This design comes from an exercise in tuning for small area and a short achievable clock period on the open sky130 flow, not from production work. Only simulation tests tie the RTL to the original design; equivalence was not proved. Not every run is shown, and edits may drop behaviour that the tests do not exercise. No activity file was given, so power comes from the tool's default toggle rates.

--- flow/design.v: outline only ---
// module bigkey_top: 472 lines
// module bigkey: 4582 lines
module bigkey_top (
  input  wire         clk,
  input  wire [255:0] key,
  input  wire [3:0]   count,
  input  wire         start,
  input  wire         encrypt,
  output wire [191:0] ksi,
  output wire [3:0]   new_count,
  output wire         data_ready
);
  // ...
==> flow/run.sh <==
#!/bin/bash
# synth_recipe.tcl (not shown) runs the flow's synth.tcl, then flattens the netlist and writes it again
# the make line also repeats each setting of config.mk as NAME=value (left out here)
make -C /OpenROAD-flow-scripts/flow DESIGN_CONFIG=/design/flow/config.mk WORK_HOME=/design/flow/orfs CLKGATE_MAP_FILE= SYNTH_SCRIPT=/design/flow/synth_recipe.tcl finish
==> flow/config.mk <==
export PLATFORM = sky130hd
export DESIGN_NAME = bigkey_top
export DESIGN_NICKNAME = bigkey_top
export VERILOG_FILES = /design/flow/design.v
export SDC_FILE = /design/flow/constraint.sdc
export NUM_CORES = 4
export LEC_CHECK = 0
export CAP_MARGIN = 20
export CORE_MARGIN = 2
export CORE_UTILIZATION = 40
export SLEW_MARGIN = 20
==> flow/constraint.sdc <==
create_clock -name core_clock -period 4.5 [get_ports {clk}]
set_input_delay 0.9000 -clock core_clock [delete_from_list [all_inputs] [get_ports {clk}]]
set_output_delay 0.9000 -clock core_clock [all_outputs]
set_load 0.01 [all_outputs]
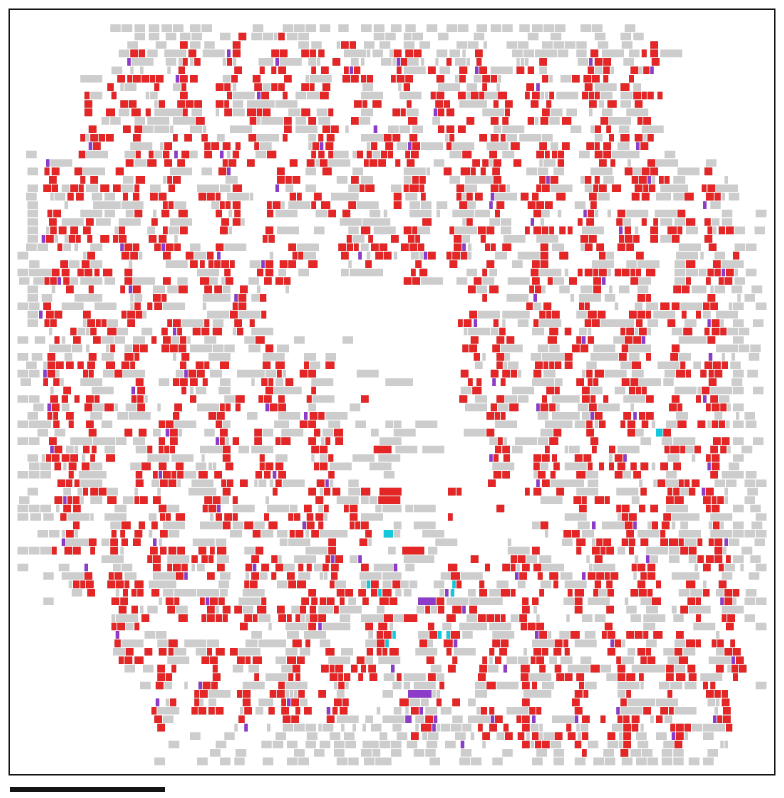
**Above:** run 1 (selected gate families).
The bar under the picture is 50 um long.
[nor cells] purple | cells: 120 | most used: nor2_1 | where: spread over the die
[inv cells] cyan | cells: 10 | most used: inv_1 | where: bottom centre
[aoi and oai cells] red | cells: 1574 | most used: a211oi_1 | where: spread over the die
multi-input combinational area share: 57.8%
most common cell after layout, fill and taps aside: a211oi_1

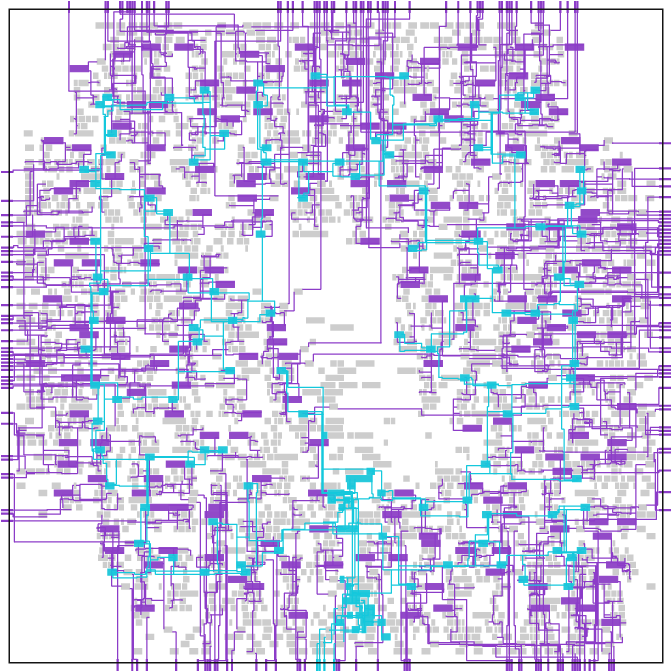
**Above:** run 1 (wires at chosen ports, followed through buffers).
[ksi] purple | direction: output | edge: 60 top, 48 bottom, 44 right, 40 left | end cells: 188 | wire: 18800 um
[count] cyan | direction: input | edge: bottom | end cells: 138 | wire: 4450 um

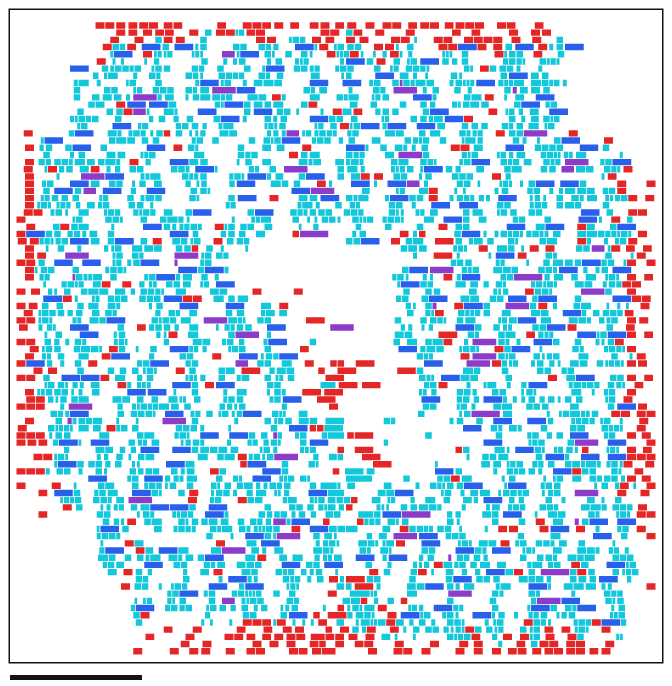
**Above:** run 1 (placed cells, one colour a class).
The bar under the picture is 50 um long.
[remaining buffers and delay cells] red | cells: 469
[registers] blue | cells: 224
[remaining logic cells] cyan | cells: 2344
[clock drivers and dummy loads] purple | cells: 55

==> flow_metrics.py, run 1 <==
metrics = {
    "status": {
        "status": "timing/DRC/antenna clean",
    },
    "detailed_routing": {
        "vias": 27400,
        "vias_per_cell": 7.10,
        "drtIter0Drc": 3370,
    },
    "yosys": {
        "synth-adder-area-share_pct": 0,
        "yosysSeqAreaShare_pct": 19.1,
        "synth_top_family_by_area": "compound AO/OA/AOI/OAI gates",
        "synth_mux_area_share_pct": 0.303,
        "netlist_instances": 3232,
        "syn_nets": 3495,
        "yosys_register_bits": 224,
        "ys_async_sr_fraction_pct": 0,
        "yosysTopAreaCell": "dfxtp_1",
        "avgSynthCellArea_um2": 7.28,
        "syn_area_um2": 23500,
        "synth_xor_area_share_pct": 0.149,
        "synth_top_area_share_pct": 19.1,
    },
    "grt": {
        "overflow": 0,
        "antenna_found_initial": 6,
        "grt_max_degree": 194,
    },
    "power_and_ir_drop": {
        "p_leak_nw": 8.92,
        "powerDensity_nw_per_um2": 523,
    },
    "floorplanning": {
        "coreArea_um2": 57900,
        "io_pins": 460,
        "dieArea_um2": 60800,
        "start_util_pct": 40.6,
    },
    "critical_path": {
        "end_kind": "output port",
        "cp.arrival_ns": 2.86,
        "cp.required_ns": 3.60,
        "max_stage_delay_ns": 0.57,
        "crit_path_max_fanout": 9,
    },
    "sta": {
        "rsz0062_at_grt": "no",
        "setup-tns-final_ns": 0,
        "slew_viol_final": 0,
        "hold_violations": 0,
    },
    "layout": {
        "layout_common_cells": "435 x a211oi_1, 421 x clkdlybuf4s50_1, 279 x nand2_1",
        "drive_above_1_share_pct": 3.69,
    },
    "clocking": {
        "cts_root_buf": "clkbuf_16",
        "clock_latency_ns": 0.59,
        "clkSlewWorstSetupHoldPaths_ns": 0.06,
        "cts.path.max_buffers": 3,
    },
    "place": {
        "numPortBuffers": 425,
    },
    "worst_hold_path": {
        "hp-class": "reg2reg",
    },
}
==> run 1: area by class of cell <==
| type | count | area [um2] |
|---|---|---|
| Antenna cell | 5 | 12.5 |
| Tap cell | 765 | 957 |
| Multi-Input combinational cell | 2334 | 15700 |
| Sequential cell | 224 | 4480 |
| Clock inverter | 10 | 175 |
| Fill cell | 5725 | 30800 |
| Inverter | 10 | 45.0 |
| Timing Repair Buffer | 469 | 4850 |
| Clock buffer | 45 | 928 |
==> run 1: stage by stage <==
step | std cells | setup slack (ns) | power, mW | instance area [um2] | utilization (%)
after floorplan | 3232 | 1.17 | 9.36 | 23500 | -
after global placement | 3802 | 0.753 | 10.9 | 26000 | 44.9
after detailed placement | 3802 | 0.739 | 11.3 | 26000 | 44.9
after CTS | 3857 | 0.739 | 14.1 | 27100 | 46.8
after global routing | 3858 | 0.608 | 15.0 | 27100 | 46.8
final | 3862 | 0.744 | 14.2 | 27100 | 46.8
==> run 1: cells by family after synthesis <==
group,after synthesis
simple gates,638
flops,224
buf+inv,674
mux,7
xor+xnor,4
compound gates,1685
==> run 1: per-layer routing <==
layer	routed length (um)	vias to the layer above	track usage (%)
met2	47700	1464	51.0
li1	-	12300	-
met5	23	-	0
met3	9320	202	5.90
met4	4790	4	13.7
met1	43200	13500	42.9
==> run 1: power breakdown <==
group	internal [mW]	switching [mW]
logic	3.27	3.12
clock network	1.70	1.07
registers	2.90	2.12
==> run 1: worst register-to-register path, stage by stage, from the launching register on <==
cell,delay [ns]
dfxtp_1,0.40
inv_1,0.13
o32ai_1,0.09
a2111oi_0,0.53
o21ai_1,0.13
==> run 1: synthesized netlist by cell type, drive strengths merged (2+ instances only) <==
cell type	instances
a31oi	164
mux2i	6
a32oi	108
nand3b	112
o211ai	10
nand3	6
o2111a	108
nor2	117
o22ai	109
a211o	2
a21boi	160
inv	10
xnor2	3
o32ai	4
o21ai	222
clkbuf	328
buf	336
and4b	108
nand4b	5
dfxtp	224
nor4	2
nand2	279
a221oi	3
a2111oi	4
a21oi	178
a22oi	170
a211oi	438
nand4	2
--- run 2: outline of the changes from run 1 ---
flow/design.v: 5055 -> 1812 lines; modules unchanged: 1
  bigkey: edited, 4582 -> 1339 lines
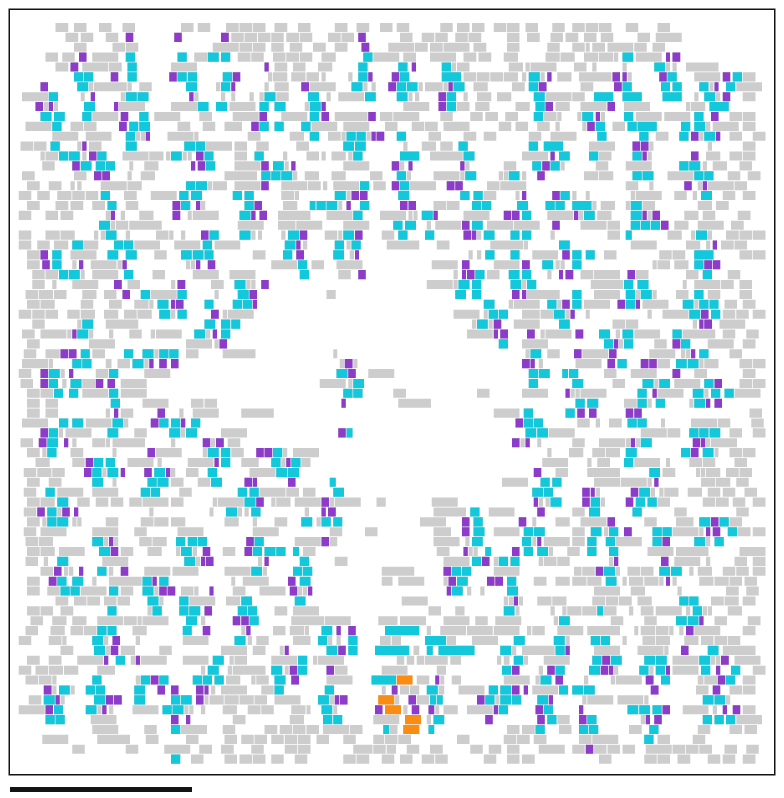
**Above:** run 2 (selected gate families).
The bar under the picture is 50 um long.
[fa/ha/maj cells] orange | cells: 5 | most used: ha_1 | where: bottom centre
[nor cells] purple | cells: 348 | most used: nor2b_1 | where: spread over the die
[aoi and oai cells] cyan | cells: 576 | most used: o211ai_1 | where: spread over the die
most common cell after layout, fill and taps aside: clkdlybuf4s50_1
multi-input combinational area share: 49.4%
Non-Filler Instances: 2773

==> flow_metrics.py, run 2 <==
metrics = {
    "floorplanning": {
        "die-width_um": 210,
        "dieHeight_um": 210,
        "start_util_pct": 40.5,
        "coreArea_um2": 41900,
        "io_pins": 460,
        "rows": 75,
        "dieArea_um2": 44200,
    },
    "place": {
        "numPortBuffers": 425,
        "place_hpwl_um": 40200,
        "gp_congestion": 0.839,
    },
    "critical_path": {
        "crit_path_frequent_cell": "clkdlybuf4s50_1",
        "crit_chain": "clkdlybuf4s50_1 > nor3_1 > nand2_1 > a21oi_1 > clkdlybuf4s50_1",
        "cp.arrival_ns": 2.88,
        "path_buf_inv": 2,
        "path_class": "in2out",
        "reg2reg_depth": 3,
        "cp.required_ns": 3.60,
        "cp.depth": 5,
        "max_stage_delay_ns": 0.67,
        "end_kind": "output port",
        "r2r_slack_ns": 3.46,
        "path_delay_family": "buffers and inverters",
        "start_kind": "input pin",
        "slowest_stage": "clkdlybuf4s50_1",
        "crit_path_max_fanout": 14,
    },
    "grt": {
        "overflow": 0,
        "grt_usage_pct": 26.4,
        "grt_pass1_wl_um": 93600,
        "antenna_found_initial": 3,
        "grt_pass1_vias": 16300,
        "grt_max_degree": 221,
    },
    "yosys": {
        "yosysUniqueCellTypes": 34,
        "avgSynthCellArea_um2": 8.17,
        "yosysMostFrequentCell": "nand2_1",
        "yosysSeqAreaShare_pct": 26.4,
        "synth_top_area_share_pct": 26.4,
        "yosys_register_bits": 224,
        "yosysTopAreaCell": "dfxtp_1",
        "yosys-top-cells-area": "dfxtp_1 26%, o211ai_1 15%, buf_4 9.2%",
        "syn_area_um2": 17000,
        "syn_nets": 2349,
        "ys_async_sr_fraction_pct": 0,
        "yosys-top-cells-count": "343 x nand2_1, 332 x o211ai_1, 233 x nor2b_1",
        "netlist_instances": 2081,
        "synth_edf_count": 0,
        "ys.warnings.count": 1,
        "synthFlopType": "dfxtp_1",
    },
    "power_and_ir_drop": {
        "powerDensity_nw_per_um2": 391,
        "p_leak_nw": 7.46,
        "irDropWorstVdd_uv": 221,
    },
    "clocking": {
        "cts.repair.resized": 0,
        "cts_hold_buffers": 0,
        "post_cts_buffers": 0,
        "clock_latency_ns": 0.57,
        "numCtsBuffers": 29,
        "clock_sinks": 224,
        "cts_root_buf": "clkbuf_16",
        "htreeDepth": 1,
        "clkSlewWorstSetupHoldPaths_ns": 0.06,
        "cts.path.max_buffers": 3,
        "cts_tree": "built",
    },
    "layout": {
        "nets": 2479,
        "fill_cells": 3961,
        "multi_input_area_um2": 10400,
        "seq_area_um2": 4480,
        "area_growth_pct": 23.9,
        "drive_above_1_share_pct": 8.74,
        "layout_common_cells": "423 x clkdlybuf4s50_1, 343 x nand2_1, 332 x o211ai_1",
        "largest_register_ffs": 224,
    },
    "status": {
        "status": "timing/DRC/antenna clean",
    },
    "sta": {
        "fmax_mhz": 265,
        "rsz0062_at_grt": "no",
        "setup-tns-final_ns": 0,
        "period_share_pct": 84.0,
        "tightest_slew_ns": 1.30,
        "hold_violations": 0,
        "period_needed_ns": 3.78,
        "clock_skew_ns": 0.00727,
        "hold_ws_ns": 0.553,
        "setup_viol": 0,
        "slew_viol_final": 0,
        "slew_headroom_pct": 13.3,
    },
    "detailed_routing": {
        "wirelength_um": 61100,
        "wl_per_cell_um": 22.0,
        "wl_met1_um": 26500,
        "wl_met2_um": 28300,
        "dr_wl_met3_um": 4580,
        "top_layer": "met4",
        "drc": 0,
        "first_pass_iters": 5,
        "antenna_left": 0,
        "vias": 16500,
        "vias_per_cell": 5.94,
        "drtIter0Drc": 1203,
    },
    "job": {
        "maxCapViolCount": 0,
    },
    "worst_hold_path": {
        "min_path_cells": 2,
        "hp-class": "reg2reg",
    },
}
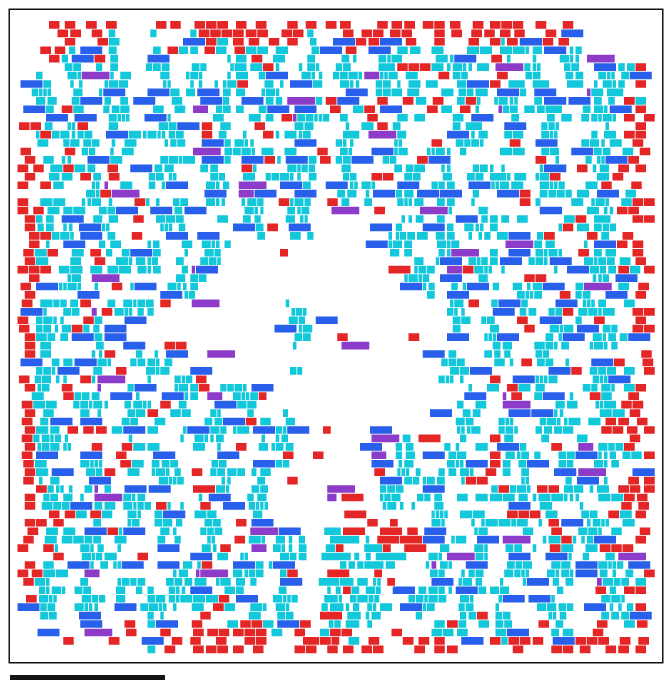
**Above:** run 2 (placed cells, one colour a class).
The bar under the picture is 50 um long.
[registers] blue | cells: 224
[remaining buffers and delay cells] red | cells: 446
[remaining logic cells] cyan | cells: 1510
[clock drivers and dummy loads] purple | cells: 51

[run 2: where the power goes]
| part | internal (mW) | switching (mW) | total [mW] |
|---|---|---|---|
| sequential | 2.41 | 0.497 | 2.90 |
| combinational | 1.59 | 1.46 | 3.05 |
| clock | 1.33 | 0.954 | 2.28 |
| total | 5.32 | 2.91 | 8.23 |
[run 2: layer usage]
layer	vias to the layer above	GRT usage (%)
met5	-	0
met3	117	5.69
met2	648	43.5
met1	7928	34.1
li1	7777	-
met4	0	9.46
[run 2: layout make-up]
class / instances / area share [%]
antenna: 3 / 0.0356
clock buffer: 47 / 4.19
clock inverter: 4 / 0.113
inverter: 5 / 0.125
multi-input combinational: 1505 / 49.4
sequential: 224 / 21.3
tap: 539 / 3.20
timing repair buffer: 446 / 21.7
[run 2: through the flow]
step / power [mW] / area (um2) / setup slack, ns / util, % / cells
floorplan: 4.97 / 17000 / 1.49 / - / 2081
global placement: 5.89 / 20200 / 0.709 / 48.0 / 2719
detailed placement: 5.96 / 20200 / 0.699 / 48.0 / 2719
CTS: 8.27 / 21100 / 0.701 / 50.2 / 2770
global route: 8.67 / 21100 / 0.531 / 50.2 / 2770
finish: 8.23 / 21100 / 0.719 / 50.2 / 2773
[run 2: worst min-delay path: stages (launching register included)]
cell and delay, ns:
dfxtp_1 0.32, nand2_1 0.08, o2111ai_1 0.09
[run 2: kinds of logic after synthesis]
family | after synthesis | share of synthesized area (%)
multiplexers | 219 | 13.7
adder cells (fa/ha/maj) | 5 | 0.368
XOR/XNOR | 2 | 0.103
flip-flops | 224 | 26.4
AND/OR/NAND/NOR | 701 | 19.1
AO/OA/AOI/OAI | 578 | 27.5
buffers and inverters | 352 | 12.8
==> run 3: too many edits to list; what changed since run 2 <==
flow/design.v: 1812 -> 2266 lines; modules unchanged: 1
  bigkey: edited, 1339 -> 1787 lines
  bk_f: new, 3 lines
  bk_ld: new, 3 lines
==> module bk_ld as of run 3 <==
module bk_ld (input f, input l1, input k1, input l0, input k0, output y);
  assign y = f | (l1 & k1) | (l0 & k0);
endmodule
==> module bk_f as of run 3 <==
module bk_f (input a, input b, input [2:0] t, output y);
  assign y = a ? (b ? t[2] : t[1]) : (b ? t[1] : t[0]);
endmodule
==> flow/flow/run.sh (new file) <==
#!/bin/bash
# The standard layout, with the port buffers made of small fast buffers
# (buf_1) instead of the default delay-cell buffers.
set -euo pipefail
export BUFFER_PORTS_ARGS="-buffer_cell sky130_fd_sc_hd__buf_1"
bash standard.sh BUFFER_PORTS_ARGS="$BUFFER_PORTS_ARGS" finish > standard.log 2>&1
==> flow/standard.sh (new file) <==
#!/bin/bash
# synth_recipe.tcl (not shown) runs the flow's synth.tcl, then flattens the netlist and writes it again
# the make line also repeats each setting of config.mk as NAME=value (left out here)
make -C /OpenROAD-flow-scripts/flow DESIGN_CONFIG=/design/flow/config.mk WORK_HOME=/design/flow/orfs CLKGATE_MAP_FILE= SYNTH_SCRIPT=/design/flow/synth_recipe.tcl "${@:-finish}"
--- a/flow/config.mk
+++ b/flow/config.mk
@@ -10,2 +10,3 @@
 export CORE_UTILIZATION = 40
 export SLEW_MARGIN = 20
+export SYNTH_HIERARCHICAL = 1
removed: flow/run.sh
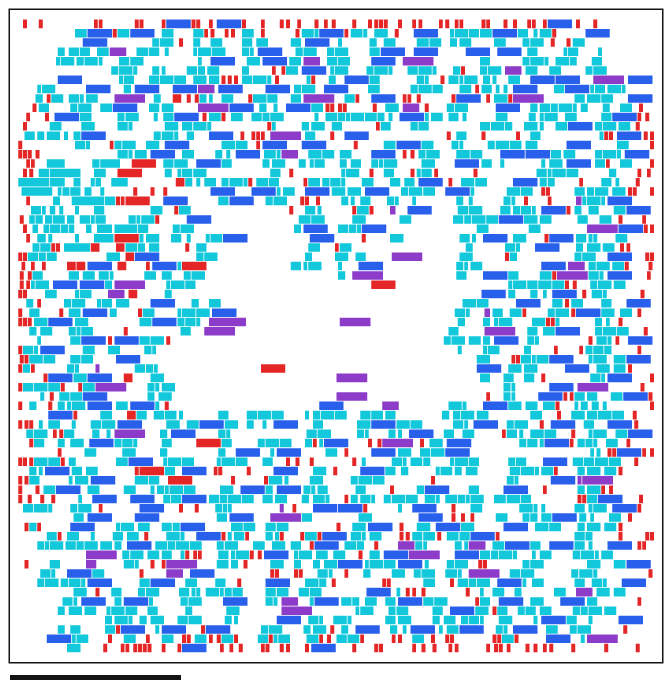
**Above:** run 3 (placed cells, one colour a class).
The bar under the picture is 50 um long.
[remaining buffers and delay cells] red | cells: 446
[registers] blue | cells: 224
[remaining logic cells] cyan | cells: 1173
[clock drivers and dummy loads] purple | cells: 51
final core utilization: 50.6%
Cell Rows: 68

==> flow_metrics.py, run 3 <==
metrics = {
    "sta": {
        "fmax_mhz": 299,
        "slew_headroom_pct": 47.9,
        "setup_ws_ns": 1.16,
        "hold_ws_ns": 0.610,
        "slew_viol_final": 0,
        "period_needed_ns": 3.34,
        "period_share_pct": 74.2,
        "setup-tns-final_ns": 0,
        "tightest_slew_ns": 0.780,
        "hold_violations": 0,
        "rsz0062_at_grt": "no",
        "setup_viol": 0,
        "clock_skew_ns": 0.0101,
    },
    "clocking": {
        "numCtsBuffers": 28,
        "htreeDepth": 1,
        "clock_sinks": 224,
        "post_cts_buffers": 0,
        "cts.path.max_buffers": 3,
        "cts_hold_buffers": 0,
        "cts_tree": "built",
        "cts.repair.resized": 0,
        "cts_root_buf": "clkbuf_16",
        "clock_latency_ns": 0.54,
    },
    "critical_path": {
        "reg2reg_depth": 3,
        "path_delay_family": "buffers and inverters",
        "end_kind": "output port",
        "max_stage_delay_ns": 0.42,
        "crit_path_frequent_cell": "buf_1",
        "cp.arrival_ns": 2.44,
        "slowest_stage": "a2111oi_0",
        "path_buf_inv": 3,
        "crit_path_max_fanout": 5,
        "crit_chain": "buf_1 > inv_1 > ha_1 > nor2b_1 > a2111oi_0 > a21oi_1 > buf_1",
        "r2r_slack_ns": 3.21,
        "cp.required_ns": 3.60,
        "cp.depth": 7,
    },
    "power_and_ir_drop": {
        "fin_total_pwr_mw": 15.5,
        "powerDensity_nw_per_um2": 891,
        "p_leak_nw": 6.13,
        "irDropWorstVdd_uv": 383,
    },
    "detailed_routing": {
        "wirelength_um": 48500,
        "first_pass_iters": 7,
        "antenna_left": 0,
        "drtIter0Drc": 1009,
        "wl_per_cell_um": 20.6,
        "vias_per_cell": 6.16,
        "vias": 14500,
    },
    "floorplanning": {
        "dieHeight_um": 190,
        "start_util_pct": 40.4,
        "die-width_um": 190,
        "coreArea_um2": 34400,
        "io_pins": 460,
        "dieArea_um2": 36200,
    },
    "yosys": {
        "yosysTopAreaCell": "dfxtp_1",
        "avgSynthCellArea_um2": 9.88,
        "ys_async_sr_fraction_pct": 0,
        "ys.warnings.count": 7,
        "yosys-top-cells-area": "dfxtp_1 32%, o221a_2 18%, a221o_1 16%",
        "yosysSeqAreaShare_pct": 32.3,
        "synth_top_area_share_pct": 32.3,
        "syn_nets": 1674,
        "netlist_instances": 1406,
        "yosysMostFrequentCell": "nand2_1",
        "synthFlopType": "dfxtp_1",
        "syn_area_um2": 13900,
        "yosys-top-cells-count": "228 x nand2_1, 225 x xnor2_1",
        "yosys_register_bits": 224,
        "yosysUniqueCellTypes": 37,
    },
    "worst_hold_path": {
        "min_path_cells": 2,
        "hp-class": "in2reg",
    },
    "place": {
        "placed_cell_area_um2": 16400,
        "place_inst": 2298,
        "place_hpwl_um": 31300,
        "numPortBuffers": 425,
        "dp_slack_ns": 1.05,
        "gp_congestion": 0.837,
    },
    "grt": {
        "grt_max_degree": 113,
        "grt_pass1_vias": 13100,
        "antenna_found_initial": 3,
        "grt_pass1_wl_um": 73700,
        "overflow": 0,
        "grt_usage_pct": 25.1,
    },
    "layout": {
        "final_common_cell": "buf_1",
        "final_cells": 2354,
        "largest_register_ffs": 224,
        "drive_above_1_share_pct": 16.6,
        "layout_common_cells": "425 x buf_1, 227 x nand2_1, 225 x xnor2_1",
        "stdcell_area_um2": 17400,
        "nets": 2141,
        "seq_area_um2": 4480,
        "area_growth_pct": 25.1,
    },
    "job": {
        "maxCapViolCount": 0,
    },
    "status": {
        "status": "timing/DRC/antenna clean",
    },
}
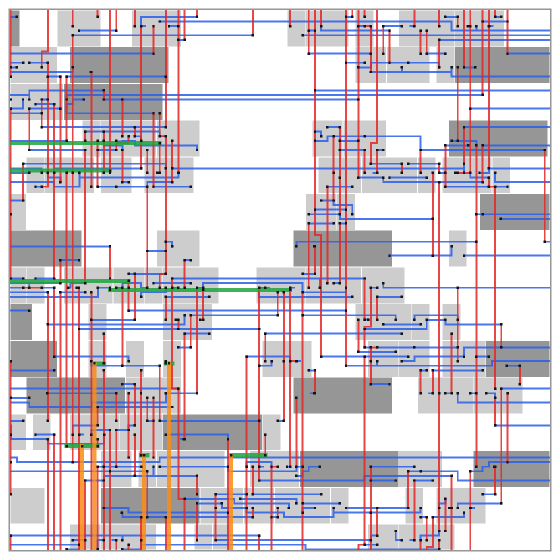
**Above:** run 3 (zoomed window).
Region (123, 28) to (163, 68) um. Cells in grey, sequential cells in the stronger grey; small squares are vias.
[M2] red
[M4] orange
[M3] green
[M1] blue
cells with their middle in the window: 89
sequential cells in the window: 14
most frequent: dfxtp_1 (14)

-- run 3: cell types whose count changed in the layout (fill, tap and decap cells not counted), sizes merged, moves of 224 or more --
cell	previous run	this run
o221a	0	224
a221o	0	224
nor2b	233	3
buf	23	446
o211ai	332	0
clkdlybuf4s50	423	0
-- run 3: cells by family (layout without fill, tap and decap cells) --
logic type	count (synthesis)	in the layout	synth area share [%]
xor+xnor	225	225	14.2
buf+inv	14	502	0.585
flops	224	224	32.3
fa+ha+maj	5	5	0.450
simple gates	470	470	17.1
other cells	0	5	0
compound gates	468	468	35.4
-- run 3: final cells by class --
cell class,instances,area share [%]
tap,455,3.27
inverter,5,0.137
clock buffer,46,5.35
multi-input combinational,1168,54.3
sequential,224,25.8
timing repair buffer,446,10.8
clock inverter,5,0.309
antenna,5,0.0720
-- run 3: routing by layer --
metal  wire length, um  global-route usage (%)  part of all wire, %  up-vias
met5                12                       0                0.025        -
met4              1600                    8.91                  3.3        2
met3              3130                    4.27                  6.5       90
met2             22300                    40.1                   46      478
met1             21400                    34.1                   44     7120
li1                  -                       -                    -     6819
-- run 3: power breakdown --
group | leakage, nW | switching (mW) | internal (mW) | total [mW]
logic | 3.75 | 3.05 | 4.91 | 7.96
registers | 1.89 | 2.05 | 3.11 | 5.16
clock network | 0.492 | 0.920 | 1.46 | 2.38
total | 6.13 | 6.02 | 9.48 | 15.5
--- run 4: outline of the changes from run 3 ---
flow/design.v: 2266 -> 2195 lines; modules unchanged: 1
  bigkey: edited, 1787 -> 1714 lines
  bk_pair: new, 8 lines
  removed: bk_f, bk_ld
==> module bk_pair as of run 4 <==
module bk_pair (input a, input b, input ta0, input ta1, input ta2, input tb0, input tb1, input tb2, input l1, input l0,
                input ka1, input ka0, input kb1, input kb0, output da, output db);
  wire x = a ^ b;
  wire n = a & b;
  wire z = ~(a | b);
  assign da = (x & ta1) | (n & ta2) | (z & ta0) | (l1 & ka1) | (l0 & ka0);
  assign db = (x & tb1) | (n & tb2) | (z & tb0) | (l1 & kb1) | (l0 & kb0);
endmodule
==> flow/flow/run.sh (replaced) <==
#!/bin/bash
# The standard layout, except that
#  - module bk_pair is read as the gate-level version in flow/bk_pair_cells.v
#    (same function; the registers and their names are untouched), and
#  - the port buffers are small fast buffers (buf_1) instead of the default.
set -euo pipefail
python3 flow/subst.py design.v flow/bk_pair_cells.v design_cells.v > subst.log 2>&1
bash standard.sh VERILOG_FILES="$PWD/design_cells.v" \
  BUFFER_PORTS_ARGS="-buffer_cell sky130_fd_sc_hd__buf_1" finish > standard.log 2>&1
==> flow/flow/bk_pair_cells.v (new file) <==
// Gate-level bk_pair for the layout: the same function as the RTL's bk_pair,
// in sky130 cells chosen for area.
module bk_pair (input a, input b, input ta0, input ta1, input ta2, input tb0, input tb1, input tb2, input l1, input l0,
                input ka1, input ka0, input kb1, input kb0, output da, output db);
  wire x, n, z, fa_n, ka_n, fb_n, kb_n;
  sky130_fd_sc_hd__xor2_1   ux (.A(a), .B(b), .X(x));
  sky130_fd_sc_hd__and2_1   un (.A(a), .B(b), .X(n));
  sky130_fd_sc_hd__nor2_1   uz (.A(a), .B(b), .Y(z));
  sky130_fd_sc_hd__a222oi_1 ufa (.A1(x), .A2(ta1), .B1(n), .B2(ta2), .C1(z), .C2(ta0), .Y(fa_n));
  sky130_fd_sc_hd__a22oi_1  uka (.A1(l1), .A2(ka1), .B1(l0), .B2(ka0), .Y(ka_n));
  sky130_fd_sc_hd__nand2_1  uda (.A(fa_n), .B(ka_n), .Y(da));
  sky130_fd_sc_hd__a222oi_1 ufb (.A1(x), .A2(tb1), .B1(n), .B2(tb2), .C1(z), .C2(tb0), .Y(fb_n));
  sky130_fd_sc_hd__a22oi_1  ukb (.A1(l1), .A2(kb1), .B1(l0), .B2(kb0), .Y(kb_n));
  sky130_fd_sc_hd__nand2_1  udb (.A(fb_n), .B(kb_n), .Y(db));
endmodule
==> flow/flow/subst.py (new file) <==
# Writes argv[3]: argv[1] (design.v) with module bk_pair replaced by the one in argv[2].
import re, sys
src = open(sys.argv[1]).read()
new, n = re.subn(r'^module bk_pair\b.*?^endmodule\b', lambda m: open(sys.argv[2]).read().strip(), src, flags=re.S | re.M)
assert n == 1, n
open(sys.argv[3], 'w').write(new)
--- a/flow/config.mk
+++ b/flow/config.mk
@@ -10,3 +10,2 @@
 export CORE_UTILIZATION = 40
 export SLEW_MARGIN = 20
-export SYNTH_HIERARCHICAL = 1
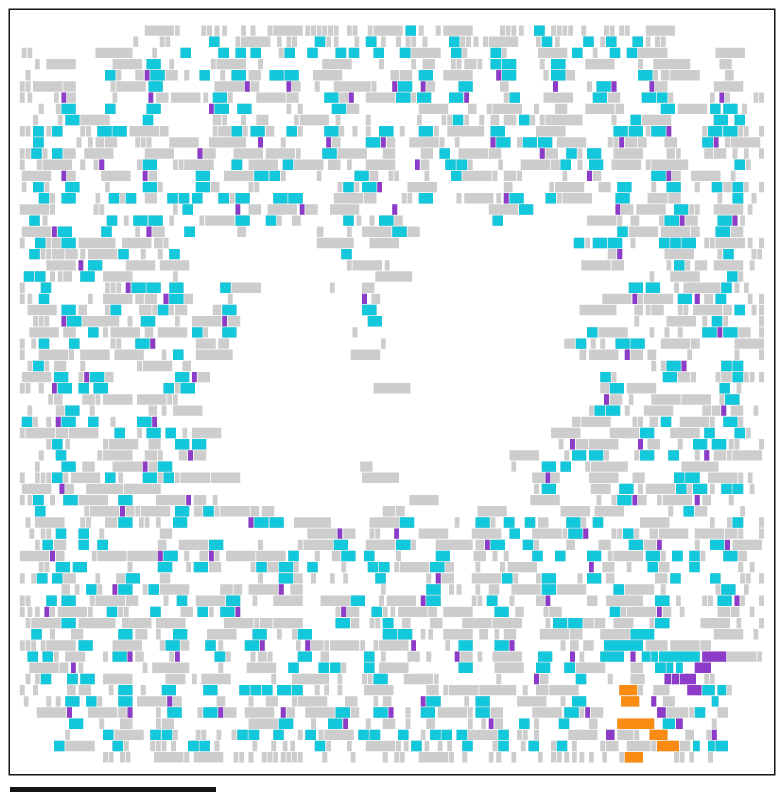
**Above:** run 4 (selected gate families).
The bar under the picture is 50 um long.
[aoi and oai cells] cyan | cells: 465 | where: spread over the die
[fa/ha/maj cells] orange | cells: 6 | most used: ha_1 | where: lower right
[nor cells] purple | cells: 124 | most used: nor2_1 | where: spread over the die

==> flow_metrics.py, run 4 <==
metrics = {
    "clocking": {
        "cts_hold_buffers": 0,
        "cts.path.max_buffers": 3,
        "cts_root_buf": "clkbuf_16",
        "htreeDepth": 1,
        "numCtsBuffers": 27,
        "cts_tree": "built",
        "clock_latency_ns": 0.54,
        "cts.repair.resized": 0,
        "post_cts_buffers": 0,
    },
    "floorplanning": {
        "dieHeight_um": 186,
        "rows": 66,
        "dieArea_um2": 34600,
        "die-width_um": 186,
        "io_pins": 460,
        "coreArea_um2": 32500,
        "start_util_pct": 40.7,
    },
    "detailed_routing": {
        "wirelength_um": 45300,
        "vias": 13400,
        "first_pass_iters": 8,
        "antenna_left": 0,
        "wl_per_cell_um": 20.4,
        "vias_per_cell": 6.05,
        "drtIter0Drc": 1999,
    },
    "power_and_ir_drop": {
        "fin_total_pwr_mw": 8.69,
        "powerDensity_nw_per_um2": 575,
        "p_leak_nw": 5.96,
        "irDropWorstVdd_uv": 364,
    },
    "critical_path": {
        "crit_path_frequent_cell": "buf_1",
        "r2r_slack_ns": 3.35,
        "cp.required_ns": 3.60,
        "cp.depth": 7,
        "path_buf_inv": 3,
        "crit_path_max_fanout": 7,
        "slowest_stage": "a2111oi_0",
        "reg2reg_depth": 3,
        "max_stage_delay_ns": 0.41,
        "path_delay_family": "buffers and inverters",
        "crit_chain": "buf_1 > inv_8 > ha_1 > nor2b_1 > a2111oi_0 > a21oi_1 > buf_1",
    },
    "layout": {
        "drive_above_1_share_pct": 4.27,
        "stdcell_area_um2": 15100,
        "layout_common_cells": "425 x buf_1, 227 x nand2_1, 224 x dfxtp_1, 224 x a222oi_1, 224 x a22oi_1",
        "final_common_cell": "buf_1",
        "nets": 2032,
        "area_growth_pct": 14.3,
        "final_util_pct": 46.5,
    },
    "yosys": {
        "synthFlopType": "dfxtp_1",
        "yosysSeqAreaShare_pct": 33.9,
        "avgSynthCellArea_um2": 8.90,
        "yosysTopAreaCell": "dfxtp_1",
        "synth_top_area_share_pct": 33.9,
        "ys.warnings.count": 1,
        "yosys-top-cells-area": "dfxtp_1 34%, a222oi_1 17%, a22oi_1 13%",
        "netlist_instances": 1487,
        "yosysUniqueCellTypes": 35,
        "yosys_register_bits": 224,
        "ys_async_sr_fraction_pct": 0,
        "syn_nets": 1756,
        "yosys-top-cells-count": "227 x nand2_1, 224 x a222oi_1, 224 x a22oi_1, 224 x dfxtp_1, 197 x buf_4",
    },
    "job": {
        "maxCapViolCount": 0,
    },
    "worst_hold_path": {
        "min_path_cells": 3,
        "hp-class": "reg2reg",
    },
    "status": {
        "status": "timing/DRC/antenna clean",
    },
    "grt": {
        "grt_usage_pct": 24.2,
        "grt_pass1_wl_um": 67600,
        "overflow": 0,
        "grt_pass1_vias": 12600,
        "grt_max_degree": 113,
        "antenna_found_initial": 0,
    },
    "sta": {
        "period_share_pct": 72.1,
        "hold_violations": 0,
        "tightest_slew_ns": 0.931,
        "slew_headroom_pct": 37.9,
        "rsz0062_at_grt": "no",
        "fmax_mhz": 308,
        "hold_ws_ns": 0.607,
        "setup_viol": 0,
        "slew_viol_final": 0,
    },
    "place": {
        "placed_cell_area_um2": 14300,
        "place_inst": 2176,
        "place_hpwl_um": 30000,
        "gp_congestion": 0.798,
        "numPortBuffers": 425,
    },
}
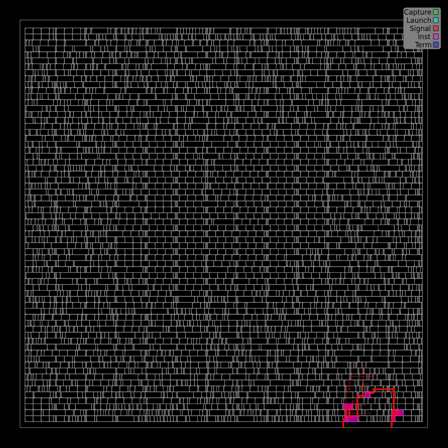
**Above:** run 4 (path with the least slack).
Non-Filler Instances: 2222
PnR worst setup slack: 1.25 ns
clock period minus worst slack: 3.25 ns

-- run 4: layout make-up --
type | count | area [um2] | area share (%)
flip-flops and latches | 224 | 4480 | 29.6
diodes | 1 | 2.50 | 0.0165
well taps | 442 | 553 | 3.66
clock inverters | 3 | 18.8 | 0.124
clock buffers | 42 | 792 | 5.24
multi-input cells | 1055 | 7320 | 48.4
repair buffers | 450 | 1920 | 12.7
inverters | 5 | 38.8 | 0.256
-- run 4: worst reg2reg max path, stage by stage, from the launching register on --
cell and delay [ns]:
dfxtp_1 0.45, xor2_1 0.12, a222oi_1 0.39, nand2_1 0.08
-- run 4: through the flow --
step,setup TNS (ns),worst slack (ns)
after floorplan,-7.51,-0.535
after global placement,0,1.08
after detailed placement,0,1.04
after CTS,0,1.25
after global routing,0,1.02
final,0,1.25
-- run 4: logic make-up after synthesis --
| logic type | after synthesis | synth area share [%] |
|---|---|---|
| and+or+nand+nor | 465 | 15.5 |
| DFF | 224 | 33.9 |
| AOI/OAI and AO/OA | 469 | 30.8 |
| xor gates and xnor gates | 113 | 7.48 |
| buffers and inverters | 208 | 11.6 |
| muxes | 2 | 0.199 |
| adders and majority gates | 6 | 0.567 |
-- run 4: routing by layer --
layer	wire [um]	part of all wire [%]	up-vias	global-route usage, %
li1	-	-	6279	-
met1	18100	40	6434	30.0
met2	21500	48	646	41.2
met3	4490	9.9	80	5.87
met4	1220	2.7	0	7.56
met5	0	0	-	0
-- run 4: power breakdown --
part / total [mW] / switching [mW] / internal (mW)
clock: 2.05 / 0.854 / 1.19
combinational: 3.31 / 1.91 / 1.40
sequential: 3.34 / 0.683 / 2.66
total: 8.69 / 3.44 / 5.25
## Run 5: large edit since run 4, in outline
flow/design.v: 2195 -> 2199 lines; modules unchanged: 1
  bigkey: edited, 1714 -> 1716 lines
  bk_pair: edited, 8 -> 10 lines
==> module bk_pair as of run 5 <==
module bk_pair (input a, input b, input ta0, input ta1, input ta2, input tb0, input tb1, input tb2, input l1, input l0,
                input ka1, input ka0, input kb1, input kb0, output da, output db);
  wire x = a ^ b;
  wire n = a & b;
  wire z = ~(a | b);
  wire fa = ~((x & ta1) | (n & ta2) | (z & ta0));
  wire fb = ~((x & tb1) | (n & tb2) | (z & tb0));
  assign da = fa | (l1 & ka1) | (l0 & ka0);
  assign db = fb | (l1 & kb1) | (l0 & kb0);
endmodule
==> flow/flow/bk_pair_cells.v (replaced) <==
// Gate-level bk_pair for the layout: the same function as the RTL's bk_pair,
// in sky130 cells chosen for area.
module bk_pair (input a, input b, input ta0, input ta1, input ta2, input tb0, input tb1, input tb2, input l1, input l0,
                input ka1, input ka0, input kb1, input kb0, output da, output db);
  wire x, n, z, fa, fb;
  sky130_fd_sc_hd__xor2_1   ux (.A(a), .B(b), .X(x));
  sky130_fd_sc_hd__and2_1   un (.A(a), .B(b), .X(n));
  sky130_fd_sc_hd__nor2_1   uz (.A(a), .B(b), .Y(z));
  sky130_fd_sc_hd__a222oi_1 ufa (.A1(x), .A2(ta1), .B1(n), .B2(ta2), .C1(z), .C2(ta0), .Y(fa));
  sky130_fd_sc_hd__a221o_1  uda (.A1(l1), .A2(ka1), .B1(l0), .B2(ka0), .C1(fa), .X(da));
  sky130_fd_sc_hd__a222oi_1 ufb (.A1(x), .A2(tb1), .B1(n), .B2(tb2), .C1(z), .C2(tb0), .Y(fb));
  sky130_fd_sc_hd__a221o_1  udb (.A1(l1), .A2(kb1), .B1(l0), .B2(kb0), .C1(fb), .X(db));
endmodule
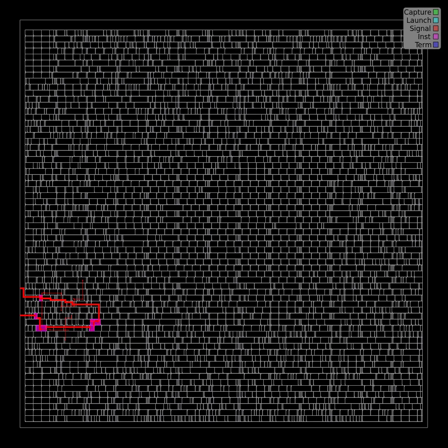
**Above:** run 5 (path with the least slack).
Non-Filler Instances: 1958
clock period minus worst slack: 3.27 ns
PnR worst setup slack: 1.23 ns

==> flow_metrics.py, run 5 <==
metrics = {
    "status": {
        "status": "timing/DRC/antenna clean",
    },
    "yosys": {
        "yosysSeqAreaShare_pct": 34.6,
        "syn_nets": 1532,
        "synth_mux_area_share_pct": 0.0869,
        "synth_top_family_by_area": "compound AO/OA/AOI/OAI gates",
        "ys.warnings.count": 1,
        "yosys.area_share.simple_pct": 9.69,
        "synth_compound_area_share_pct": 35.8,
        "yosysTopAreaCell": "dfxtp_1",
        "synth-adder-area-share_pct": 0.483,
        "synthFlopType": "dfxtp_1",
        "synth_top_area_share_pct": 34.6,
        "ys_async_sr_fraction_pct": 0,
        "yosysUniqueCellTypes": 38,
        "yosys-top-cells-count": "224 x a221o_1, 224 x a222oi_1, 224 x dfxtp_1",
        "netlist_instances": 1264,
    },
    "floorplanning": {
        "coreArea_um2": 31700,
        "die-width_um": 184,
        "rows": 65,
        "dieHeight_um": 184,
    },
    "sta": {
        "hold_violations": 0,
        "tightest_slew_ns": 1.10,
        "setup_viol": 0,
        "slew_viol_final": 0,
        "rsz0062_at_grt": "no",
    },
    "layout": {
        "final_common_cell": "buf_1",
        "layout_common_cells": "425 x buf_1, 224 x dfxtp_1, 224 x a221o_1, 224 x a222oi_1, 115 x nor2_1",
        "n_antenna_cell": 0,
        "nets": 1803,
        "drive_above_1_share_pct": 4.88,
        "multi_input_area_um2": 7050,
    },
    "detailed_routing": {
        "wl_per_cell_um": 23.0,
        "vias_per_cell": 6.61,
        "drtIter0Drc": 2282,
        "wirelength_um": 45000,
        "vias": 12900,
        "antenna_left": 0,
    },
    "critical_path": {
        "reg2reg_depth": 3,
        "slowest_stage": "ha_1",
        "cp.required_ns": 3.60,
        "crit_chain": "buf_1 > ha_1 > nand2b_1 > a21oi_1 > a211oi_1 > buf_1",
        "max_stage_delay_ns": 0.38,
    },
    "clocking": {
        "numCtsBuffers": 28,
        "cts_root_buf": "clkbuf_16",
        "post_cts_buffers": 0,
        "cts_hold_buffers": 0,
        "htreeDepth": 1,
        "clock_latency_ns": 0.54,
        "cts.repair.resized": 0,
    },
    "grt": {
        "overflow": 0,
        "grt_pass1_wl_um": 67200,
        "grt_max_degree": 225,
        "grt_pass1_vias": 12200,
        "grt_usage_pct": 24.4,
    },
    "power_and_ir_drop": {
        "intPower_mw": 8.03,
        "p_leak_nw": 5.34,
        "clockPowerShare_pct": 18.6,
        "p_sw_mw": 5.19,
        "sw_frac_of_total_pct": 39.2,
        "irDropWorstVdd_uv": 331,
        "fin_total_pwr_mw": 13.2,
    },
    "place": {
        "numPortBuffers": 425,
        "place_hpwl_um": 28800,
        "place_inst": 1907,
        "gp_congestion": 0.800,
    },
    "worst_hold_path": {
        "min_path_cells": 2,
    },
    "job": {
        "maxCapViolCount": 0,
    },
}
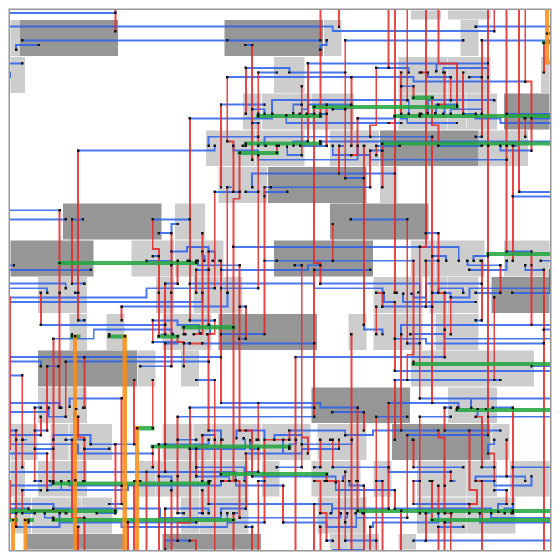
**Above:** run 5 (zoomed window).
Region (118, 26) to (158, 66) um. Cells in grey, sequential cells in the stronger grey; small squares are vias.
[M3] green
[M2] red
[M1] blue
[M4] orange
sequential cells in the window: 13
cells with their middle in the window: 81
most frequent: a222oi_1 (16), a221o_1 (15), buf_1 (14)

[run 5: through the flow]
step	setup TNS (ns)	util [%]
detailed placement	0	43.9
global placement	0	43.9
finish	0	47.1
CTS	0	47.1
global route	0	47.1
floorplan	-161.41	-
[run 5: layout make-up]
type	count	share of cell area [%]
multi-input combinational	836	47.2
tap	402	3.37
timing repair buffer	442	12.5
clock buffer	42	5.59
clock inverter	9	1.14
inverter	3	0.142
sequential	224	30.0
[run 5: logic make-up after synthesis]
family | Yosys count
adders and majority gates | 5
xor gates and xnor gates | 113
buffers and inverters | 204
muxes | 1
AOI/OAI and AO/OA | 468
DFF | 224
and+or+nand+nor | 249
[run 5: power groups by stage]
stage / registers (mW) / logic [mW] / clock network, mW
2_1_floorplan: 4.01 / 6.09 / 0
3_3_place_gp: 4.20 / 6.23 / 0
3_5_place_dp: 4.26 / 6.39 / 0
4_1_cts: 4.23 / 6.44 / 2.51
5_1_grt: 4.41 / 7.14 / 2.59
6_report: 4.25 / 6.52 / 2.46
[run 5: critical path: cells and delay by family]
| family | cells | cell delay, ns |
|---|---|---|
| AO/OA/AOI/OAI | 2 | 0.42 |
| AND/OR/NAND/NOR | 1 | 0.14 |
| buffers and inverters | 2 | 0.53 |
| adder cells (fa/ha/maj) | 1 | 0.38 |
[run 5: layer usage]
layer  global-route usage [%]  up-vias  share of wire, %
li1                         -     5812                 -
met1                     31.9     6281                41
met2                     39.5      732                46
met3                     4.71      113               9.7
met4                     9.79        2               3.9
met5                        0        -             0.029
==> inputs of run 6 (changes only) <==
--- a/flow/config.mk
+++ b/flow/config.mk
@@ -5,7 +5,9 @@
 export SDC_FILE = /design/flow/constraint.sdc
 export NUM_CORES = 4
 export LEC_CHECK = 0
+export ABC_CLOCK_PERIOD_IN_PS = 400
 export CAP_MARGIN = 20
 export CORE_MARGIN = 2
 export CORE_UTILIZATION = 40
+export SETUP_SLACK_MARGIN = 2.1
 export SLEW_MARGIN = 20
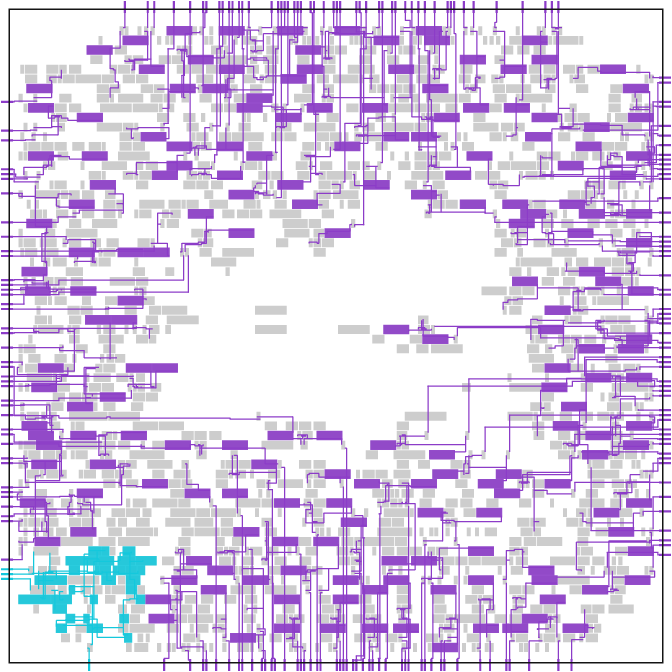
**Above:** run 6 (wires at chosen ports, followed through buffers).
[ksi] purple | direction: output | edge: 55 right, 50 top, 47 bottom, 40 left | end cells: 188 | wire: 8290 um
[count] cyan | direction: input | edge: 3 left, 1 bottom | end cells: 31 | wire: 298 um
I/O pin count: 460
IO buf count: 425

==> flow_metrics.py, run 6 <==
metrics = {
    "grt": {
        "overflow": 0,
        "grt_pass1_wl_um": 68900,
        "grt_max_degree": 225,
        "grt_pass1_vias": 12300,
        "grt_usage_pct": 25.3,
    },
    "place": {
        "place_hpwl_um": 29000,
        "gp_congestion": 0.800,
        "place_inst": 1910,
    },
    "yosys": {
        "synthFlopType": "dfxtp_1",
        "yosys.area_share.simple_pct": 9.69,
        "yosysTopAreaCell": "dfxtp_1",
        "synth_compound_area_share_pct": 35.8,
        "ys_async_sr_fraction_pct": 0,
        "synth_top_family_by_area": "compound AO/OA/AOI/OAI gates",
        "synth-adder-area-share_pct": 0.483,
        "syn_nets": 1532,
        "synth_mux_area_share_pct": 0.0869,
        "ys.warnings.count": 1,
        "netlist_instances": 1264,
        "yosysUniqueCellTypes": 38,
    },
    "sta": {
        "hold_violations": 0,
        "period_needed_ns": 2.77,
        "tightest_slew_ns": 1.14,
        "rsz0062_at_grt": "yes",
        "setup_viol": 0,
        "slew_viol_final": 0,
    },
    "detailed_routing": {
        "antenna_left": 0,
        "wl_per_cell_um": 23.9,
        "wirelength_um": 47300,
        "vias_per_cell": 6.58,
        "drtIter0Drc": 2255,
        "vias": 13000,
    },
    "floorplanning": {
        "dieHeight_um": 184,
        "coreArea_um2": 31700,
        "rows": 65,
    },
    "power_and_ir_drop": {
        "clockPowerShare_pct": 17.2,
        "irDropWorstVdd_uv": 405,
        "sw_frac_of_total_pct": 40.0,
        "combPwrFrac_pct": 50.5,
        "p_leak_nw": 5.52,
        "intPower_mw": 7.86,
    },
    "critical_path": {
        "crit_chain": "buf_12 > inv_6 > ha_4 > or3_4 > a21oi_2 > a211oi_1 > buf_2",
        "cp.arrival_ns": 1.87,
        "slowest_stage": "or3_4",
        "reg2reg_depth": 3,
    },
    "layout": {
        "n_antenna_cell": 0,
        "nets": 1825,
        "layout_common_cells": "414 x buf_1, 224 x dfxtp_1, 224 x a221o_1, 224 x a222oi_1",
        "final_cells": 1981,
        "final_common_cell": "buf_1",
        "final_util_pct": 48.2,
    },
    "job": {
        "maxCapViolCount": 0,
    },
    "clocking": {
        "numCtsBuffers": 28,
        "htreeDepth": 1,
        "cts_root_buf": "clkbuf_16",
    },
    "status": {
        "status": "timing/DRC/antenna clean",
    },
    "worst_hold_path": {
        "min_path_cells": 2,
    },
}
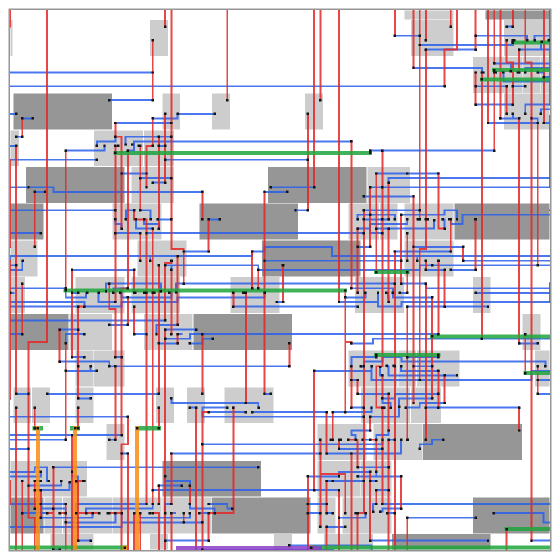
**Above:** run 6 (zoomed window).
Region (118, 26) to (158, 66) um. Cells in grey, sequential cells in the stronger grey; small squares are vias.
[M5] purple
[M1] blue
[M3] green
[M4] orange
[M2] red
sequential cells in the window: 12
cells with their middle in the window: 66
most frequent: a222oi_1 (14), dfxtp_1 (12), buf_1 (11)

-- run 6: what timing repair did --
item	4_1_cts	5_1_grt
pin swaps	7	2
setup endpoints to repair	229	229
hold buffers	0	0
resized for setup	42	12
buffers inserted	8	3
cloned	2	6
-- run 6: layout make-up --
type	instances	area [um2]
clock buffers	48	857
fillers	3052	16400
clock inverters	4	45.0
flip-flops and latches	224	4480
repair buffers	464	2230
well taps	402	503
multi-input cells	836	7130
inverters	3	23.8
-- run 6: logic make-up (layout without fill, tap and decap cells) --
kind of cell | Yosys count | in the layout
AND/OR/NAND/NOR | 249 | 249
adder cells (fa/ha/maj) | 5 | 5
multiplexers | 1 | 1
AO/OA/AOI/OAI | 468 | 468
buffers and inverters | 204 | 519
flip-flops | 224 | 224
XOR/XNOR | 113 | 113
-- run 6: stage by stage --
stage | total power [mW] | TNS (ns) | setup WS, ns
floorplan | 10.1 | -157.37 | -1.41
global placement | 10.4 | 0 | 1.01
detailed placement | 10.7 | 0 | 0.975
CTS | 13.0 | 0 | 1.72
global route | 14.0 | 0 | 1.69
finish | 13.1 | 0 | 1.73
-- run 6: per-layer routing --
metal	wire length, um	track usage, %	vias to the layer above
li1	-	-	5860
met2	22400	41.3	699
met1	18800	32.4	6367
met5	36	0	-
met3	4600	6.10	94
met4	1460	9.06	6
-- run 6: critical path: cells and delay by family --
kind	cells	cell delay (ns)
adder cells (fa/ha/maj)	1	0.17
buffers and inverters	3	0.30
AND/OR/NAND/NOR	1	0.32
AO/OA/AOI/OAI	2	0.18
-- run 6: power groups by stage --
stage                     combinational (mW)  clock (mW)  sequential [mW]
final                                   6.61        2.25             4.24
after global routing                    7.23        2.35             4.41
after CTS                               6.48        2.28             4.22
after detailed placement                6.40           0             4.25
after global placement                  6.23           0             4.19
after floorplan                         6.09           0             4.01
==> inputs of run 7 (changes only) <==
--- a/flow/flow/bk_pair_cells.v
+++ b/flow/flow/bk_pair_cells.v
@@ -3,8 +3,7 @@
 module bk_pair (input a, input b, input ta0, input ta1, input ta2, input tb0, input tb1, input tb2, input l1, input l0,
                 input ka1, input ka0, input kb1, input kb0, output da, output db);
   wire x, n, z, fa, fb;
-  sky130_fd_sc_hd__xor2_1   ux (.A(a), .B(b), .X(x));
-  sky130_fd_sc_hd__and2_1   un (.A(a), .B(b), .X(n));
+  sky130_fd_sc_hd__ha_1     uh (.A(a), .B(b), .SUM(x), .COUT(n));
   sky130_fd_sc_hd__nor2_1   uz (.A(a), .B(b), .Y(z));
   sky130_fd_sc_hd__a222oi_1 ufa (.A1(x), .A2(ta1), .B1(n), .B2(ta2), .C1(z), .C2(ta0), .Y(fa));
   sky130_fd_sc_hd__a221o_1  uda (.A1(l1), .A2(ka1), .B1(l0), .B2(ka0), .C1(fa), .X(da));
--- a/flow/config.mk
+++ b/flow/config.mk
@@ -9,5 +9,7 @@
 export CAP_MARGIN = 20
 export CORE_MARGIN = 2
 export CORE_UTILIZATION = 40
+export CTS_BUF_LIST = sky130_fd_sc_hd__clkbuf_4 sky130_fd_sc_hd__clkbuf_8
+export CTS_CLUSTER_SIZE = 24
 export SETUP_SLACK_MARGIN = 2.1
 export SLEW_MARGIN = 20
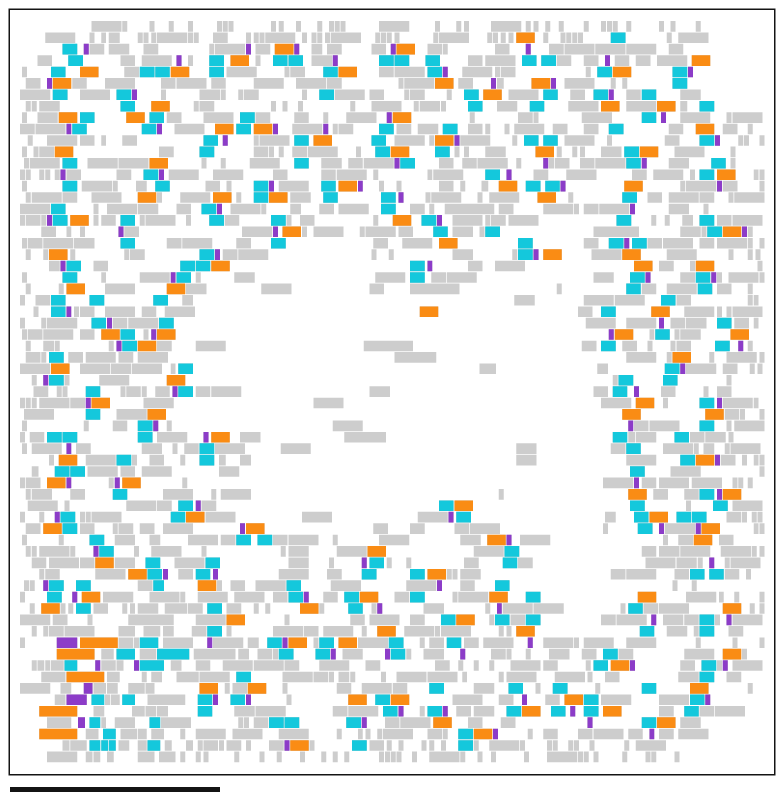
**Above:** run 7 (selected gate families).
The bar under the picture is 50 um long.
[aoi and oai cells] cyan | cells: 239 | most used: a222oi_1 | where: spread over the die
[nor cells] purple | cells: 118 | most used: nor2_1 | where: spread over the die
[fa/ha/maj cells] orange | cells: 117 | most used: ha_1 | where: spread over the die

==> flow_metrics.py, run 7 <==
metrics = {
    "critical_path": {
        "cp.arrival_ns": 1.91,
        "reg2reg_depth": 3,
        "crit_path_max_fanout": 4,
        "start_kind": "input pin",
        "path_class": "in2out",
        "end_kind": "output port",
    },
    "yosys": {
        "ys_async_sr_fraction_pct": 0,
        "ys.warnings.count": 1,
        "synth_compound_area_share_pct": 36.6,
        "yosysUniqueCellTypes": 37,
        "synthFlopType": "dfxtp_1",
        "yosys.area_share.simple_pct": 4.38,
        "yosys_register_bits": 224,
        "yosysSeqAreaShare_pct": 35.4,
        "yosys-top-cells-count": "224 x a221o_1, 224 x a222oi_1, 224 x dfxtp_1",
        "synth_top_family_by_area": "compound AO/OA/AOI/OAI gates",
        "netlist_instances": 1152,
        "yosysTopAreaCell": "dfxtp_1",
        "synth_mux_area_share_pct": 0.0888,
        "syn_nets": 1532,
        "synth-adder-area-share_pct": 11.5,
    },
    "layout": {
        "nets": 1833,
        "final_common_cell": "buf_1",
        "multi_input_area_um2": 6860,
        "fill_cells": 3052,
        "seq_area_um2": 4480,
        "final_util_pct": 47.9,
        "layout_common_cells": "414 x buf_1, 224 x dfxtp_1, 224 x a221o_1, 224 x a222oi_1, 114 x nor2_1",
    },
    "clocking": {
        "cts.path.max_buffers": 3,
        "numCtsBuffers": 42,
        "cts_root_buf": "clkbuf_8",
        "cts_hold_buffers": 0,
        "htreeDepth": 2,
    },
    "worst_hold_path": {
        "hp-class": "in2reg",
        "min_path_cells": 2,
    },
    "sta": {
        "fmax_mhz": 356,
        "period_share_pct": 62.4,
        "rsz0062_at_grt": "yes",
        "tightest_slew_ns": 1.21,
        "hold_violations": 0,
        "setup_viol": 0,
        "setup_ws_ns": 1.69,
        "slew_viol_final": 0,
    },
    "floorplanning": {
        "coreArea_um2": 31400,
        "io_pins": 460,
        "rows": 65,
        "dieHeight_um": 182,
    },
    "place": {
        "dp_slack_ns": 1.03,
        "place_hpwl_um": 27900,
        "numPortBuffers": 425,
        "gp_congestion": 0.808,
    },
    "status": {
        "status": "timing/DRC/antenna clean",
    },
    "power_and_ir_drop": {
        "powerDensity_nw_per_um2": 850,
        "intPower_mw": 7.83,
        "combPwrFrac_pct": 51.6,
        "clockPowerShare_pct": 17.4,
        "fin_total_pwr_mw": 12.8,
        "p_leak_nw": 5.70,
        "irDropWorstVdd_uv": 409,
        "sw_frac_of_total_pct": 38.7,
    },
    "grt": {
        "grt_usage_pct": 25.9,
        "grt_pass1_vias": 12300,
        "grt_pass1_wl_um": 69300,
        "grt_max_degree": 225,
        "overflow": 0,
    },
    "detailed_routing": {
        "drtIter0Drc": 2389,
        "wirelength_um": 47000,
        "wl_per_cell_um": 24.9,
        "vias_per_cell": 6.76,
        "vias": 12800,
        "antenna_left": 0,
    },
    "job": {
        "maxCapViolCount": 0,
    },
}
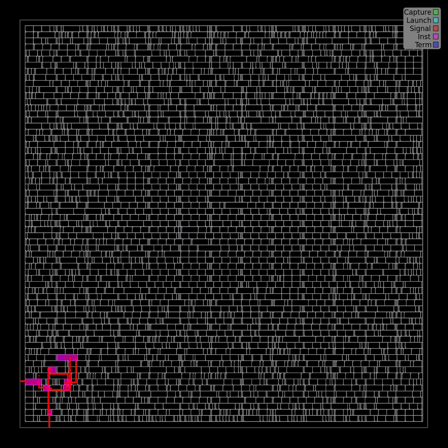
**Above:** run 7 (path with the least slack).
final setup TNS: 0 ns
clock period minus worst slack: 2.81 ns

## run 7: cell type report
cell class              count  area share (%)
clock buffers              66            5.63
multi-input cells         724            45.6
clock inverters             9           0.649
flip-flops and latches    224            29.8
inverters                   3           0.241
diodes                      2          0.0333
repair buffers            458            14.6
well taps                 402            3.35
## run 7: per-layer routing
metal | share of wire, % | vias up | routed length (um) | GRT usage (%)
met3 | 9.1 | 101 | 4280 | 5.93
met2 | 46 | 687 | 21800 | 41.3
met5 | 0.028 | - | 13 | 0
met1 | 41 | 6322 | 19400 | 33.8
li1 | - | 5660 | - | -
met4 | 3.3 | 2 | 1560 | 11.0
## run 7: cells by family after synthesis
family | count (synthesis)
buffers and inverters | 204
and+or+nand+nor | 137
adders and majority gates | 117
DFF | 224
AOI/OAI and AO/OA | 468
xor gates and xnor gates | 1
muxes | 1
## run 7: stage by stage
| stage | cell area (um2) | cells |
|---|---|---|
| after floorplan | 12800 | 1152 |
| after global placement | 13600 | 1794 |
| after detailed placement | 13600 | 1794 |
| after CTS | 14900 | 1882 |
| after global routing | 15000 | 1887 |
| final | 15000 | 1888 |
## run 7: critical path: stages
cell and delay, ns:
buf_12 0.12, buf_4 0.14, ha_4 0.15, or2_4 0.22, a21oi_2 0.13, o32ai_1 0.09, buf_2 0.15
## run 7: repair_timing
action | 4_1_cts | 5_1_grt
gates resized for setup | 45 | 16
setup endpoints to repair | 229 | 229
pin swaps | 11 | 23
setup buffers | 7 | 3
gates cloned | 6 | 1
## run 7: power by group through the flow
stage	Sequential [mW]	Combinational (mW)	Clock [mW]
floorplan	3.76	5.96	0
global placement	3.93	6.13	0
detailed placement	3.96	6.36	0
CTS	3.94	6.45	2.26
global route	4.09	7.28	2.36
finish	3.95	6.59	2.23
--- run 8: outline of the changes from run 7 ---
flow/design.v: 2199 -> 1906 lines; modules unchanged: 2
  bigkey: edited, 1716 -> 1308 lines
  bk_ctl: new, 115 lines
==> module bk_ctl as of run 8 <==
module bk_ctl (input start, input encrypt, input c0, input c1, input c2, input c3,
               output nc0, output nc1, output nc2, output nc3, output dr,
               output [2:0] tn0, output [2:0] tn1, output ld1, output ld0);
  reg [2:0] t0, t1;
  reg [4:0] cmb;
  always @* begin
    case ({encrypt, c3, c2, c1, c0})
      5'd0: begin t0 = 3'b101; t1 = 3'b110; end
      5'd1: begin t0 = 3'b101; t1 = 3'b110; end
      5'd2: begin t0 = 3'b110; t1 = 3'b101; end
      5'd3: begin t0 = 3'b110; t1 = 3'b101; end
      5'd4: begin t0 = 3'b110; t1 = 3'b101; end
      5'd5: begin t0 = 3'b110; t1 = 3'b101; end
      5'd6: begin t0 = 3'b110; t1 = 3'b101; end
      5'd7: begin t0 = 3'b110; t1 = 3'b101; end
      5'd8: begin t0 = 3'b101; t1 = 3'b110; end
      5'd9: begin t0 = 3'b110; t1 = 3'b101; end
      5'd10: begin t0 = 3'b110; t1 = 3'b101; end
      5'd11: begin t0 = 3'b110; t1 = 3'b101; end
      5'd12: begin t0 = 3'b110; t1 = 3'b101; end
      5'd13: begin t0 = 3'b110; t1 = 3'b101; end
      5'd14: begin t0 = 3'b110; t1 = 3'b101; end
      5'd15: begin t0 = 3'b101; t1 = 3'b110; end
      5'd16: begin t0 = 3'b100; t1 = 3'b010; end
      5'd17: begin t0 = 3'b010; t1 = 3'b100; end
      5'd18: begin t0 = 3'b010; t1 = 3'b100; end
      5'd19: begin t0 = 3'b010; t1 = 3'b100; end
      5'd20: begin t0 = 3'b010; t1 = 3'b100; end
      5'd21: begin t0 = 3'b010; t1 = 3'b100; end
      5'd22: begin t0 = 3'b010; t1 = 3'b100; end
      5'd23: begin t0 = 3'b100; t1 = 3'b010; end
      5'd24: begin t0 = 3'b010; t1 = 3'b100; end
      5'd25: begin t0 = 3'b010; t1 = 3'b100; end
      5'd26: begin t0 = 3'b010; t1 = 3'b100; end
      5'd27: begin t0 = 3'b010; t1 = 3'b100; end
      5'd28: begin t0 = 3'b010; t1 = 3'b100; end
      5'd29: begin t0 = 3'b010; t1 = 3'b100; end
      5'd30: begin t0 = 3'b100; t1 = 3'b010; end
      5'd31: begin t0 = 3'b010; t1 = 3'b100; end
      default: begin t0 = 3'b000; t1 = 3'b000; end
    endcase
    case ({start, encrypt, c3, c2, c1, c0})
      6'd0: cmb = 5'b11111;
      6'd1: cmb = 5'b00000;
      6'd2: cmb = 5'b00001;
      6'd3: cmb = 5'b00010;
      6'd4: cmb = 5'b00011;
      6'd5: cmb = 5'b00100;
      6'd6: cmb = 5'b00101;
      6'd7: cmb = 5'b00110;
      6'd8: cmb = 5'b00111;
      6'd9: cmb = 5'b01000;
      6'd10: cmb = 5'b01001;
      6'd11: cmb = 5'b01010;
      6'd12: cmb = 5'b01011;
      6'd13: cmb = 5'b01100;
      6'd14: cmb = 5'b01101;
      6'd15: cmb = 5'b01110;
      6'd16: cmb = 5'b00001;
      6'd17: cmb = 5'b00010;
      6'd18: cmb = 5'b00011;
      6'd19: cmb = 5'b00100;
      6'd20: cmb = 5'b00101;
      6'd21: cmb = 5'b00110;
      6'd22: cmb = 5'b00111;
      6'd23: cmb = 5'b01000;
      6'd24: cmb = 5'b01001;
      6'd25: cmb = 5'b01010;
      6'd26: cmb = 5'b01011;
      6'd27: cmb = 5'b01100;
      6'd28: cmb = 5'b01101;
      6'd29: cmb = 5'b01110;
      6'd30: cmb = 5'b01111;
      6'd31: cmb = 5'b10000;
      6'd32: cmb = 5'b01111;
      6'd33: cmb = 5'b01111;
      6'd34: cmb = 5'b01111;
      6'd35: cmb = 5'b01111;
      6'd36: cmb = 5'b01111;
      6'd37: cmb = 5'b01111;
      6'd38: cmb = 5'b01111;
      6'd39: cmb = 5'b01111;
      6'd40: cmb = 5'b01111;
      6'd41: cmb = 5'b01111;
      6'd42: cmb = 5'b01111;
      6'd43: cmb = 5'b01111;
      6'd44: cmb = 5'b01111;
      6'd45: cmb = 5'b01111;
      6'd46: cmb = 5'b01111;
      6'd47: cmb = 5'b01111;
      6'd48: cmb = 5'b00000;
      6'd49: cmb = 5'b00000;
      6'd50: cmb = 5'b00000;
      6'd51: cmb = 5'b00000;
      6'd52: cmb = 5'b00000;
      6'd53: cmb = 5'b00000;
      6'd54: cmb = 5'b00000;
      6'd55: cmb = 5'b00000;
      6'd56: cmb = 5'b00000;
      6'd57: cmb = 5'b00000;
      6'd58: cmb = 5'b00000;
      6'd59: cmb = 5'b00000;
      6'd60: cmb = 5'b00000;
      6'd61: cmb = 5'b00000;
      6'd62: cmb = 5'b00000;
      6'd63: cmb = 5'b00000;
      default: cmb = 5'b00000;
    endcase
  end
  assign tn0 = start ? 3'b111 : ~t0;
  assign tn1 = start ? 3'b111 : ~t1;
  assign ld1 = start & encrypt;
  assign ld0 = start & ~encrypt;
  assign {dr, nc3, nc2, nc1, nc0} = cmb;
endmodule
==> flow/flow/run.sh (replaced) <==
#!/bin/bash
# The standard layout, except that
#  - modules bk_pair and bk_ctl are read as the gate-level versions in
#    flow/*_cells.v (same functions; the registers and their names are untouched),
#  - the port buffers are small fast buffers (buf_1) instead of the default.
set -euo pipefail
python3 flow/subst.py design.v design_cells.v flow/bk_pair_cells.v flow/bk_ctl_cells.v > subst.log 2>&1
bash standard.sh VERILOG_FILES="$PWD/design_cells.v" \
  BUFFER_PORTS_ARGS="-buffer_cell sky130_fd_sc_hd__buf_1" finish > standard.log 2>&1
==> flow/flow/bk_ctl_cells.v (new file) <==
// Gate-level bk_ctl for the layout: the same function as the RTL's bk_ctl.
// u[i] = (count[i] == encrypt): bit i carries the increment (encrypt) or
// decrement (not encrypt) on to bit i+1. sp is class 0's "special" mode flag.
module bk_ctl (input start, input encrypt, input c0, input c1, input c2, input c3,
               output nc0, output nc1, output nc2, output nc3, output dr,
               output [2:0] tn0, output [2:0] tn1, output ld1, output ld0);
  wire u0, u1, u2, u3, x1, x2, x3, p2n, p3n, a4n, o01, o23, t0000, t0111, t1110, t1111e, sp, spn;
  sky130_fd_sc_hd__xnor2_1 gu0 (.A(c0), .B(encrypt), .Y(u0));
  sky130_fd_sc_hd__xnor2_1 gu1 (.A(c1), .B(encrypt), .Y(u1));
  sky130_fd_sc_hd__xnor2_1 gu2 (.A(c2), .B(encrypt), .Y(u2));
  sky130_fd_sc_hd__xnor2_1 gu3 (.A(c3), .B(encrypt), .Y(u3));
  sky130_fd_sc_hd__mux2i_1 gn0 (.A0(c0), .A1(encrypt), .S(start), .Y(nc0));
  sky130_fd_sc_hd__xnor2_1 gx1 (.A(c1), .B(u0), .Y(x1));
  sky130_fd_sc_hd__mux2i_1 gn1 (.A0(x1), .A1(encrypt), .S(start), .Y(nc1));
  sky130_fd_sc_hd__nand2_1 gp2 (.A(u0), .B(u1), .Y(p2n));
  sky130_fd_sc_hd__xor2_1  gx2 (.A(c2), .B(p2n), .X(x2));
  sky130_fd_sc_hd__mux2i_1 gn2 (.A0(x2), .A1(encrypt), .S(start), .Y(nc2));
  sky130_fd_sc_hd__nand3_1 gp3 (.A(u0), .B(u1), .C(u2), .Y(p3n));
  sky130_fd_sc_hd__xor2_1  gx3 (.A(c3), .B(p3n), .X(x3));
  sky130_fd_sc_hd__mux2i_1 gn3 (.A0(x3), .A1(encrypt), .S(start), .Y(nc3));
  sky130_fd_sc_hd__nand4_1 ga4 (.A(u0), .B(u1), .C(u2), .D(u3), .Y(a4n));
  sky130_fd_sc_hd__nor2_1  gdr (.A(start), .B(a4n), .Y(dr));
  sky130_fd_sc_hd__nor2_1  go01 (.A(u0), .B(u1), .Y(o01));
  sky130_fd_sc_hd__nor2_1  go23 (.A(u2), .B(u3), .Y(o23));
  sky130_fd_sc_hd__nand2_1 gt0 (.A(o01), .B(o23), .Y(t0000));
  sky130_fd_sc_hd__nand4b_1 gt7 (.A_N(u3), .B(u2), .C(u1), .D(u0), .Y(t0111));
  sky130_fd_sc_hd__nand4b_1 gte (.A_N(u0), .B(u1), .C(u2), .D(u3), .Y(t1110));
  sky130_fd_sc_hd__or2_1   gtf (.A(a4n), .B(encrypt), .X(t1111e));
  sky130_fd_sc_hd__nand4_1 gsp (.A(t0000), .B(t0111), .C(t1110), .D(t1111e), .Y(sp));
  sky130_fd_sc_hd__inv_1   gspn (.A(sp), .Y(spn));
  sky130_fd_sc_hd__or3_1   ga0 (.A(start), .B(encrypt), .C(spn), .X(tn0[0]));
  sky130_fd_sc_hd__or2_1   ga1 (.A(start), .B(sp), .X(tn0[1]));
  sky130_fd_sc_hd__a21o_1  ga2 (.A1(encrypt), .A2(spn), .B1(start), .X(tn0[2]));
  sky130_fd_sc_hd__or3_1   gb0 (.A(start), .B(encrypt), .C(sp), .X(tn1[0]));
  sky130_fd_sc_hd__or2_1   gb1 (.A(start), .B(spn), .X(tn1[1]));
  sky130_fd_sc_hd__a21o_1  gb2 (.A1(encrypt), .A2(sp), .B1(start), .X(tn1[2]));
  sky130_fd_sc_hd__and2_1  gl1 (.A(start), .B(encrypt), .X(ld1));
  sky130_fd_sc_hd__nor2b_1 gl0 (.A(encrypt), .B_N(start), .Y(ld0));
endmodule
==> flow/flow/subst.py (replaced) <==
# Writes argv[2]: argv[1] (design.v) with each module defined in the files
# argv[3:] replacing the module of the same name.
import re, sys
src = open(sys.argv[1]).read()
for f in sys.argv[3:]:
    text = open(f).read()
    name = re.search(r'^module\s+(\w+)', text, re.M).group(1)
    src, n = re.subn(r'^module %s\b.*?^endmodule\b' % name, lambda m: text.strip(), src, flags=re.S | re.M)
    assert n == 1, (name, n)
open(sys.argv[2], 'w').write(src)
--- a/flow/config.mk
+++ b/flow/config.mk
@@ -6,5 +6,4 @@
 export NUM_CORES = 4
 export LEC_CHECK = 0
-export ABC_CLOCK_PERIOD_IN_PS = 400
 export CAP_MARGIN = 20
 export CORE_MARGIN = 2
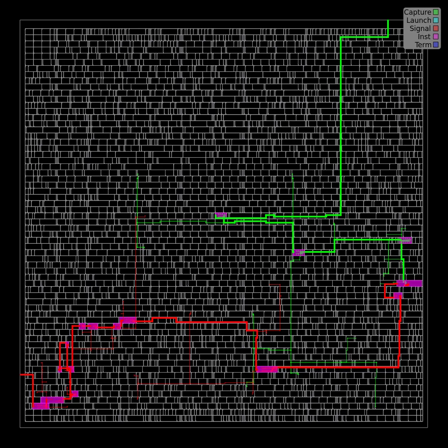
**Above:** run 8 (path with the least slack).
final core utilization: 52.3%
Non-Filler Instances: 1923

==> flow_metrics.py, run 8 <==
metrics = {
    "status": {
        "status": "timing/DRC/antenna clean",
    },
    "yosys": {
        "yosys_register_bits": 224,
        "yosysUniqueCellTypes": 19,
        "yosys-top-cells-count": "224 x a221o_1, 224 x a222oi_1, 224 x dfxtp_1",
        "ys.warnings.count": 1,
        "syn_nets": 1498,
        "yosysSeqAreaShare_pct": 35.9,
        "ys_async_sr_fraction_pct": 0,
    },
    "grt": {
        "met3_usage_pct": 7.90,
        "overflow": 0,
        "gr-usage-met1_pct": 37.8,
        "grt_pass1_vias": 12800,
        "grt_usage_pct": 29.4,
        "grt_pass1_wl_um": 76100,
    },
    "detailed_routing": {
        "vias": 13500,
        "wl_per_cell_um": 28.2,
        "vias_per_cell": 7.01,
        "antenna_left": 0,
        "drtIter0Drc": 2554,
        "wirelength_um": 54300,
    },
    "place": {
        "dp_slack_ns": 0.638,
        "numPortBuffers": 425,
        "gp_congestion": 0.828,
    },
    "worst_hold_path": {
        "min_path_cells": 2,
    },
    "layout": {
        "nets": 1874,
        "layout_common_cells": "414 x buf_1, 224 x dfxtp_1, 224 x a221o_1, 224 x a222oi_1, 114 x nor2_1",
        "fill_cells": 2894,
    },
    "critical_path": {
        "end_kind": "flop",
        "start_kind": "input pin",
        "crit_path_max_fanout": 6,
        "cp.arrival_ns": 3.17,
    },
    "clocking": {
        "cts.path.max_buffers": 3,
        "cts_root_buf": "clkbuf_8",
        "htreeDepth": 2,
        "cts_hold_buffers": 0,
    },
    "floorplanning": {
        "io_pins": 460,
        "dieHeight_um": 181,
    },
    "sta": {
        "tightest_slew_ns": 0.729,
        "setup_ws_ns": 1.82,
        "setup_viol": 0,
        "setup-tns-final_ns": 0,
        "slew_viol_final": 0,
        "fmax_mhz": 373,
        "rsz0062_at_grt": "yes",
        "hold_violations": 0,
    },
    "power_and_ir_drop": {
        "irDropWorstVdd_uv": 426,
        "fin_total_pwr_mw": 13.2,
        "p_leak_nw": 6.24,
    },
}
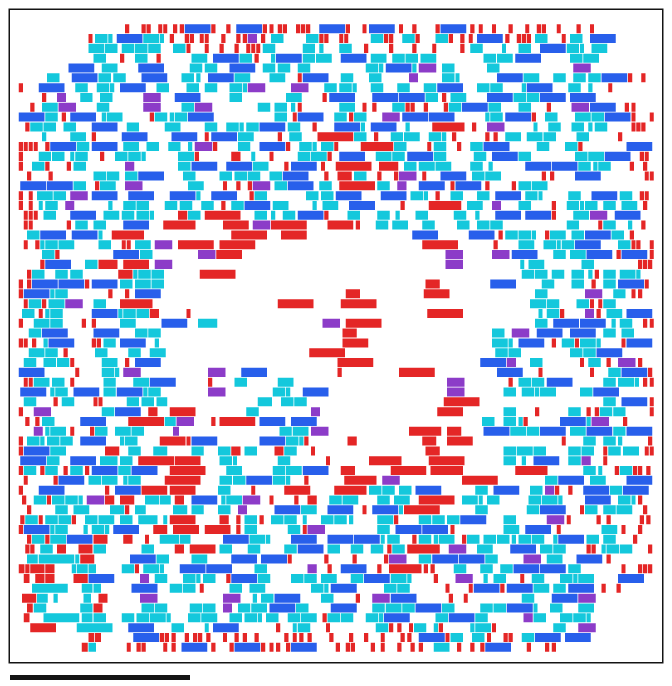
**Above:** run 8 (placed cells, one colour a class).
The bar under the picture is 50 um long.
[remaining buffers and delay cells] red | cells: 522
[remaining logic cells] cyan | cells: 709
[clock drivers and dummy loads] purple | cells: 71
[registers] blue | cells: 224
CORE AREA: 30700 um2
post-route cell area: 16000 um2
Seq/total area: 28.0%
Cell Rows: 64

## run 8: cell types whose count changed in the layout (fill, tap and decap cells not counted), sizes merged, moves of 3 or more
cell	before	now
buf	454	508
clkbuf	67	84
clkinv	8	1
ha	117	112
a21oi	4	0
mux2i	0	4
nand2	6	2
or2	1	5
xnor2	1	5
bufbuf	3	0
nand2b	3	0
or3	2	5
## run 8: cells by family after synthesis
family | after synthesis | synth area share [%]
AOI/OAI and AO/OA | 450 | 36.1
DFF | 224 | 35.9
buffers and inverters | 197 | 11.8
and+or+nand+nor | 129 | 4.15
adders and majority gates | 112 | 11.2
xor gates and xnor gates | 7 | 0.491
muxes | 4 | 0.321
## run 8: layout make-up
class / count / share of cell area [%]
diodes: 1 / 0.0156
well taps: 396 / 3.09
clock inverters: 1 / 0.0312
flip-flops and latches: 224 / 28.0
inverters: 1 / 0.0234
clock buffers: 70 / 5.31
multi-input cells: 708 / 41.8
repair buffers: 522 / 21.7
## run 8: worst max-delay path, cell delays in order
cell	delay, ns
buf_12	0.13
xnor2_4	0.18
buf_4	0.15
nor2_1	0.05
nand2_1	0.07
nand4_1	0.19
buf_4	0.21
buf_6	0.13
or2_4	0.29
buf_12	0.17
clkbuf_16	0.17
a222oi_1	0.37
a221o_1	0.16
## run 8: per-layer routing
metal  up-vias  share of wire [%]
met1      6594                 39
met4         8                4.1
met2       986                 45
li1       5743                  -
met3       146                 12
met5         -              0.099
## run 8: stage by stage
stage                     cells  hold WS [ns]
final                      1923         0.614
after floorplan            1123         0.714
after CTS                  1893         0.589
after global routing       1923         0.610
after global placement     1771         0.733
after detailed placement   1771         0.743
## run 8: repair_timing
action	in CTS	in global routing
resized for setup	49	32
buffers inserted	24	9
pin swaps	121	148
cloned	27	20
endpoints found under the setup margin	229	229
## run 8: power breakdown
| part | switching, mW | total (mW) | leakage, nW | internal [mW] |
|---|---|---|---|---|
| registers | 0.866 | 3.99 | 1.89 | 3.13 |
| logic | 3.45 | 7.15 | 3.89 | 3.70 |
| clock network | 0.900 | 2.08 | 0.461 | 1.18 |
| total | 5.22 | 13.2 | 6.24 | 8.01 |
--- run 9: outline of the changes from run 8 ---
flow/design.v: 1906 -> 1911 lines; modules unchanged: 2
  bigkey: edited, 1308 -> 1308 lines
  bk_ctl: edited, 115 -> 120 lines
==> module bk_ctl as of run 9 <==
module bk_ctl (input start, input encrypt, input c0, input c1, input c2, input c3,
               output nc0, output nc1, output nc2, output nc3, output dr,
               output [2:0] tn0a, output [2:0] tn1a, output [2:0] tn0b, output [2:0] tn1b,
               output [3:0] ld1, output [3:0] ld0);
  reg [2:0] t0, t1;
  reg [4:0] cmb;
  always @* begin
    case ({encrypt, c3, c2, c1, c0})
      5'd0: begin t0 = 3'b101; t1 = 3'b110; end
      5'd1: begin t0 = 3'b101; t1 = 3'b110; end
      5'd2: begin t0 = 3'b110; t1 = 3'b101; end
      5'd3: begin t0 = 3'b110; t1 = 3'b101; end
      5'd4: begin t0 = 3'b110; t1 = 3'b101; end
      5'd5: begin t0 = 3'b110; t1 = 3'b101; end
      5'd6: begin t0 = 3'b110; t1 = 3'b101; end
      5'd7: begin t0 = 3'b110; t1 = 3'b101; end
      5'd8: begin t0 = 3'b101; t1 = 3'b110; end
      5'd9: begin t0 = 3'b110; t1 = 3'b101; end
      5'd10: begin t0 = 3'b110; t1 = 3'b101; end
      5'd11: begin t0 = 3'b110; t1 = 3'b101; end
      5'd12: begin t0 = 3'b110; t1 = 3'b101; end
      5'd13: begin t0 = 3'b110; t1 = 3'b101; end
      5'd14: begin t0 = 3'b110; t1 = 3'b101; end
      5'd15: begin t0 = 3'b101; t1 = 3'b110; end
      5'd16: begin t0 = 3'b100; t1 = 3'b010; end
      5'd17: begin t0 = 3'b010; t1 = 3'b100; end
      5'd18: begin t0 = 3'b010; t1 = 3'b100; end
      5'd19: begin t0 = 3'b010; t1 = 3'b100; end
      5'd20: begin t0 = 3'b010; t1 = 3'b100; end
      5'd21: begin t0 = 3'b010; t1 = 3'b100; end
      5'd22: begin t0 = 3'b010; t1 = 3'b100; end
      5'd23: begin t0 = 3'b100; t1 = 3'b010; end
      5'd24: begin t0 = 3'b010; t1 = 3'b100; end
      5'd25: begin t0 = 3'b010; t1 = 3'b100; end
      5'd26: begin t0 = 3'b010; t1 = 3'b100; end
      5'd27: begin t0 = 3'b010; t1 = 3'b100; end
      5'd28: begin t0 = 3'b010; t1 = 3'b100; end
      5'd29: begin t0 = 3'b010; t1 = 3'b100; end
      5'd30: begin t0 = 3'b100; t1 = 3'b010; end
      5'd31: begin t0 = 3'b010; t1 = 3'b100; end
      default: begin t0 = 3'b000; t1 = 3'b000; end
    endcase
    case ({start, encrypt, c3, c2, c1, c0})
      6'd0: cmb = 5'b11111;
      6'd1: cmb = 5'b00000;
      6'd2: cmb = 5'b00001;
      6'd3: cmb = 5'b00010;
      6'd4: cmb = 5'b00011;
      6'd5: cmb = 5'b00100;
      6'd6: cmb = 5'b00101;
      6'd7: cmb = 5'b00110;
      6'd8: cmb = 5'b00111;
      6'd9: cmb = 5'b01000;
      6'd10: cmb = 5'b01001;
      6'd11: cmb = 5'b01010;
      6'd12: cmb = 5'b01011;
      6'd13: cmb = 5'b01100;
      6'd14: cmb = 5'b01101;
      6'd15: cmb = 5'b01110;
      6'd16: cmb = 5'b00001;
      6'd17: cmb = 5'b00010;
      6'd18: cmb = 5'b00011;
      6'd19: cmb = 5'b00100;
      6'd20: cmb = 5'b00101;
      6'd21: cmb = 5'b00110;
      6'd22: cmb = 5'b00111;
      6'd23: cmb = 5'b01000;
      6'd24: cmb = 5'b01001;
      6'd25: cmb = 5'b01010;
      6'd26: cmb = 5'b01011;
      6'd27: cmb = 5'b01100;
      6'd28: cmb = 5'b01101;
      6'd29: cmb = 5'b01110;
      6'd30: cmb = 5'b01111;
      6'd31: cmb = 5'b10000;
      6'd32: cmb = 5'b01111;
      6'd33: cmb = 5'b01111;
      6'd34: cmb = 5'b01111;
      6'd35: cmb = 5'b01111;
      6'd36: cmb = 5'b01111;
      6'd37: cmb = 5'b01111;
      6'd38: cmb = 5'b01111;
      6'd39: cmb = 5'b01111;
      6'd40: cmb = 5'b01111;
      6'd41: cmb = 5'b01111;
      6'd42: cmb = 5'b01111;
      6'd43: cmb = 5'b01111;
      6'd44: cmb = 5'b01111;
      6'd45: cmb = 5'b01111;
      6'd46: cmb = 5'b01111;
      6'd47: cmb = 5'b01111;
      6'd48: cmb = 5'b00000;
      6'd49: cmb = 5'b00000;
      6'd50: cmb = 5'b00000;
      6'd51: cmb = 5'b00000;
      6'd52: cmb = 5'b00000;
      6'd53: cmb = 5'b00000;
      6'd54: cmb = 5'b00000;
      6'd55: cmb = 5'b00000;
      6'd56: cmb = 5'b00000;
      6'd57: cmb = 5'b00000;
      6'd58: cmb = 5'b00000;
      6'd59: cmb = 5'b00000;
      6'd60: cmb = 5'b00000;
      6'd61: cmb = 5'b00000;
      6'd62: cmb = 5'b00000;
      6'd63: cmb = 5'b00000;
      default: cmb = 5'b00000;
    endcase
  end
  wire [2:0] tn0 = start ? 3'b111 : ~t0;
  wire [2:0] tn1 = start ? 3'b111 : ~t1;
  assign tn0a = tn0;
  assign tn0b = tn0;
  assign tn1a = tn1;
  assign tn1b = tn1;
  assign ld1 = {4{start & encrypt}};
  assign ld0 = {4{start & ~encrypt}};
  assign {dr, nc3, nc2, nc1, nc0} = cmb;
endmodule
--- a/flow/flow/bk_ctl_cells.v
+++ b/flow/flow/bk_ctl_cells.v
@@ -2,7 +2,9 @@
 // u[i] = (count[i] == encrypt): bit i carries the increment (encrypt) or
 // decrement (not encrypt) on to bit i+1. sp is class 0's "special" mode flag.
+// Each distributed signal is made inverted and then driven by its own inverters.
 module bk_ctl (input start, input encrypt, input c0, input c1, input c2, input c3,
                output nc0, output nc1, output nc2, output nc3, output dr,
-               output [2:0] tn0, output [2:0] tn1, output ld1, output ld0);
+               output [2:0] tn0a, output [2:0] tn1a, output [2:0] tn0b, output [2:0] tn1b,
+               output [3:0] ld1, output [3:0] ld0);
   wire u0, u1, u2, u3, x1, x2, x3, p2n, p3n, a4n, o01, o23, t0000, t0111, t1110, t1111e, sp, spn;
   sky130_fd_sc_hd__xnor2_1 gu0 (.A(c0), .B(encrypt), .Y(u0));
@@ -29,11 +31,33 @@
   sky130_fd_sc_hd__nand4_1 gsp (.A(t0000), .B(t0111), .C(t1110), .D(t1111e), .Y(sp));
   sky130_fd_sc_hd__inv_1   gspn (.A(sp), .Y(spn));
-  sky130_fd_sc_hd__or3_1   ga0 (.A(start), .B(encrypt), .C(spn), .X(tn0[0]));
-  sky130_fd_sc_hd__or2_1   ga1 (.A(start), .B(sp), .X(tn0[1]));
-  sky130_fd_sc_hd__a21o_1  ga2 (.A1(encrypt), .A2(spn), .B1(start), .X(tn0[2]));
-  sky130_fd_sc_hd__or3_1   gb0 (.A(start), .B(encrypt), .C(sp), .X(tn1[0]));
-  sky130_fd_sc_hd__or2_1   gb1 (.A(start), .B(spn), .X(tn1[1]));
-  sky130_fd_sc_hd__a21o_1  gb2 (.A1(encrypt), .A2(sp), .B1(start), .X(tn1[2]));
-  sky130_fd_sc_hd__and2_1  gl1 (.A(start), .B(encrypt), .X(ld1));
-  sky130_fd_sc_hd__nor2b_1 gl0 (.A(encrypt), .B_N(start), .Y(ld0));
+  wire [2:0] tn0n, tn1n;
+  wire ld1n, ld0n;
+  sky130_fd_sc_hd__nor3_2   ga0 (.A(start), .B(encrypt), .C(spn), .Y(tn0n[0]));
+  sky130_fd_sc_hd__nor2_2   ga1 (.A(start), .B(sp), .Y(tn0n[1]));
+  sky130_fd_sc_hd__a21oi_2  ga2 (.A1(encrypt), .A2(spn), .B1(start), .Y(tn0n[2]));
+  sky130_fd_sc_hd__nor3_2   gb0 (.A(start), .B(encrypt), .C(sp), .Y(tn1n[0]));
+  sky130_fd_sc_hd__nor2_2   gb1 (.A(start), .B(spn), .Y(tn1n[1]));
+  sky130_fd_sc_hd__a21oi_2  gb2 (.A1(encrypt), .A2(sp), .B1(start), .Y(tn1n[2]));
+  sky130_fd_sc_hd__nand2_4  gl1 (.A(start), .B(encrypt), .Y(ld1n));
+  sky130_fd_sc_hd__nand2b_4 gl0 (.A_N(encrypt), .B(start), .Y(ld0n));
+  sky130_fd_sc_hd__inv_8    gi0a0 (.A(tn0n[0]), .Y(tn0a[0]));
+  sky130_fd_sc_hd__inv_8    gi0b0 (.A(tn0n[0]), .Y(tn0b[0]));
+  sky130_fd_sc_hd__inv_8    gi1a0 (.A(tn1n[0]), .Y(tn1a[0]));
+  sky130_fd_sc_hd__inv_8    gi1b0 (.A(tn1n[0]), .Y(tn1b[0]));
+  sky130_fd_sc_hd__inv_8    gi0a1 (.A(tn0n[1]), .Y(tn0a[1]));
+  sky130_fd_sc_hd__inv_8    gi0b1 (.A(tn0n[1]), .Y(tn0b[1]));
+  sky130_fd_sc_hd__inv_8    gi1a1 (.A(tn1n[1]), .Y(tn1a[1]));
+  sky130_fd_sc_hd__inv_8    gi1b1 (.A(tn1n[1]), .Y(tn1b[1]));
+  sky130_fd_sc_hd__inv_8    gi0a2 (.A(tn0n[2]), .Y(tn0a[2]));
+  sky130_fd_sc_hd__inv_8    gi0b2 (.A(tn0n[2]), .Y(tn0b[2]));
+  sky130_fd_sc_hd__inv_8    gi1a2 (.A(tn1n[2]), .Y(tn1a[2]));
+  sky130_fd_sc_hd__inv_8    gi1b2 (.A(tn1n[2]), .Y(tn1b[2]));
+  sky130_fd_sc_hd__inv_8    gil10 (.A(ld1n), .Y(ld1[0]));
+  sky130_fd_sc_hd__inv_8    gil00 (.A(ld0n), .Y(ld0[0]));
+  sky130_fd_sc_hd__inv_8    gil11 (.A(ld1n), .Y(ld1[1]));
+  sky130_fd_sc_hd__inv_8    gil01 (.A(ld0n), .Y(ld0[1]));
+  sky130_fd_sc_hd__inv_8    gil12 (.A(ld1n), .Y(ld1[2]));
+  sky130_fd_sc_hd__inv_8    gil02 (.A(ld0n), .Y(ld0[2]));
+  sky130_fd_sc_hd__inv_8    gil13 (.A(ld1n), .Y(ld1[3]));
+  sky130_fd_sc_hd__inv_8    gil03 (.A(ld0n), .Y(ld0[3]));
 endmodule
==> flow/config.mk (replaced) <==
export PLATFORM = sky130hd
export DESIGN_NAME = bigkey_top
export DESIGN_NICKNAME = bigkey_top
export VERILOG_FILES = /design/flow/design.v
export SDC_FILE = /design/flow/constraint.sdc
export NUM_CORES = 4
export LEC_CHECK = 0
export CAP_MARGIN = 20
export CORE_MARGIN = 2
export CORE_UTILIZATION = 55
export SETUP_SLACK_MARGIN = 1.9
export SLEW_MARGIN = 20
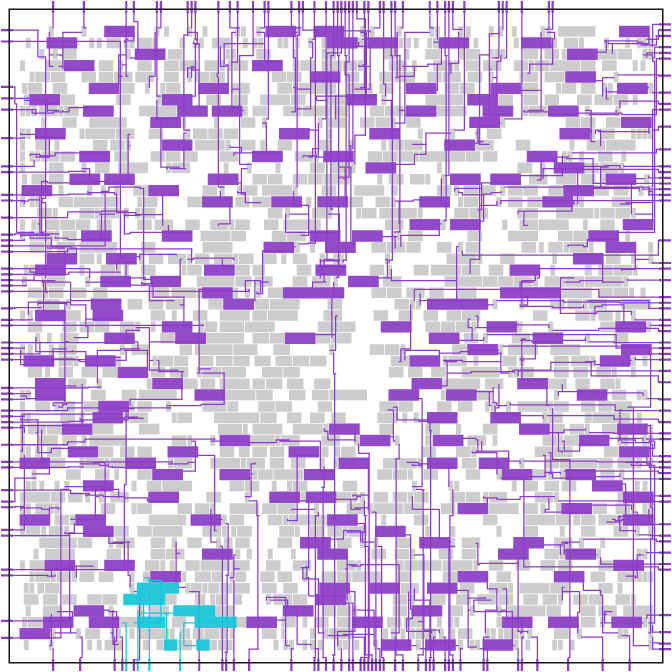
**Above:** run 9 (wires at chosen ports, followed through buffers).
[ksi] purple | direction: output | edge: 57 right, 46 top, 46 left, 43 bottom | end cells: 188 | wire: 8220 um
[count] cyan | direction: input | edge: bottom | end cells: 8 | wire: 102 um

==> flow_metrics.py, run 9 <==
metrics = {
    "status": {
        "status": "timing/DRC/antenna clean",
    },
    "sta": {
        "fmax_mhz": 376,
        "tightest_slew_ns": 0.456,
        "setup-tns-final_ns": 0,
        "setup_viol": 0,
        "hold_violations": 0,
        "setup_ws_ns": 1.84,
        "period_needed_ns": 2.66,
        "slew_viol_final": 0,
        "clock_skew_ns": 0.00783,
        "rsz0062_at_grt": "yes",
    },
    "grt": {
        "global_route.usage.met2_pct": 54.2,
        "met3_usage_pct": 9.22,
        "busiest_layer": "met2",
        "antenna_found_initial": 5,
        "grt_usage_pct": 34.7,
        "gr-usage-met1_pct": 44.4,
        "overflow": 0,
        "grt_pass1_wl_um": 67100,
        "grt_pass1_vias": 11900,
        "grt_max_degree": 57,
    },
    "layout": {
        "fill_cells": 1949,
        "final_util_pct": 63.9,
        "layout_common_cells": "417 x buf_1, 224 x dfxtp_1, 224 x a221o_1, 224 x a222oi_1, 115 x nor2_1",
        "nets": 1798,
        "final_common_cell": "buf_1",
        "stdcell_area_um2": 14500,
        "area_growth_pct": 14.0,
        "seq_area_um2": 4480,
    },
    "critical_path": {
        "crit_path_max_fanout": 7,
        "cp.arrival_ns": 3.13,
        "path_delay_family": "buffers and inverters",
        "cp.depth": 14,
        "slowest_stage": "a222oi_1",
        "end_kind": "flop",
        "crit_path_frequent_cell": "buf_12",
        "r2r_slack_ns": 3.20,
        "start_kind": "input pin",
        "crit_chain": "buf_12 > buf_4 > xnor2_4 > nand4_1 > or2_1 > nand4_1 > buf_6 > inv_6 > a21oi_4 > buf_12 > buf_12 > clkinv_8 > a222oi_1 > a221o_1",
        "max_stage_delay_ns": 0.34,
        "path_buf_inv": 7,
    },
    "place": {
        "numPortBuffers": 425,
        "dp_slack_ns": 0.734,
        "placed_cell_area_um2": 13300,
        "gp_congestion": 0.835,
    },
    "job": {
        "maxCapViolCount": 0,
    },
    "power_and_ir_drop": {
        "irDropWorstVdd_uv": 414,
        "p_leak_nw": 5.50,
    },
    "clocking": {
        "cts_root_buf": "clkbuf_16",
        "htreeDepth": 1,
        "clkSlewWorstSetupHoldPaths_ns": 0.06,
        "cts.path.max_buffers": 3,
    },
    "detailed_routing": {
        "antenna_left": 0,
        "wirelength_um": 46800,
        "vias": 12700,
        "drtIter0Drc": 2819,
        "wl_per_cell_um": 27.0,
        "first_pass_iters": 10,
        "vias_per_cell": 7.32,
    },
    "yosys": {
        "avgSynthCellArea_um2": 11.1,
        "ys_async_sr_fraction_pct": 0,
        "yosys-top-cells-count": "224 x a221o_1, 224 x a222oi_1, 224 x dfxtp_1",
        "ys.warnings.count": 1,
        "syn_nets": 1518,
        "yosys-top-cells-area": "dfxtp_1 35%, a221o_1 18%, a222oi_1 18%",
        "yosysSeqAreaShare_pct": 35.2,
        "yosys_register_bits": 224,
        "yosysUniqueCellTypes": 21,
        "synth_edf_count": 0,
        "netlist_instances": 1143,
    },
    "floorplanning": {
        "dieHeight_um": 156,
        "rows": 55,
        "dieArea_um2": 24400,
        "coreArea_um2": 22700,
        "io_pins": 460,
    },
    "worst_hold_path": {
        "hp-class": "in2reg",
        "min_path_cells": 2,
    },
}
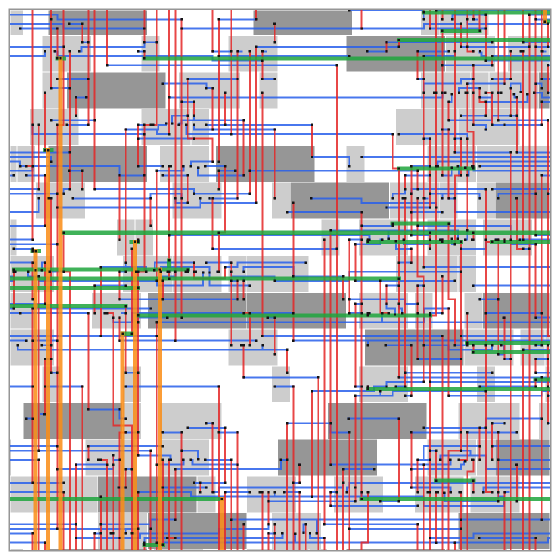
**Above:** run 9 (zoomed window).
Region (97, 19) to (137, 59) um. Cells in grey, sequential cells in the stronger grey; small squares are vias.
[M1] blue
[M4] orange
[M3] green
[M2] red
sequential cells in the window: 19
cells with their middle in the window: 91
most frequent: a221o_1 (20), buf_1 (19), dfxtp_1 (19)

-- run 9: final cells by class --
class                   instances  area share (%)
multi-input cells             702            45.9
flip-flops and latches        224            30.9
repair buffers                443            12.5
clock buffers                  38            5.36
well taps                     285            2.46
inverters                      21            2.11
repair inverters                5           0.371
clock inverters                 8           0.276
diodes                          4          0.0690
-- run 9: timing repair --
item,in CTS,in global routing
pin swaps,5,46
hold buffers,0,0
buffers inserted,9,7
setup endpoints to repair,229,228
resized for setup,14,35
cloned,0,5
-- run 9: logic make-up after synthesis --
| group | count (synthesis) | share of synthesized area [%] |
|---|---|---|
| AO/OA/AOI/OAI | 450 | 35.4 |
| XOR/XNOR | 7 | 0.482 |
| adder cells (fa/ha/maj) | 112 | 11.0 |
| buffers and inverters | 217 | 13.4 |
| flip-flops | 224 | 35.2 |
| multiplexers | 4 | 0.315 |
| AND/OR/NAND/NOR | 129 | 4.23 |
-- run 9: routing by layer --
layer  routed length [um]  share of wire (%)
met1                17300                 37
met2                21300                 46
met3                 6070                 13
met4                 2040                4.4
met5                   26              0.056
-- run 9: report_power, final --
part           switching, mW  internal, mW  leakage [nW]  total [mW]
Combinational           3.39          3.48          3.20        6.87
Sequential             0.855          3.13          1.89        3.98
Clock                  0.863          1.19         0.413        2.05
-- run 9: per-stage QoR --
step           hold slack, ns  power, mW  cells
6_report                0.626       12.9   1730
5_1_grt                 0.617       13.8   1729
4_1_cts                 0.610       12.6   1714
3_5_place_dp            0.742       10.5   1659
3_3_place_gp            0.738       10.3   1659
2_1_floorplan           0.714       9.86   1143
==> inputs of run 10 (changes only) <==
--- a/flow/flow/bk_ctl_cells.v
+++ b/flow/flow/bk_ctl_cells.v
@@ -6,7 +6,7 @@
                output nc0, output nc1, output nc2, output nc3, output dr,
                output [2:0] tn0a, output [2:0] tn1a, output [2:0] tn0b, output [2:0] tn1b,
                output [3:0] ld1, output [3:0] ld0);
-  wire u0, u1, u2, u3, x1, x2, x3, p2n, p3n, a4n, o01, o23, t0000, t0111, t1110, t1111e, sp, spn;
+  wire u0, u1, u2, u3, x1, x2, x3, p2n, p3n, a4n, sp, spn;
   sky130_fd_sc_hd__xnor2_1 gu0 (.A(c0), .B(encrypt), .Y(u0));
   sky130_fd_sc_hd__xnor2_1 gu1 (.A(c1), .B(encrypt), .Y(u1));
   sky130_fd_sc_hd__xnor2_1 gu2 (.A(c2), .B(encrypt), .Y(u2));
@@ -22,14 +22,19 @@
   sky130_fd_sc_hd__mux2i_1 gn3 (.A0(x3), .A1(encrypt), .S(start), .Y(nc3));
   sky130_fd_sc_hd__nand4_1 ga4 (.A(u0), .B(u1), .C(u2), .D(u3), .Y(a4n));
   sky130_fd_sc_hd__nor2_1  gdr (.A(start), .B(a4n), .Y(dr));
-  sky130_fd_sc_hd__nor2_1  go01 (.A(u0), .B(u1), .Y(o01));
-  sky130_fd_sc_hd__nor2_1  go23 (.A(u2), .B(u3), .Y(o23));
-  sky130_fd_sc_hd__nand2_1 gt0 (.A(o01), .B(o23), .Y(t0000));
-  sky130_fd_sc_hd__nand4b_1 gt7 (.A_N(u3), .B(u2), .C(u1), .D(u0), .Y(t0111));
-  sky130_fd_sc_hd__nand4b_1 gte (.A_N(u0), .B(u1), .C(u2), .D(u3), .Y(t1110));
-  sky130_fd_sc_hd__or2_1   gtf (.A(a4n), .B(encrypt), .X(t1111e));
-  sky130_fd_sc_hd__nand4_1 gsp (.A(t0000), .B(t0111), .C(t1110), .D(t1111e), .Y(sp));
-  sky130_fd_sc_hd__inv_1   gspn (.A(sp), .Y(spn));
+  // sp = encrypt ? (count is 0, 7 or 14) : (count is 0, 1, 8 or 15), from count directly
+  wire t1n, a4cn, spd, x30, h7, z01, z23, z4n, spe;
+  sky130_fd_sc_hd__a211o_1 gd1s (.A1(c3), .A2(c0), .B1(c2), .C1(c1), .X(t1n));
+  sky130_fd_sc_hd__nand4_1 ga4c (.A(c0), .B(c1), .C(c2), .D(c3), .Y(a4cn));
+  sky130_fd_sc_hd__nand2_1 gd2s (.A(t1n), .B(a4cn), .Y(spd));
+  sky130_fd_sc_hd__xor2_1  ge1s (.A(c3), .B(c0), .X(x30));
+  sky130_fd_sc_hd__nand3_1 ge2s (.A(c2), .B(c1), .C(x30), .Y(h7));
+  sky130_fd_sc_hd__nor2_1  gz01 (.A(c0), .B(c1), .Y(z01));
+  sky130_fd_sc_hd__nor2_1  gz23 (.A(c2), .B(c3), .Y(z23));
+  sky130_fd_sc_hd__nand2_1 gz4 (.A(z01), .B(z23), .Y(z4n));
+  sky130_fd_sc_hd__nand2_1 ge3s (.A(z4n), .B(h7), .Y(spe));
+  sky130_fd_sc_hd__mux2i_1 gspn (.A0(spd), .A1(spe), .S(encrypt), .Y(spn));
+  sky130_fd_sc_hd__inv_1   gsp (.A(spn), .Y(sp));
   wire [2:0] tn0n, tn1n;
   wire ld1n, ld0n;
   sky130_fd_sc_hd__nor3_2   ga0 (.A(start), .B(encrypt), .C(spn), .Y(tn0n[0]));
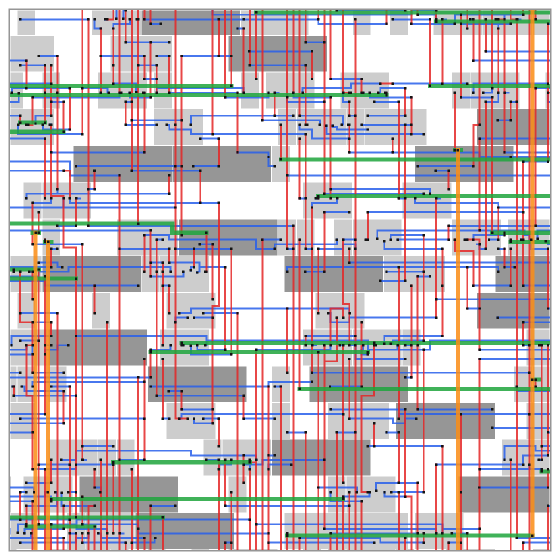
**Above:** run 10 (zoomed window).
Region (97, 19) to (137, 59) um. Cells in grey, sequential cells in the stronger grey; small squares are vias.
[M3] green
[M2] red
[M4] orange
[M1] blue
sequential cells in the window: 19
most frequent: buf_1 (24), a221o_1 (20), dfxtp_1 (19)
cells with their middle in the window: 91

==> flow_metrics.py, run 10 <==
metrics = {
    "status": {
        "status": "timing/DRC/antenna clean",
    },
    "layout": {
        "drive_above_1_share_pct": 6.77,
        "nets": 1788,
        "final_cells": 1722,
        "area_growth_pct": 12.5,
        "fill_cells": 1980,
        "layout_common_cells": "416 x buf_1, 224 x dfxtp_1, 224 x a221o_1, 224 x a222oi_1, 115 x nor2_1",
        "final_util_pct": 63.1,
        "final_common_cell": "buf_1",
    },
    "clocking": {
        "clock_sinks": 224,
        "cts_tree": "built",
        "cts.path.max_buffers": 3,
        "cts_root_buf": "clkbuf_16",
        "numCtsBuffers": 26,
        "htreeDepth": 1,
        "clock_latency_ns": 0.53,
        "clkSlewWorstSetupHoldPaths_ns": 0.06,
        "cts_hold_buffers": 0,
    },
    "yosys": {
        "yosysUniqueCellTypes": 20,
        "yosysTopAreaCell": "dfxtp_1",
        "yosys-top-cells-count": "224 x a221o_1, 224 x a222oi_1, 224 x dfxtp_1",
        "syn_area_um2": 12700,
        "synth_top_area_share_pct": 35.2,
        "ys.warnings.count": 1,
        "yosysSeqAreaShare_pct": 35.2,
        "synth_edf_count": 0,
        "yosys_register_bits": 224,
        "syn_nets": 1521,
        "netlist_instances": 1146,
        "yosys-top-cells-area": "dfxtp_1 35%, a221o_1 18%, a222oi_1 18%",
        "ys_async_sr_fraction_pct": 0,
        "synthFlopType": "dfxtp_1",
        "avgSynthCellArea_um2": 11.1,
    },
    "detailed_routing": {
        "wirelength_um": 45700,
        "wl_per_cell_um": 26.5,
        "vias": 12600,
        "vias_per_cell": 7.34,
        "drtIter0Drc": 2674,
        "antenna_left": 0,
        "first_pass_iters": 10,
        "drc": 0,
    },
    "job": {
        "maxCapViolCount": 0,
    },
    "sta": {
        "period_needed_ns": 2.72,
        "hold_violations": 0,
        "slew_viol_final": 0,
        "hold_ws_ns": 0.612,
        "fmax_mhz": 367,
        "clock_skew_ns": 0.0134,
        "tightest_slew_ns": 0.464,
        "rsz0062_at_grt": "yes",
        "period_share_pct": 60.5,
        "setup-tns-final_ns": 0,
        "slew_headroom_pct": 69.0,
        "setup_viol": 0,
    },
    "worst_hold_path": {
        "hp-class": "in2reg",
        "min_path_cells": 2,
    },
    "grt": {
        "grt_pass1_wl_um": 66600,
        "grt_usage_pct": 34.3,
        "overflow": 0,
        "grt_max_degree": 57,
        "grt_pass1_vias": 11800,
        "antenna_found_initial": 6,
    },
    "place": {
        "numPortBuffers": 425,
        "place_hpwl_um": 28300,
        "place_inst": 1662,
        "gp_congestion": 0.829,
    },
    "critical_path": {
        "crit_path_max_fanout": 4,
        "cp.arrival_ns": 1.82,
        "r2r_slack_ns": 3.19,
        "cp.required_ns": 3.60,
        "start_kind": "input pin",
        "end_kind": "output port",
        "reg2reg_depth": 3,
        "path_class": "in2out",
    },
    "power_and_ir_drop": {
        "clockPowerShare_pct": 16.5,
        "sw_frac_of_total_pct": 39.1,
        "fin_total_pwr_mw": 12.8,
        "powerDensity_nw_per_um2": 892,
        "p_leak_nw": 5.44,
        "power_frac_seq_pct": 31.0,
        "p_sw_mw": 5.00,
        "irDropWorstVdd_uv": 428,
        "combPwrFrac_pct": 52.5,
        "intPower_mw": 7.79,
    },
    "floorplanning": {
        "io_pins": 460,
        "dieArea_um2": 24400,
        "coreArea_um2": 22700,
        "start_util_pct": 56.1,
        "dieHeight_um": 156,
        "die-width_um": 156,
        "rows": 55,
    },
}
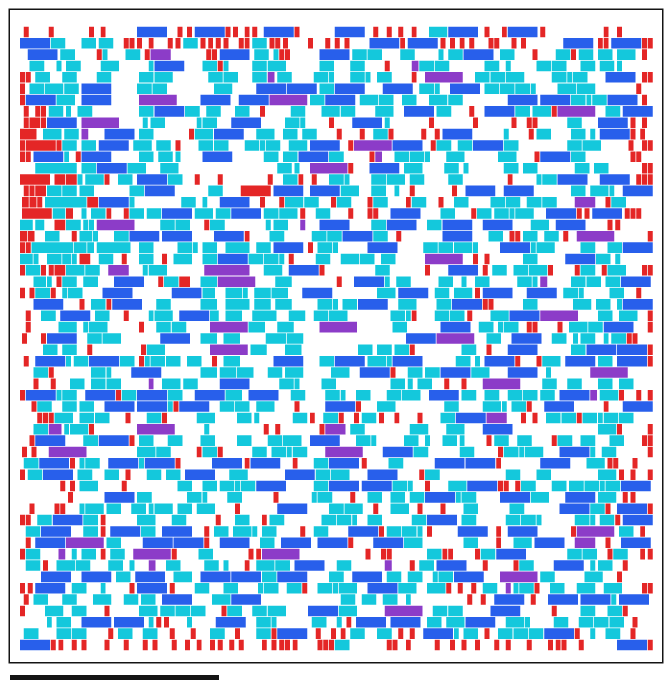
**Above:** run 10 (placed cells, one colour a class).
The bar under the picture is 50 um long.
[remaining logic cells] cyan | cells: 726
[remaining buffers and delay cells] red | cells: 435
[registers] blue | cells: 224
[clock drivers and dummy loads] purple | cells: 47

run 10: cell count changes after synthesis:
cell	delta
a211o_1	+1
mux2i_1	+1
nand2_1	+2
nand3_1	+1
nand4b_1	-2
or2_1	-1
xor2_1	+1
run 10: timing repair:
item	CTS	global route
pin swaps	5	9
endpoints found under the hold margin	0	0
setup buffers	3	5
endpoints found under the setup margin	116	210
resized for setup	19	15
run 10: power by group through the flow:
stage	Sequential, mW	Clock [mW]	Combinational (mW)
after global routing	4.10	2.22	7.33
final	3.97	2.11	6.71
after detailed placement	3.98	0	6.46
after floorplan	3.77	0	6.01
after global placement	3.94	0	6.22
after CTS	3.95	2.14	6.51
run 10: per-layer routing:
| metal | vias up | track usage [%] | share of wire, % |
|---|---|---|---|
| li1 | 5547 | - | - |
| met1 | 6089 | 43.1 | 38 |
| met2 | 893 | 55.6 | 46 |
| met3 | 115 | 8.58 | 12 |
| met4 | 2 | 15.6 | 4.5 |
| met5 | - | 0 | 0.028 |
run 10: per-stage QoR:
step | setup WS (ns) | area (um2)
after CTS | 1.87 | 14200
after detailed placement | 1.24 | 13300
after global routing | 1.77 | 14300
after global placement | 1.31 | 13300
after floorplan | 1.90 | 12800
final | 1.78 | 14300
run 10: cells by family (layout without fill, tap and decap cells):
logic type | after synthesis | after routing | share of synthesized area (%)
compound gates | 451 | 451 | 35.4
flops | 224 | 224 | 35.2
buf+inv | 217 | 503 | 13.3
simple gates | 129 | 129 | 4.13
fa+ha+maj | 112 | 112 | 11.0
xor+xnor | 8 | 8 | 0.550
mux | 5 | 5 | 0.393
other cells | 0 | 5 | 0
run 10: area by class of cell:
cell class | count | area (um2) | area share (%)
tap | 285 | 357 | 2.49
antenna | 5 | 12.5 | 0.0873
clock inverter | 11 | 83.8 | 0.585
timing repair buffer | 435 | 1750 | 12.2
clock buffer | 36 | 769 | 5.37
multi-input combinational | 705 | 6660 | 46.4
sequential | 224 | 4480 | 31.3
inverter | 21 | 229 | 1.60
run 10: worst max-delay path, stage by stage:
cell and delay [ns]:
buf_12 0.11, xnor2_4 0.19, nand2_1 0.09, xor2_1 0.18, mux2i_1 0.18, buf_2 0.17
==> inputs of run 11 (changes only) <==
--- a/flow/config.mk
+++ b/flow/config.mk
@@ -7,6 +7,6 @@
 export LEC_CHECK = 0
 export CAP_MARGIN = 20
 export CORE_MARGIN = 2
-export CORE_UTILIZATION = 55
-export SETUP_SLACK_MARGIN = 1.9
+export CORE_UTILIZATION = 65
+export SETUP_SLACK_MARGIN = 2.0
 export SLEW_MARGIN = 20
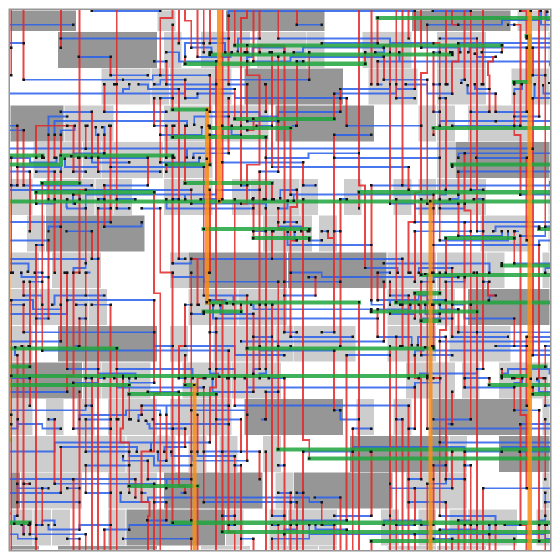
**Above:** run 11 (zoomed window).
Region (88, 16) to (128, 56) um. Cells in grey, sequential cells in the stronger grey; small squares are vias.
[M3] green
[M2] red
[M1] blue
[M4] orange
most frequent: buf_1 (32), dfxtp_1 (21), a222oi_1 (20)
cells with their middle in the window: 112
sequential cells in the window: 21

==> flow_metrics.py, run 11 <==
metrics = {
    "status": {
        "status": "timing/DRC/antenna clean",
    },
    "sta": {
        "slew_headroom_pct": 69.2,
        "slew_viol_final": 0,
        "clock_skew_ns": 0.00997,
        "rsz0062_at_grt": "yes",
        "fmax_mhz": 355,
        "period_share_pct": 62.6,
    },
    "detailed_routing": {
        "vias_per_cell": 7.56,
        "antenna_left": 0,
        "drc": 0,
        "wl_per_cell_um": 26.2,
        "wirelength_um": 44400,
        "drtIter0Drc": 2904,
        "first_pass_iters": 14,
    },
    "yosys": {
        "synth_mux_area_share_pct": 0.393,
        "yosys-top-cells-count": "224 x a221o_1, 224 x a222oi_1, 224 x dfxtp_1",
        "yosys-top-cells-area": "dfxtp_1 35%, a221o_1 18%, a222oi_1 18%",
        "synthFlopType": "dfxtp_1",
        "ys_async_sr_fraction_pct": 0,
        "yosys_register_bits": 224,
        "yosysUniqueCellTypes": 20,
        "yosysSeqAreaShare_pct": 35.2,
        "syn_area_um2": 12700,
        "synth-adder-area-share_pct": 11.0,
        "synth_compound_area_share_pct": 35.4,
        "yosys.area_share.simple_pct": 4.13,
        "synth_edf_count": 0,
        "netlist_instances": 1146,
        "avgSynthCellArea_um2": 11.1,
        "syn_nets": 1521,
        "synth_top_family_by_area": "compound AO/OA/AOI/OAI gates",
        "synth_xor_area_share_pct": 0.550,
    },
    "grt": {
        "antenna_found_initial": 2,
        "grt_usage_pct": 38.9,
        "met3_usage_pct": 10.0,
        "grt_max_degree": 57,
        "busiest_layer": "met2",
        "global_route.usage.met2_pct": 61.8,
        "grt_pass1_wl_um": 64400,
        "gr-usage-met1_pct": 50.5,
        "overflow": 0,
    },
    "power_and_ir_drop": {
        "powerDensity_nw_per_um2": 887,
        "fin_total_pwr_mw": 12.6,
        "p_leak_nw": 5.41,
        "irDropWorstVdd_uv": 498,
    },
    "layout": {
        "final_common_cell": "buf_1",
        "nets": 1792,
        "area_growth_pct": 11.9,
        "fill_cells": 1500,
    },
    "critical_path": {
        "cp.required_ns": 3.60,
        "crit_path_max_fanout": 5,
        "path_class": "in2out",
        "end_kind": "output port",
    },
    "clocking": {
        "clock_sinks": 224,
        "numCtsBuffers": 24,
        "cts.path.max_buffers": 3,
        "cts_root_buf": "clkbuf_16",
    },
    "place": {
        "gp_congestion": 0.879,
        "numPortBuffers": 425,
        "place_hpwl_um": 27400,
    },
    "worst_hold_path": {
        "hp-class": "in2reg",
    },
    "floorplanning": {
        "io_pins": 460,
        "rows": 51,
        "dieHeight_um": 144,
    },
    "job": {
        "maxCapViolCount": 0,
    },
}
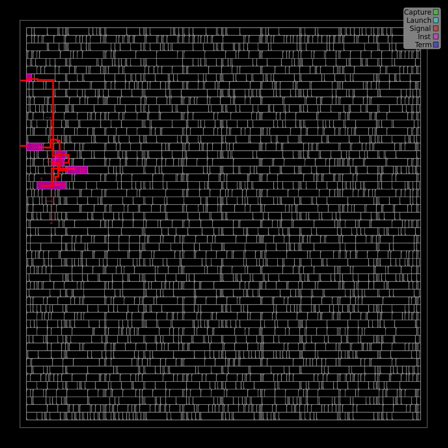
**Above:** run 11 (path with the least slack).
clock period minus worst slack: 2.82 ns
Non-Filler Instances: 1698
final core utilization: 73.7%
PnR worst setup slack: 1.68 ns

## run 11: cell counts after synthesis
No cell type changed its count.
## run 11: metrics by stage
stage	hold slack [ns]	worst slack (ns)	cell area, um2	instances
floorplan	0.714	1.98	12800	1146
global placement	0.738	1.38	13300	1642
detailed placement	0.750	1.35	13300	1642
CTS	0.623	1.68	14100	1685
global route	0.630	1.65	14200	1696
finish	0.632	1.68	14300	1698
## run 11: layout make-up
class	instances	area, um2	share of cell area [%]
inverters	21	239	1.68
clock inverters	4	20.0	0.140
well taps	265	332	2.33
flip-flops and latches	224	4480	31.5
clock buffers	35	723	5.07
multi-input cells	705	6640	46.6
repair inverters	3	26.3	0.184
diodes	3	7.51	0.0527
repair buffers	438	1780	12.5
## run 11: what timing repair did
action	in CTS	in global routing
hold buffers	0	0
buffers inserted	4	7
gates resized for setup	18	5
endpoints found under the setup margin	208	229
cloned	0	3
pin swaps	4	4
## run 11: metal layers
layer  vias to the layer above  wire, um
li1                       5544         -
met4                         0      1930
met1                      6077     15800
met3                       138      6250
met5                         -         0
met2                      1075     20500
## run 11: cell families after synthesis
logic type                 Yosys count
buffers and inverters              217
and+or+nand+nor                    129
adders and majority gates          112
DFF                                224
AOI/OAI and AO/OA                  451
muxes                                5
xor gates and xnor gates             8
## run 11: power breakdown
part           switching (mW)  leakage (nW)  total (mW)  internal (mW)
registers               0.828          1.89        3.95           3.13
clock network           0.822         0.372        1.92           1.10
logic                    3.33          3.15        6.77           3.44
## run 11: worst max-delay path: stages
cell     delay [ns]
buf_8          0.10
buf_12         0.14
xnor2_4        0.16
nand2_1        0.08
xor2_1         0.14
mux2i_1        0.21
buf_2          0.18
==> inputs of run 12 (changes only) <==
--- a/flow/config.mk
+++ b/flow/config.mk
@@ -7,6 +7,9 @@
 export LEC_CHECK = 0
 export CAP_MARGIN = 20
 export CORE_MARGIN = 2
-export CORE_UTILIZATION = 65
-export SETUP_SLACK_MARGIN = 2.0
+export CORE_UTILIZATION = 55
+export CTS_BUF_LIST = sky130_fd_sc_hd__clkbuf_16
+export CTS_CLUSTER_DIAMETER = 80
+export CTS_CLUSTER_SIZE = 16
+export SETUP_SLACK_MARGIN = 1.9
 export SLEW_MARGIN = 20
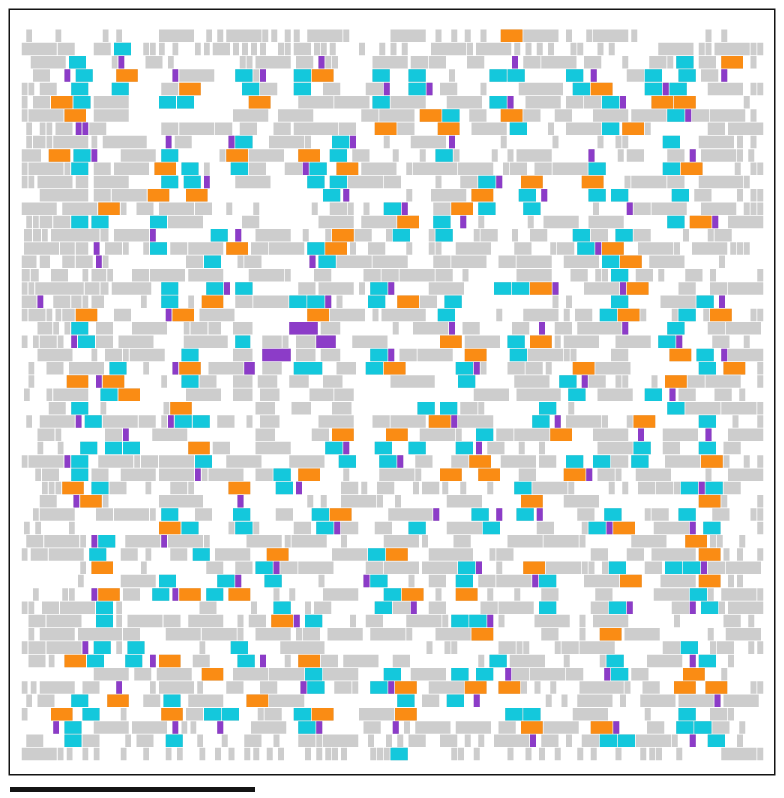
**Above:** run 12 (selected gate families).
The bar under the picture is 50 um long.
[fa/ha/maj cells] orange | cells: 112 | most used: ha_1 | where: spread over the die
[nor cells] purple | cells: 119 | most used: nor2_1 | where: spread over the die
[aoi and oai cells] cyan | cells: 226 | most used: a222oi_1 | where: spread over the die

==> flow_metrics.py, run 12 <==
metrics = {
    "yosys": {
        "avgSynthCellArea_um2": 11.1,
        "yosysSeqAreaShare_pct": 35.2,
        "yosys_register_bits": 224,
        "yosys-top-cells-count": "224 x a221o_1, 224 x a222oi_1, 224 x dfxtp_1",
        "syn_nets": 1521,
        "yosysUniqueCellTypes": 20,
        "yosys-top-cells-area": "dfxtp_1 35%, a221o_1 18%, a222oi_1 18%",
        "synth_edf_count": 0,
        "ys.warnings.count": 1,
        "netlist_instances": 1146,
        "syn_area_um2": 12700,
        "synthFlopType": "dfxtp_1",
        "ys_async_sr_fraction_pct": 0,
    },
    "detailed_routing": {
        "drtIter0Drc": 2672,
        "drc": 0,
        "wl_per_cell_um": 26.8,
        "antenna_left": 0,
        "first_pass_iters": 13,
        "vias_per_cell": 7.46,
        "wirelength_um": 45400,
        "vias": 12600,
    },
    "critical_path": {
        "crit_path_max_fanout": 4,
        "reg2reg_depth": 3,
        "cp.depth": 6,
        "path_class": "in2out",
        "crit_chain": "buf_12 > xnor2_4 > nand2_1 > xor2_1 > mux2i_1 > buf_2",
        "r2r_slack_ns": 3.19,
        "slowest_stage": "xnor2_4",
        "cp.required_ns": 3.60,
        "path_buf_inv": 2,
        "max_stage_delay_ns": 0.19,
        "end_kind": "output port",
        "start_kind": "input pin",
        "path_delay_family": "XOR/XNOR gates",
    },
    "power_and_ir_drop": {
        "powerDensity_nw_per_um2": 867,
        "irDropWorstVdd_uv": 440,
        "fin_total_pwr_mw": 12.1,
        "p_leak_nw": 5.22,
    },
    "floorplanning": {
        "dieArea_um2": 24400,
        "die-width_um": 156,
        "rows": 55,
        "start_util_pct": 56.1,
        "dieHeight_um": 156,
        "io_pins": 460,
    },
    "sta": {
        "hold_violations": 0,
        "slew_viol_final": 0,
        "setup_viol": 0,
        "period_share_pct": 61.1,
        "slew_headroom_pct": 68.9,
        "fmax_mhz": 364,
        "rsz0062_at_grt": "yes",
        "clock_skew_ns": 0.00806,
        "setup-tns-final_ns": 0,
        "hold_ws_ns": 0.655,
        "period_needed_ns": 2.75,
    },
    "clocking": {
        "cts_tree": "built",
        "clkSlewWorstSetupHoldPaths_ns": 0.08,
        "cts_hold_buffers": 0,
        "numCtsBuffers": 17,
        "cts.path.max_buffers": 3,
        "clock_sinks": 224,
        "cts_root_buf": "clkbuf_16",
        "clock_latency_ns": 0.49,
    },
    "grt": {
        "grt_pass1_wl_um": 66000,
        "grt_pass1_vias": 11700,
        "antenna_found_initial": 7,
        "grt_max_degree": 57,
        "grt_usage_pct": 34.1,
        "overflow": 0,
    },
    "layout": {
        "final_common_cell": "buf_1",
        "area_growth_pct": 9.26,
        "drive_above_1_share_pct": 4.99,
        "nets": 1779,
        "layout_common_cells": "416 x buf_1, 224 x dfxtp_1, 224 x a221o_1, 224 x a222oi_1, 115 x nor2_1",
        "stdcell_area_um2": 13900,
        "fill_cells": 2022,
    },
    "place": {
        "placed_cell_area_um2": 13300,
        "place_hpwl_um": 28300,
        "gp_congestion": 0.829,
        "numPortBuffers": 425,
    },
    "worst_hold_path": {
        "min_path_cells": 2,
        "hp-class": "in2reg",
    },
    "status": {
        "status": "timing/DRC/antenna clean",
    },
    "job": {
        "maxCapViolCount": 0,
    },
}
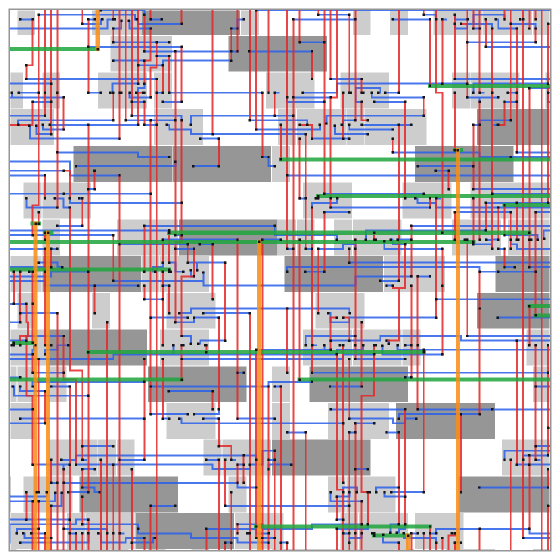
**Above:** run 12 (zoomed window).
Region (97, 19) to (137, 59) um. Cells in grey, sequential cells in the stronger grey; small squares are vias.
[M1] blue
[M4] orange
[M3] green
[M2] red
cells with their middle in the window: 92
sequential cells in the window: 19
most frequent: buf_1 (24), a221o_1 (21), dfxtp_1 (19)

-- run 12: through the flow --
stage          instances  worst slack, ns  utilization (%)
6_report            1692             1.75             61.3
5_1_grt             1692             1.73             61.3
4_1_cts             1682             1.87             60.8
3_5_place_dp        1662             1.24             58.4
3_3_place_gp        1662             1.31             58.4
2_1_floorplan       1146             1.90                -
-- run 12: what timing repair did --
item / in CTS / in global routing
resized for setup: 20 / 14
endpoints found under the setup margin: 119 / 157
hold endpoints to repair: 0 / 0
pin swaps: 5 / 13
setup buffers: 3 / 5
-- run 12: cell families after synthesis --
family | synth area share (%)
buffers and inverters | 13.3
AO/OA/AOI/OAI | 35.4
AND/OR/NAND/NOR | 4.13
multiplexers | 0.393
XOR/XNOR | 0.550
adder cells (fa/ha/maj) | 11.0
flip-flops | 35.2
-- run 12: where the power goes --
group / internal (mW) / switching, mW / total [mW]
Clock: 0.672 / 0.721 / 1.39
Sequential: 3.12 / 0.842 / 3.96
Combinational: 3.42 / 3.29 / 6.71
Total: 7.21 / 4.85 / 12.1
-- run 12: worst register-to-register path, cell delays in order, from the launching register on --
cell and delay, ns:
dfxtp_1 0.35, ha_1 0.32, a222oi_1 0.39, a221o_1 0.19
-- run 12: layout make-up --
class	count	area [um2]	area share, %
flip-flops and latches	224	4480	32.2
repair buffers	435	1760	12.6
inverters	21	229	1.64
multi-input cells	705	6660	47.8
diodes	5	12.5	0.0899
well taps	285	357	2.56
clock buffers	17	425	3.06
-- run 12: metal layers --
layer,wire (um),track usage [%],vias to the layer above
li1,-,-,5496
met1,17100,43.4,6129
met2,20900,54.6,881
met3,5370,8.34,114
met4,2000,16.0,2
met5,13,0,-

re-timing with driven ports:
The results above use ideal ports. As a check the final layouts listed here were re-extracted and re-timed, cells and wires unchanged.
Step 1, drivers: a clkbuf_16 drives clk and a buf_2 each remaining input, both assumed.
Step 2 also shifts input and output timing later by t, the mid clock arrival at the registers, as if the neighbouring blocks saw the same clock.
Slacks: no drivers / after step 1 / after step 2; pairs: no drivers / after step 1.
| run | shift t [ns] | slack for setup (ns) | hold slack, ns | worst setup path after step 2 | slew at the worst register clock pin (ns) |
|---|---|---|---|---|---|
| run 1 | 0.641 | 0.744 / 0.721 / 0.649 | 0.586 / 0.586 / 0.586 | input to register | 0.07 / 0.07 |
| run 2 | 0.619 | 0.719 / 0.696 / 0.696 | 0.553 / 0.553 / 0.553 | input to output | 0.06 / 0.06 |
| run 3 | 0.586 | 1.160 / 1.136 / 0.921 | 0.610 / 0.590 / 0.727 | input to register | 0.06 / 0.06 |
| run 4 | 0.586 | 1.254 / 1.231 / 0.990 | 0.607 / 0.589 / 0.607 | input to register | 0.06 / 0.06 |
| run 5 | 0.581 | 1.232 / 1.207 / 1.041 | 0.614 / 0.588 / 0.801 | input to register | 0.06 / 0.06 |
| run 6 | 0.595 | 1.729 / 1.662 / 1.276 | 0.600 / 0.584 / 0.799 | input to register | 0.06 / 0.06 |
| run 7 | 0.579 | 1.690 / 1.633 / 1.203 | 0.612 / 0.590 / 0.770 | input to register | 0.07 / 0.07 |
| run 8 | 0.584 | 1.816 / 1.809 / 1.227 | 0.614 / 0.591 / 0.760 | input to register | 0.06 / 0.06 |
| run 9 | 0.578 | 1.843 / 1.821 / 1.266 | 0.626 / 0.603 / 0.762 | input to register | 0.06 / 0.06 |
| run 10 | 0.573 | 1.777 / 1.714 / 1.334 | 0.612 / 0.605 / 0.765 | input to register | 0.06 / 0.06 |
| run 11 | 0.568 | 1.682 / 1.644 / 1.345 | 0.632 / 0.605 / 0.768 | input to register | 0.07 / 0.07 |
| run 12 | 0.538 | 1.752 / 1.689 / 1.376 | 0.655 / 0.637 / 0.766 | input to register | 0.08 / 0.08 |
After both steps every run listed still meets setup and hold. The setup slack of run 8, which loses most, moves by -0.007 ns with the drivers and by -0.589 ns with both steps.
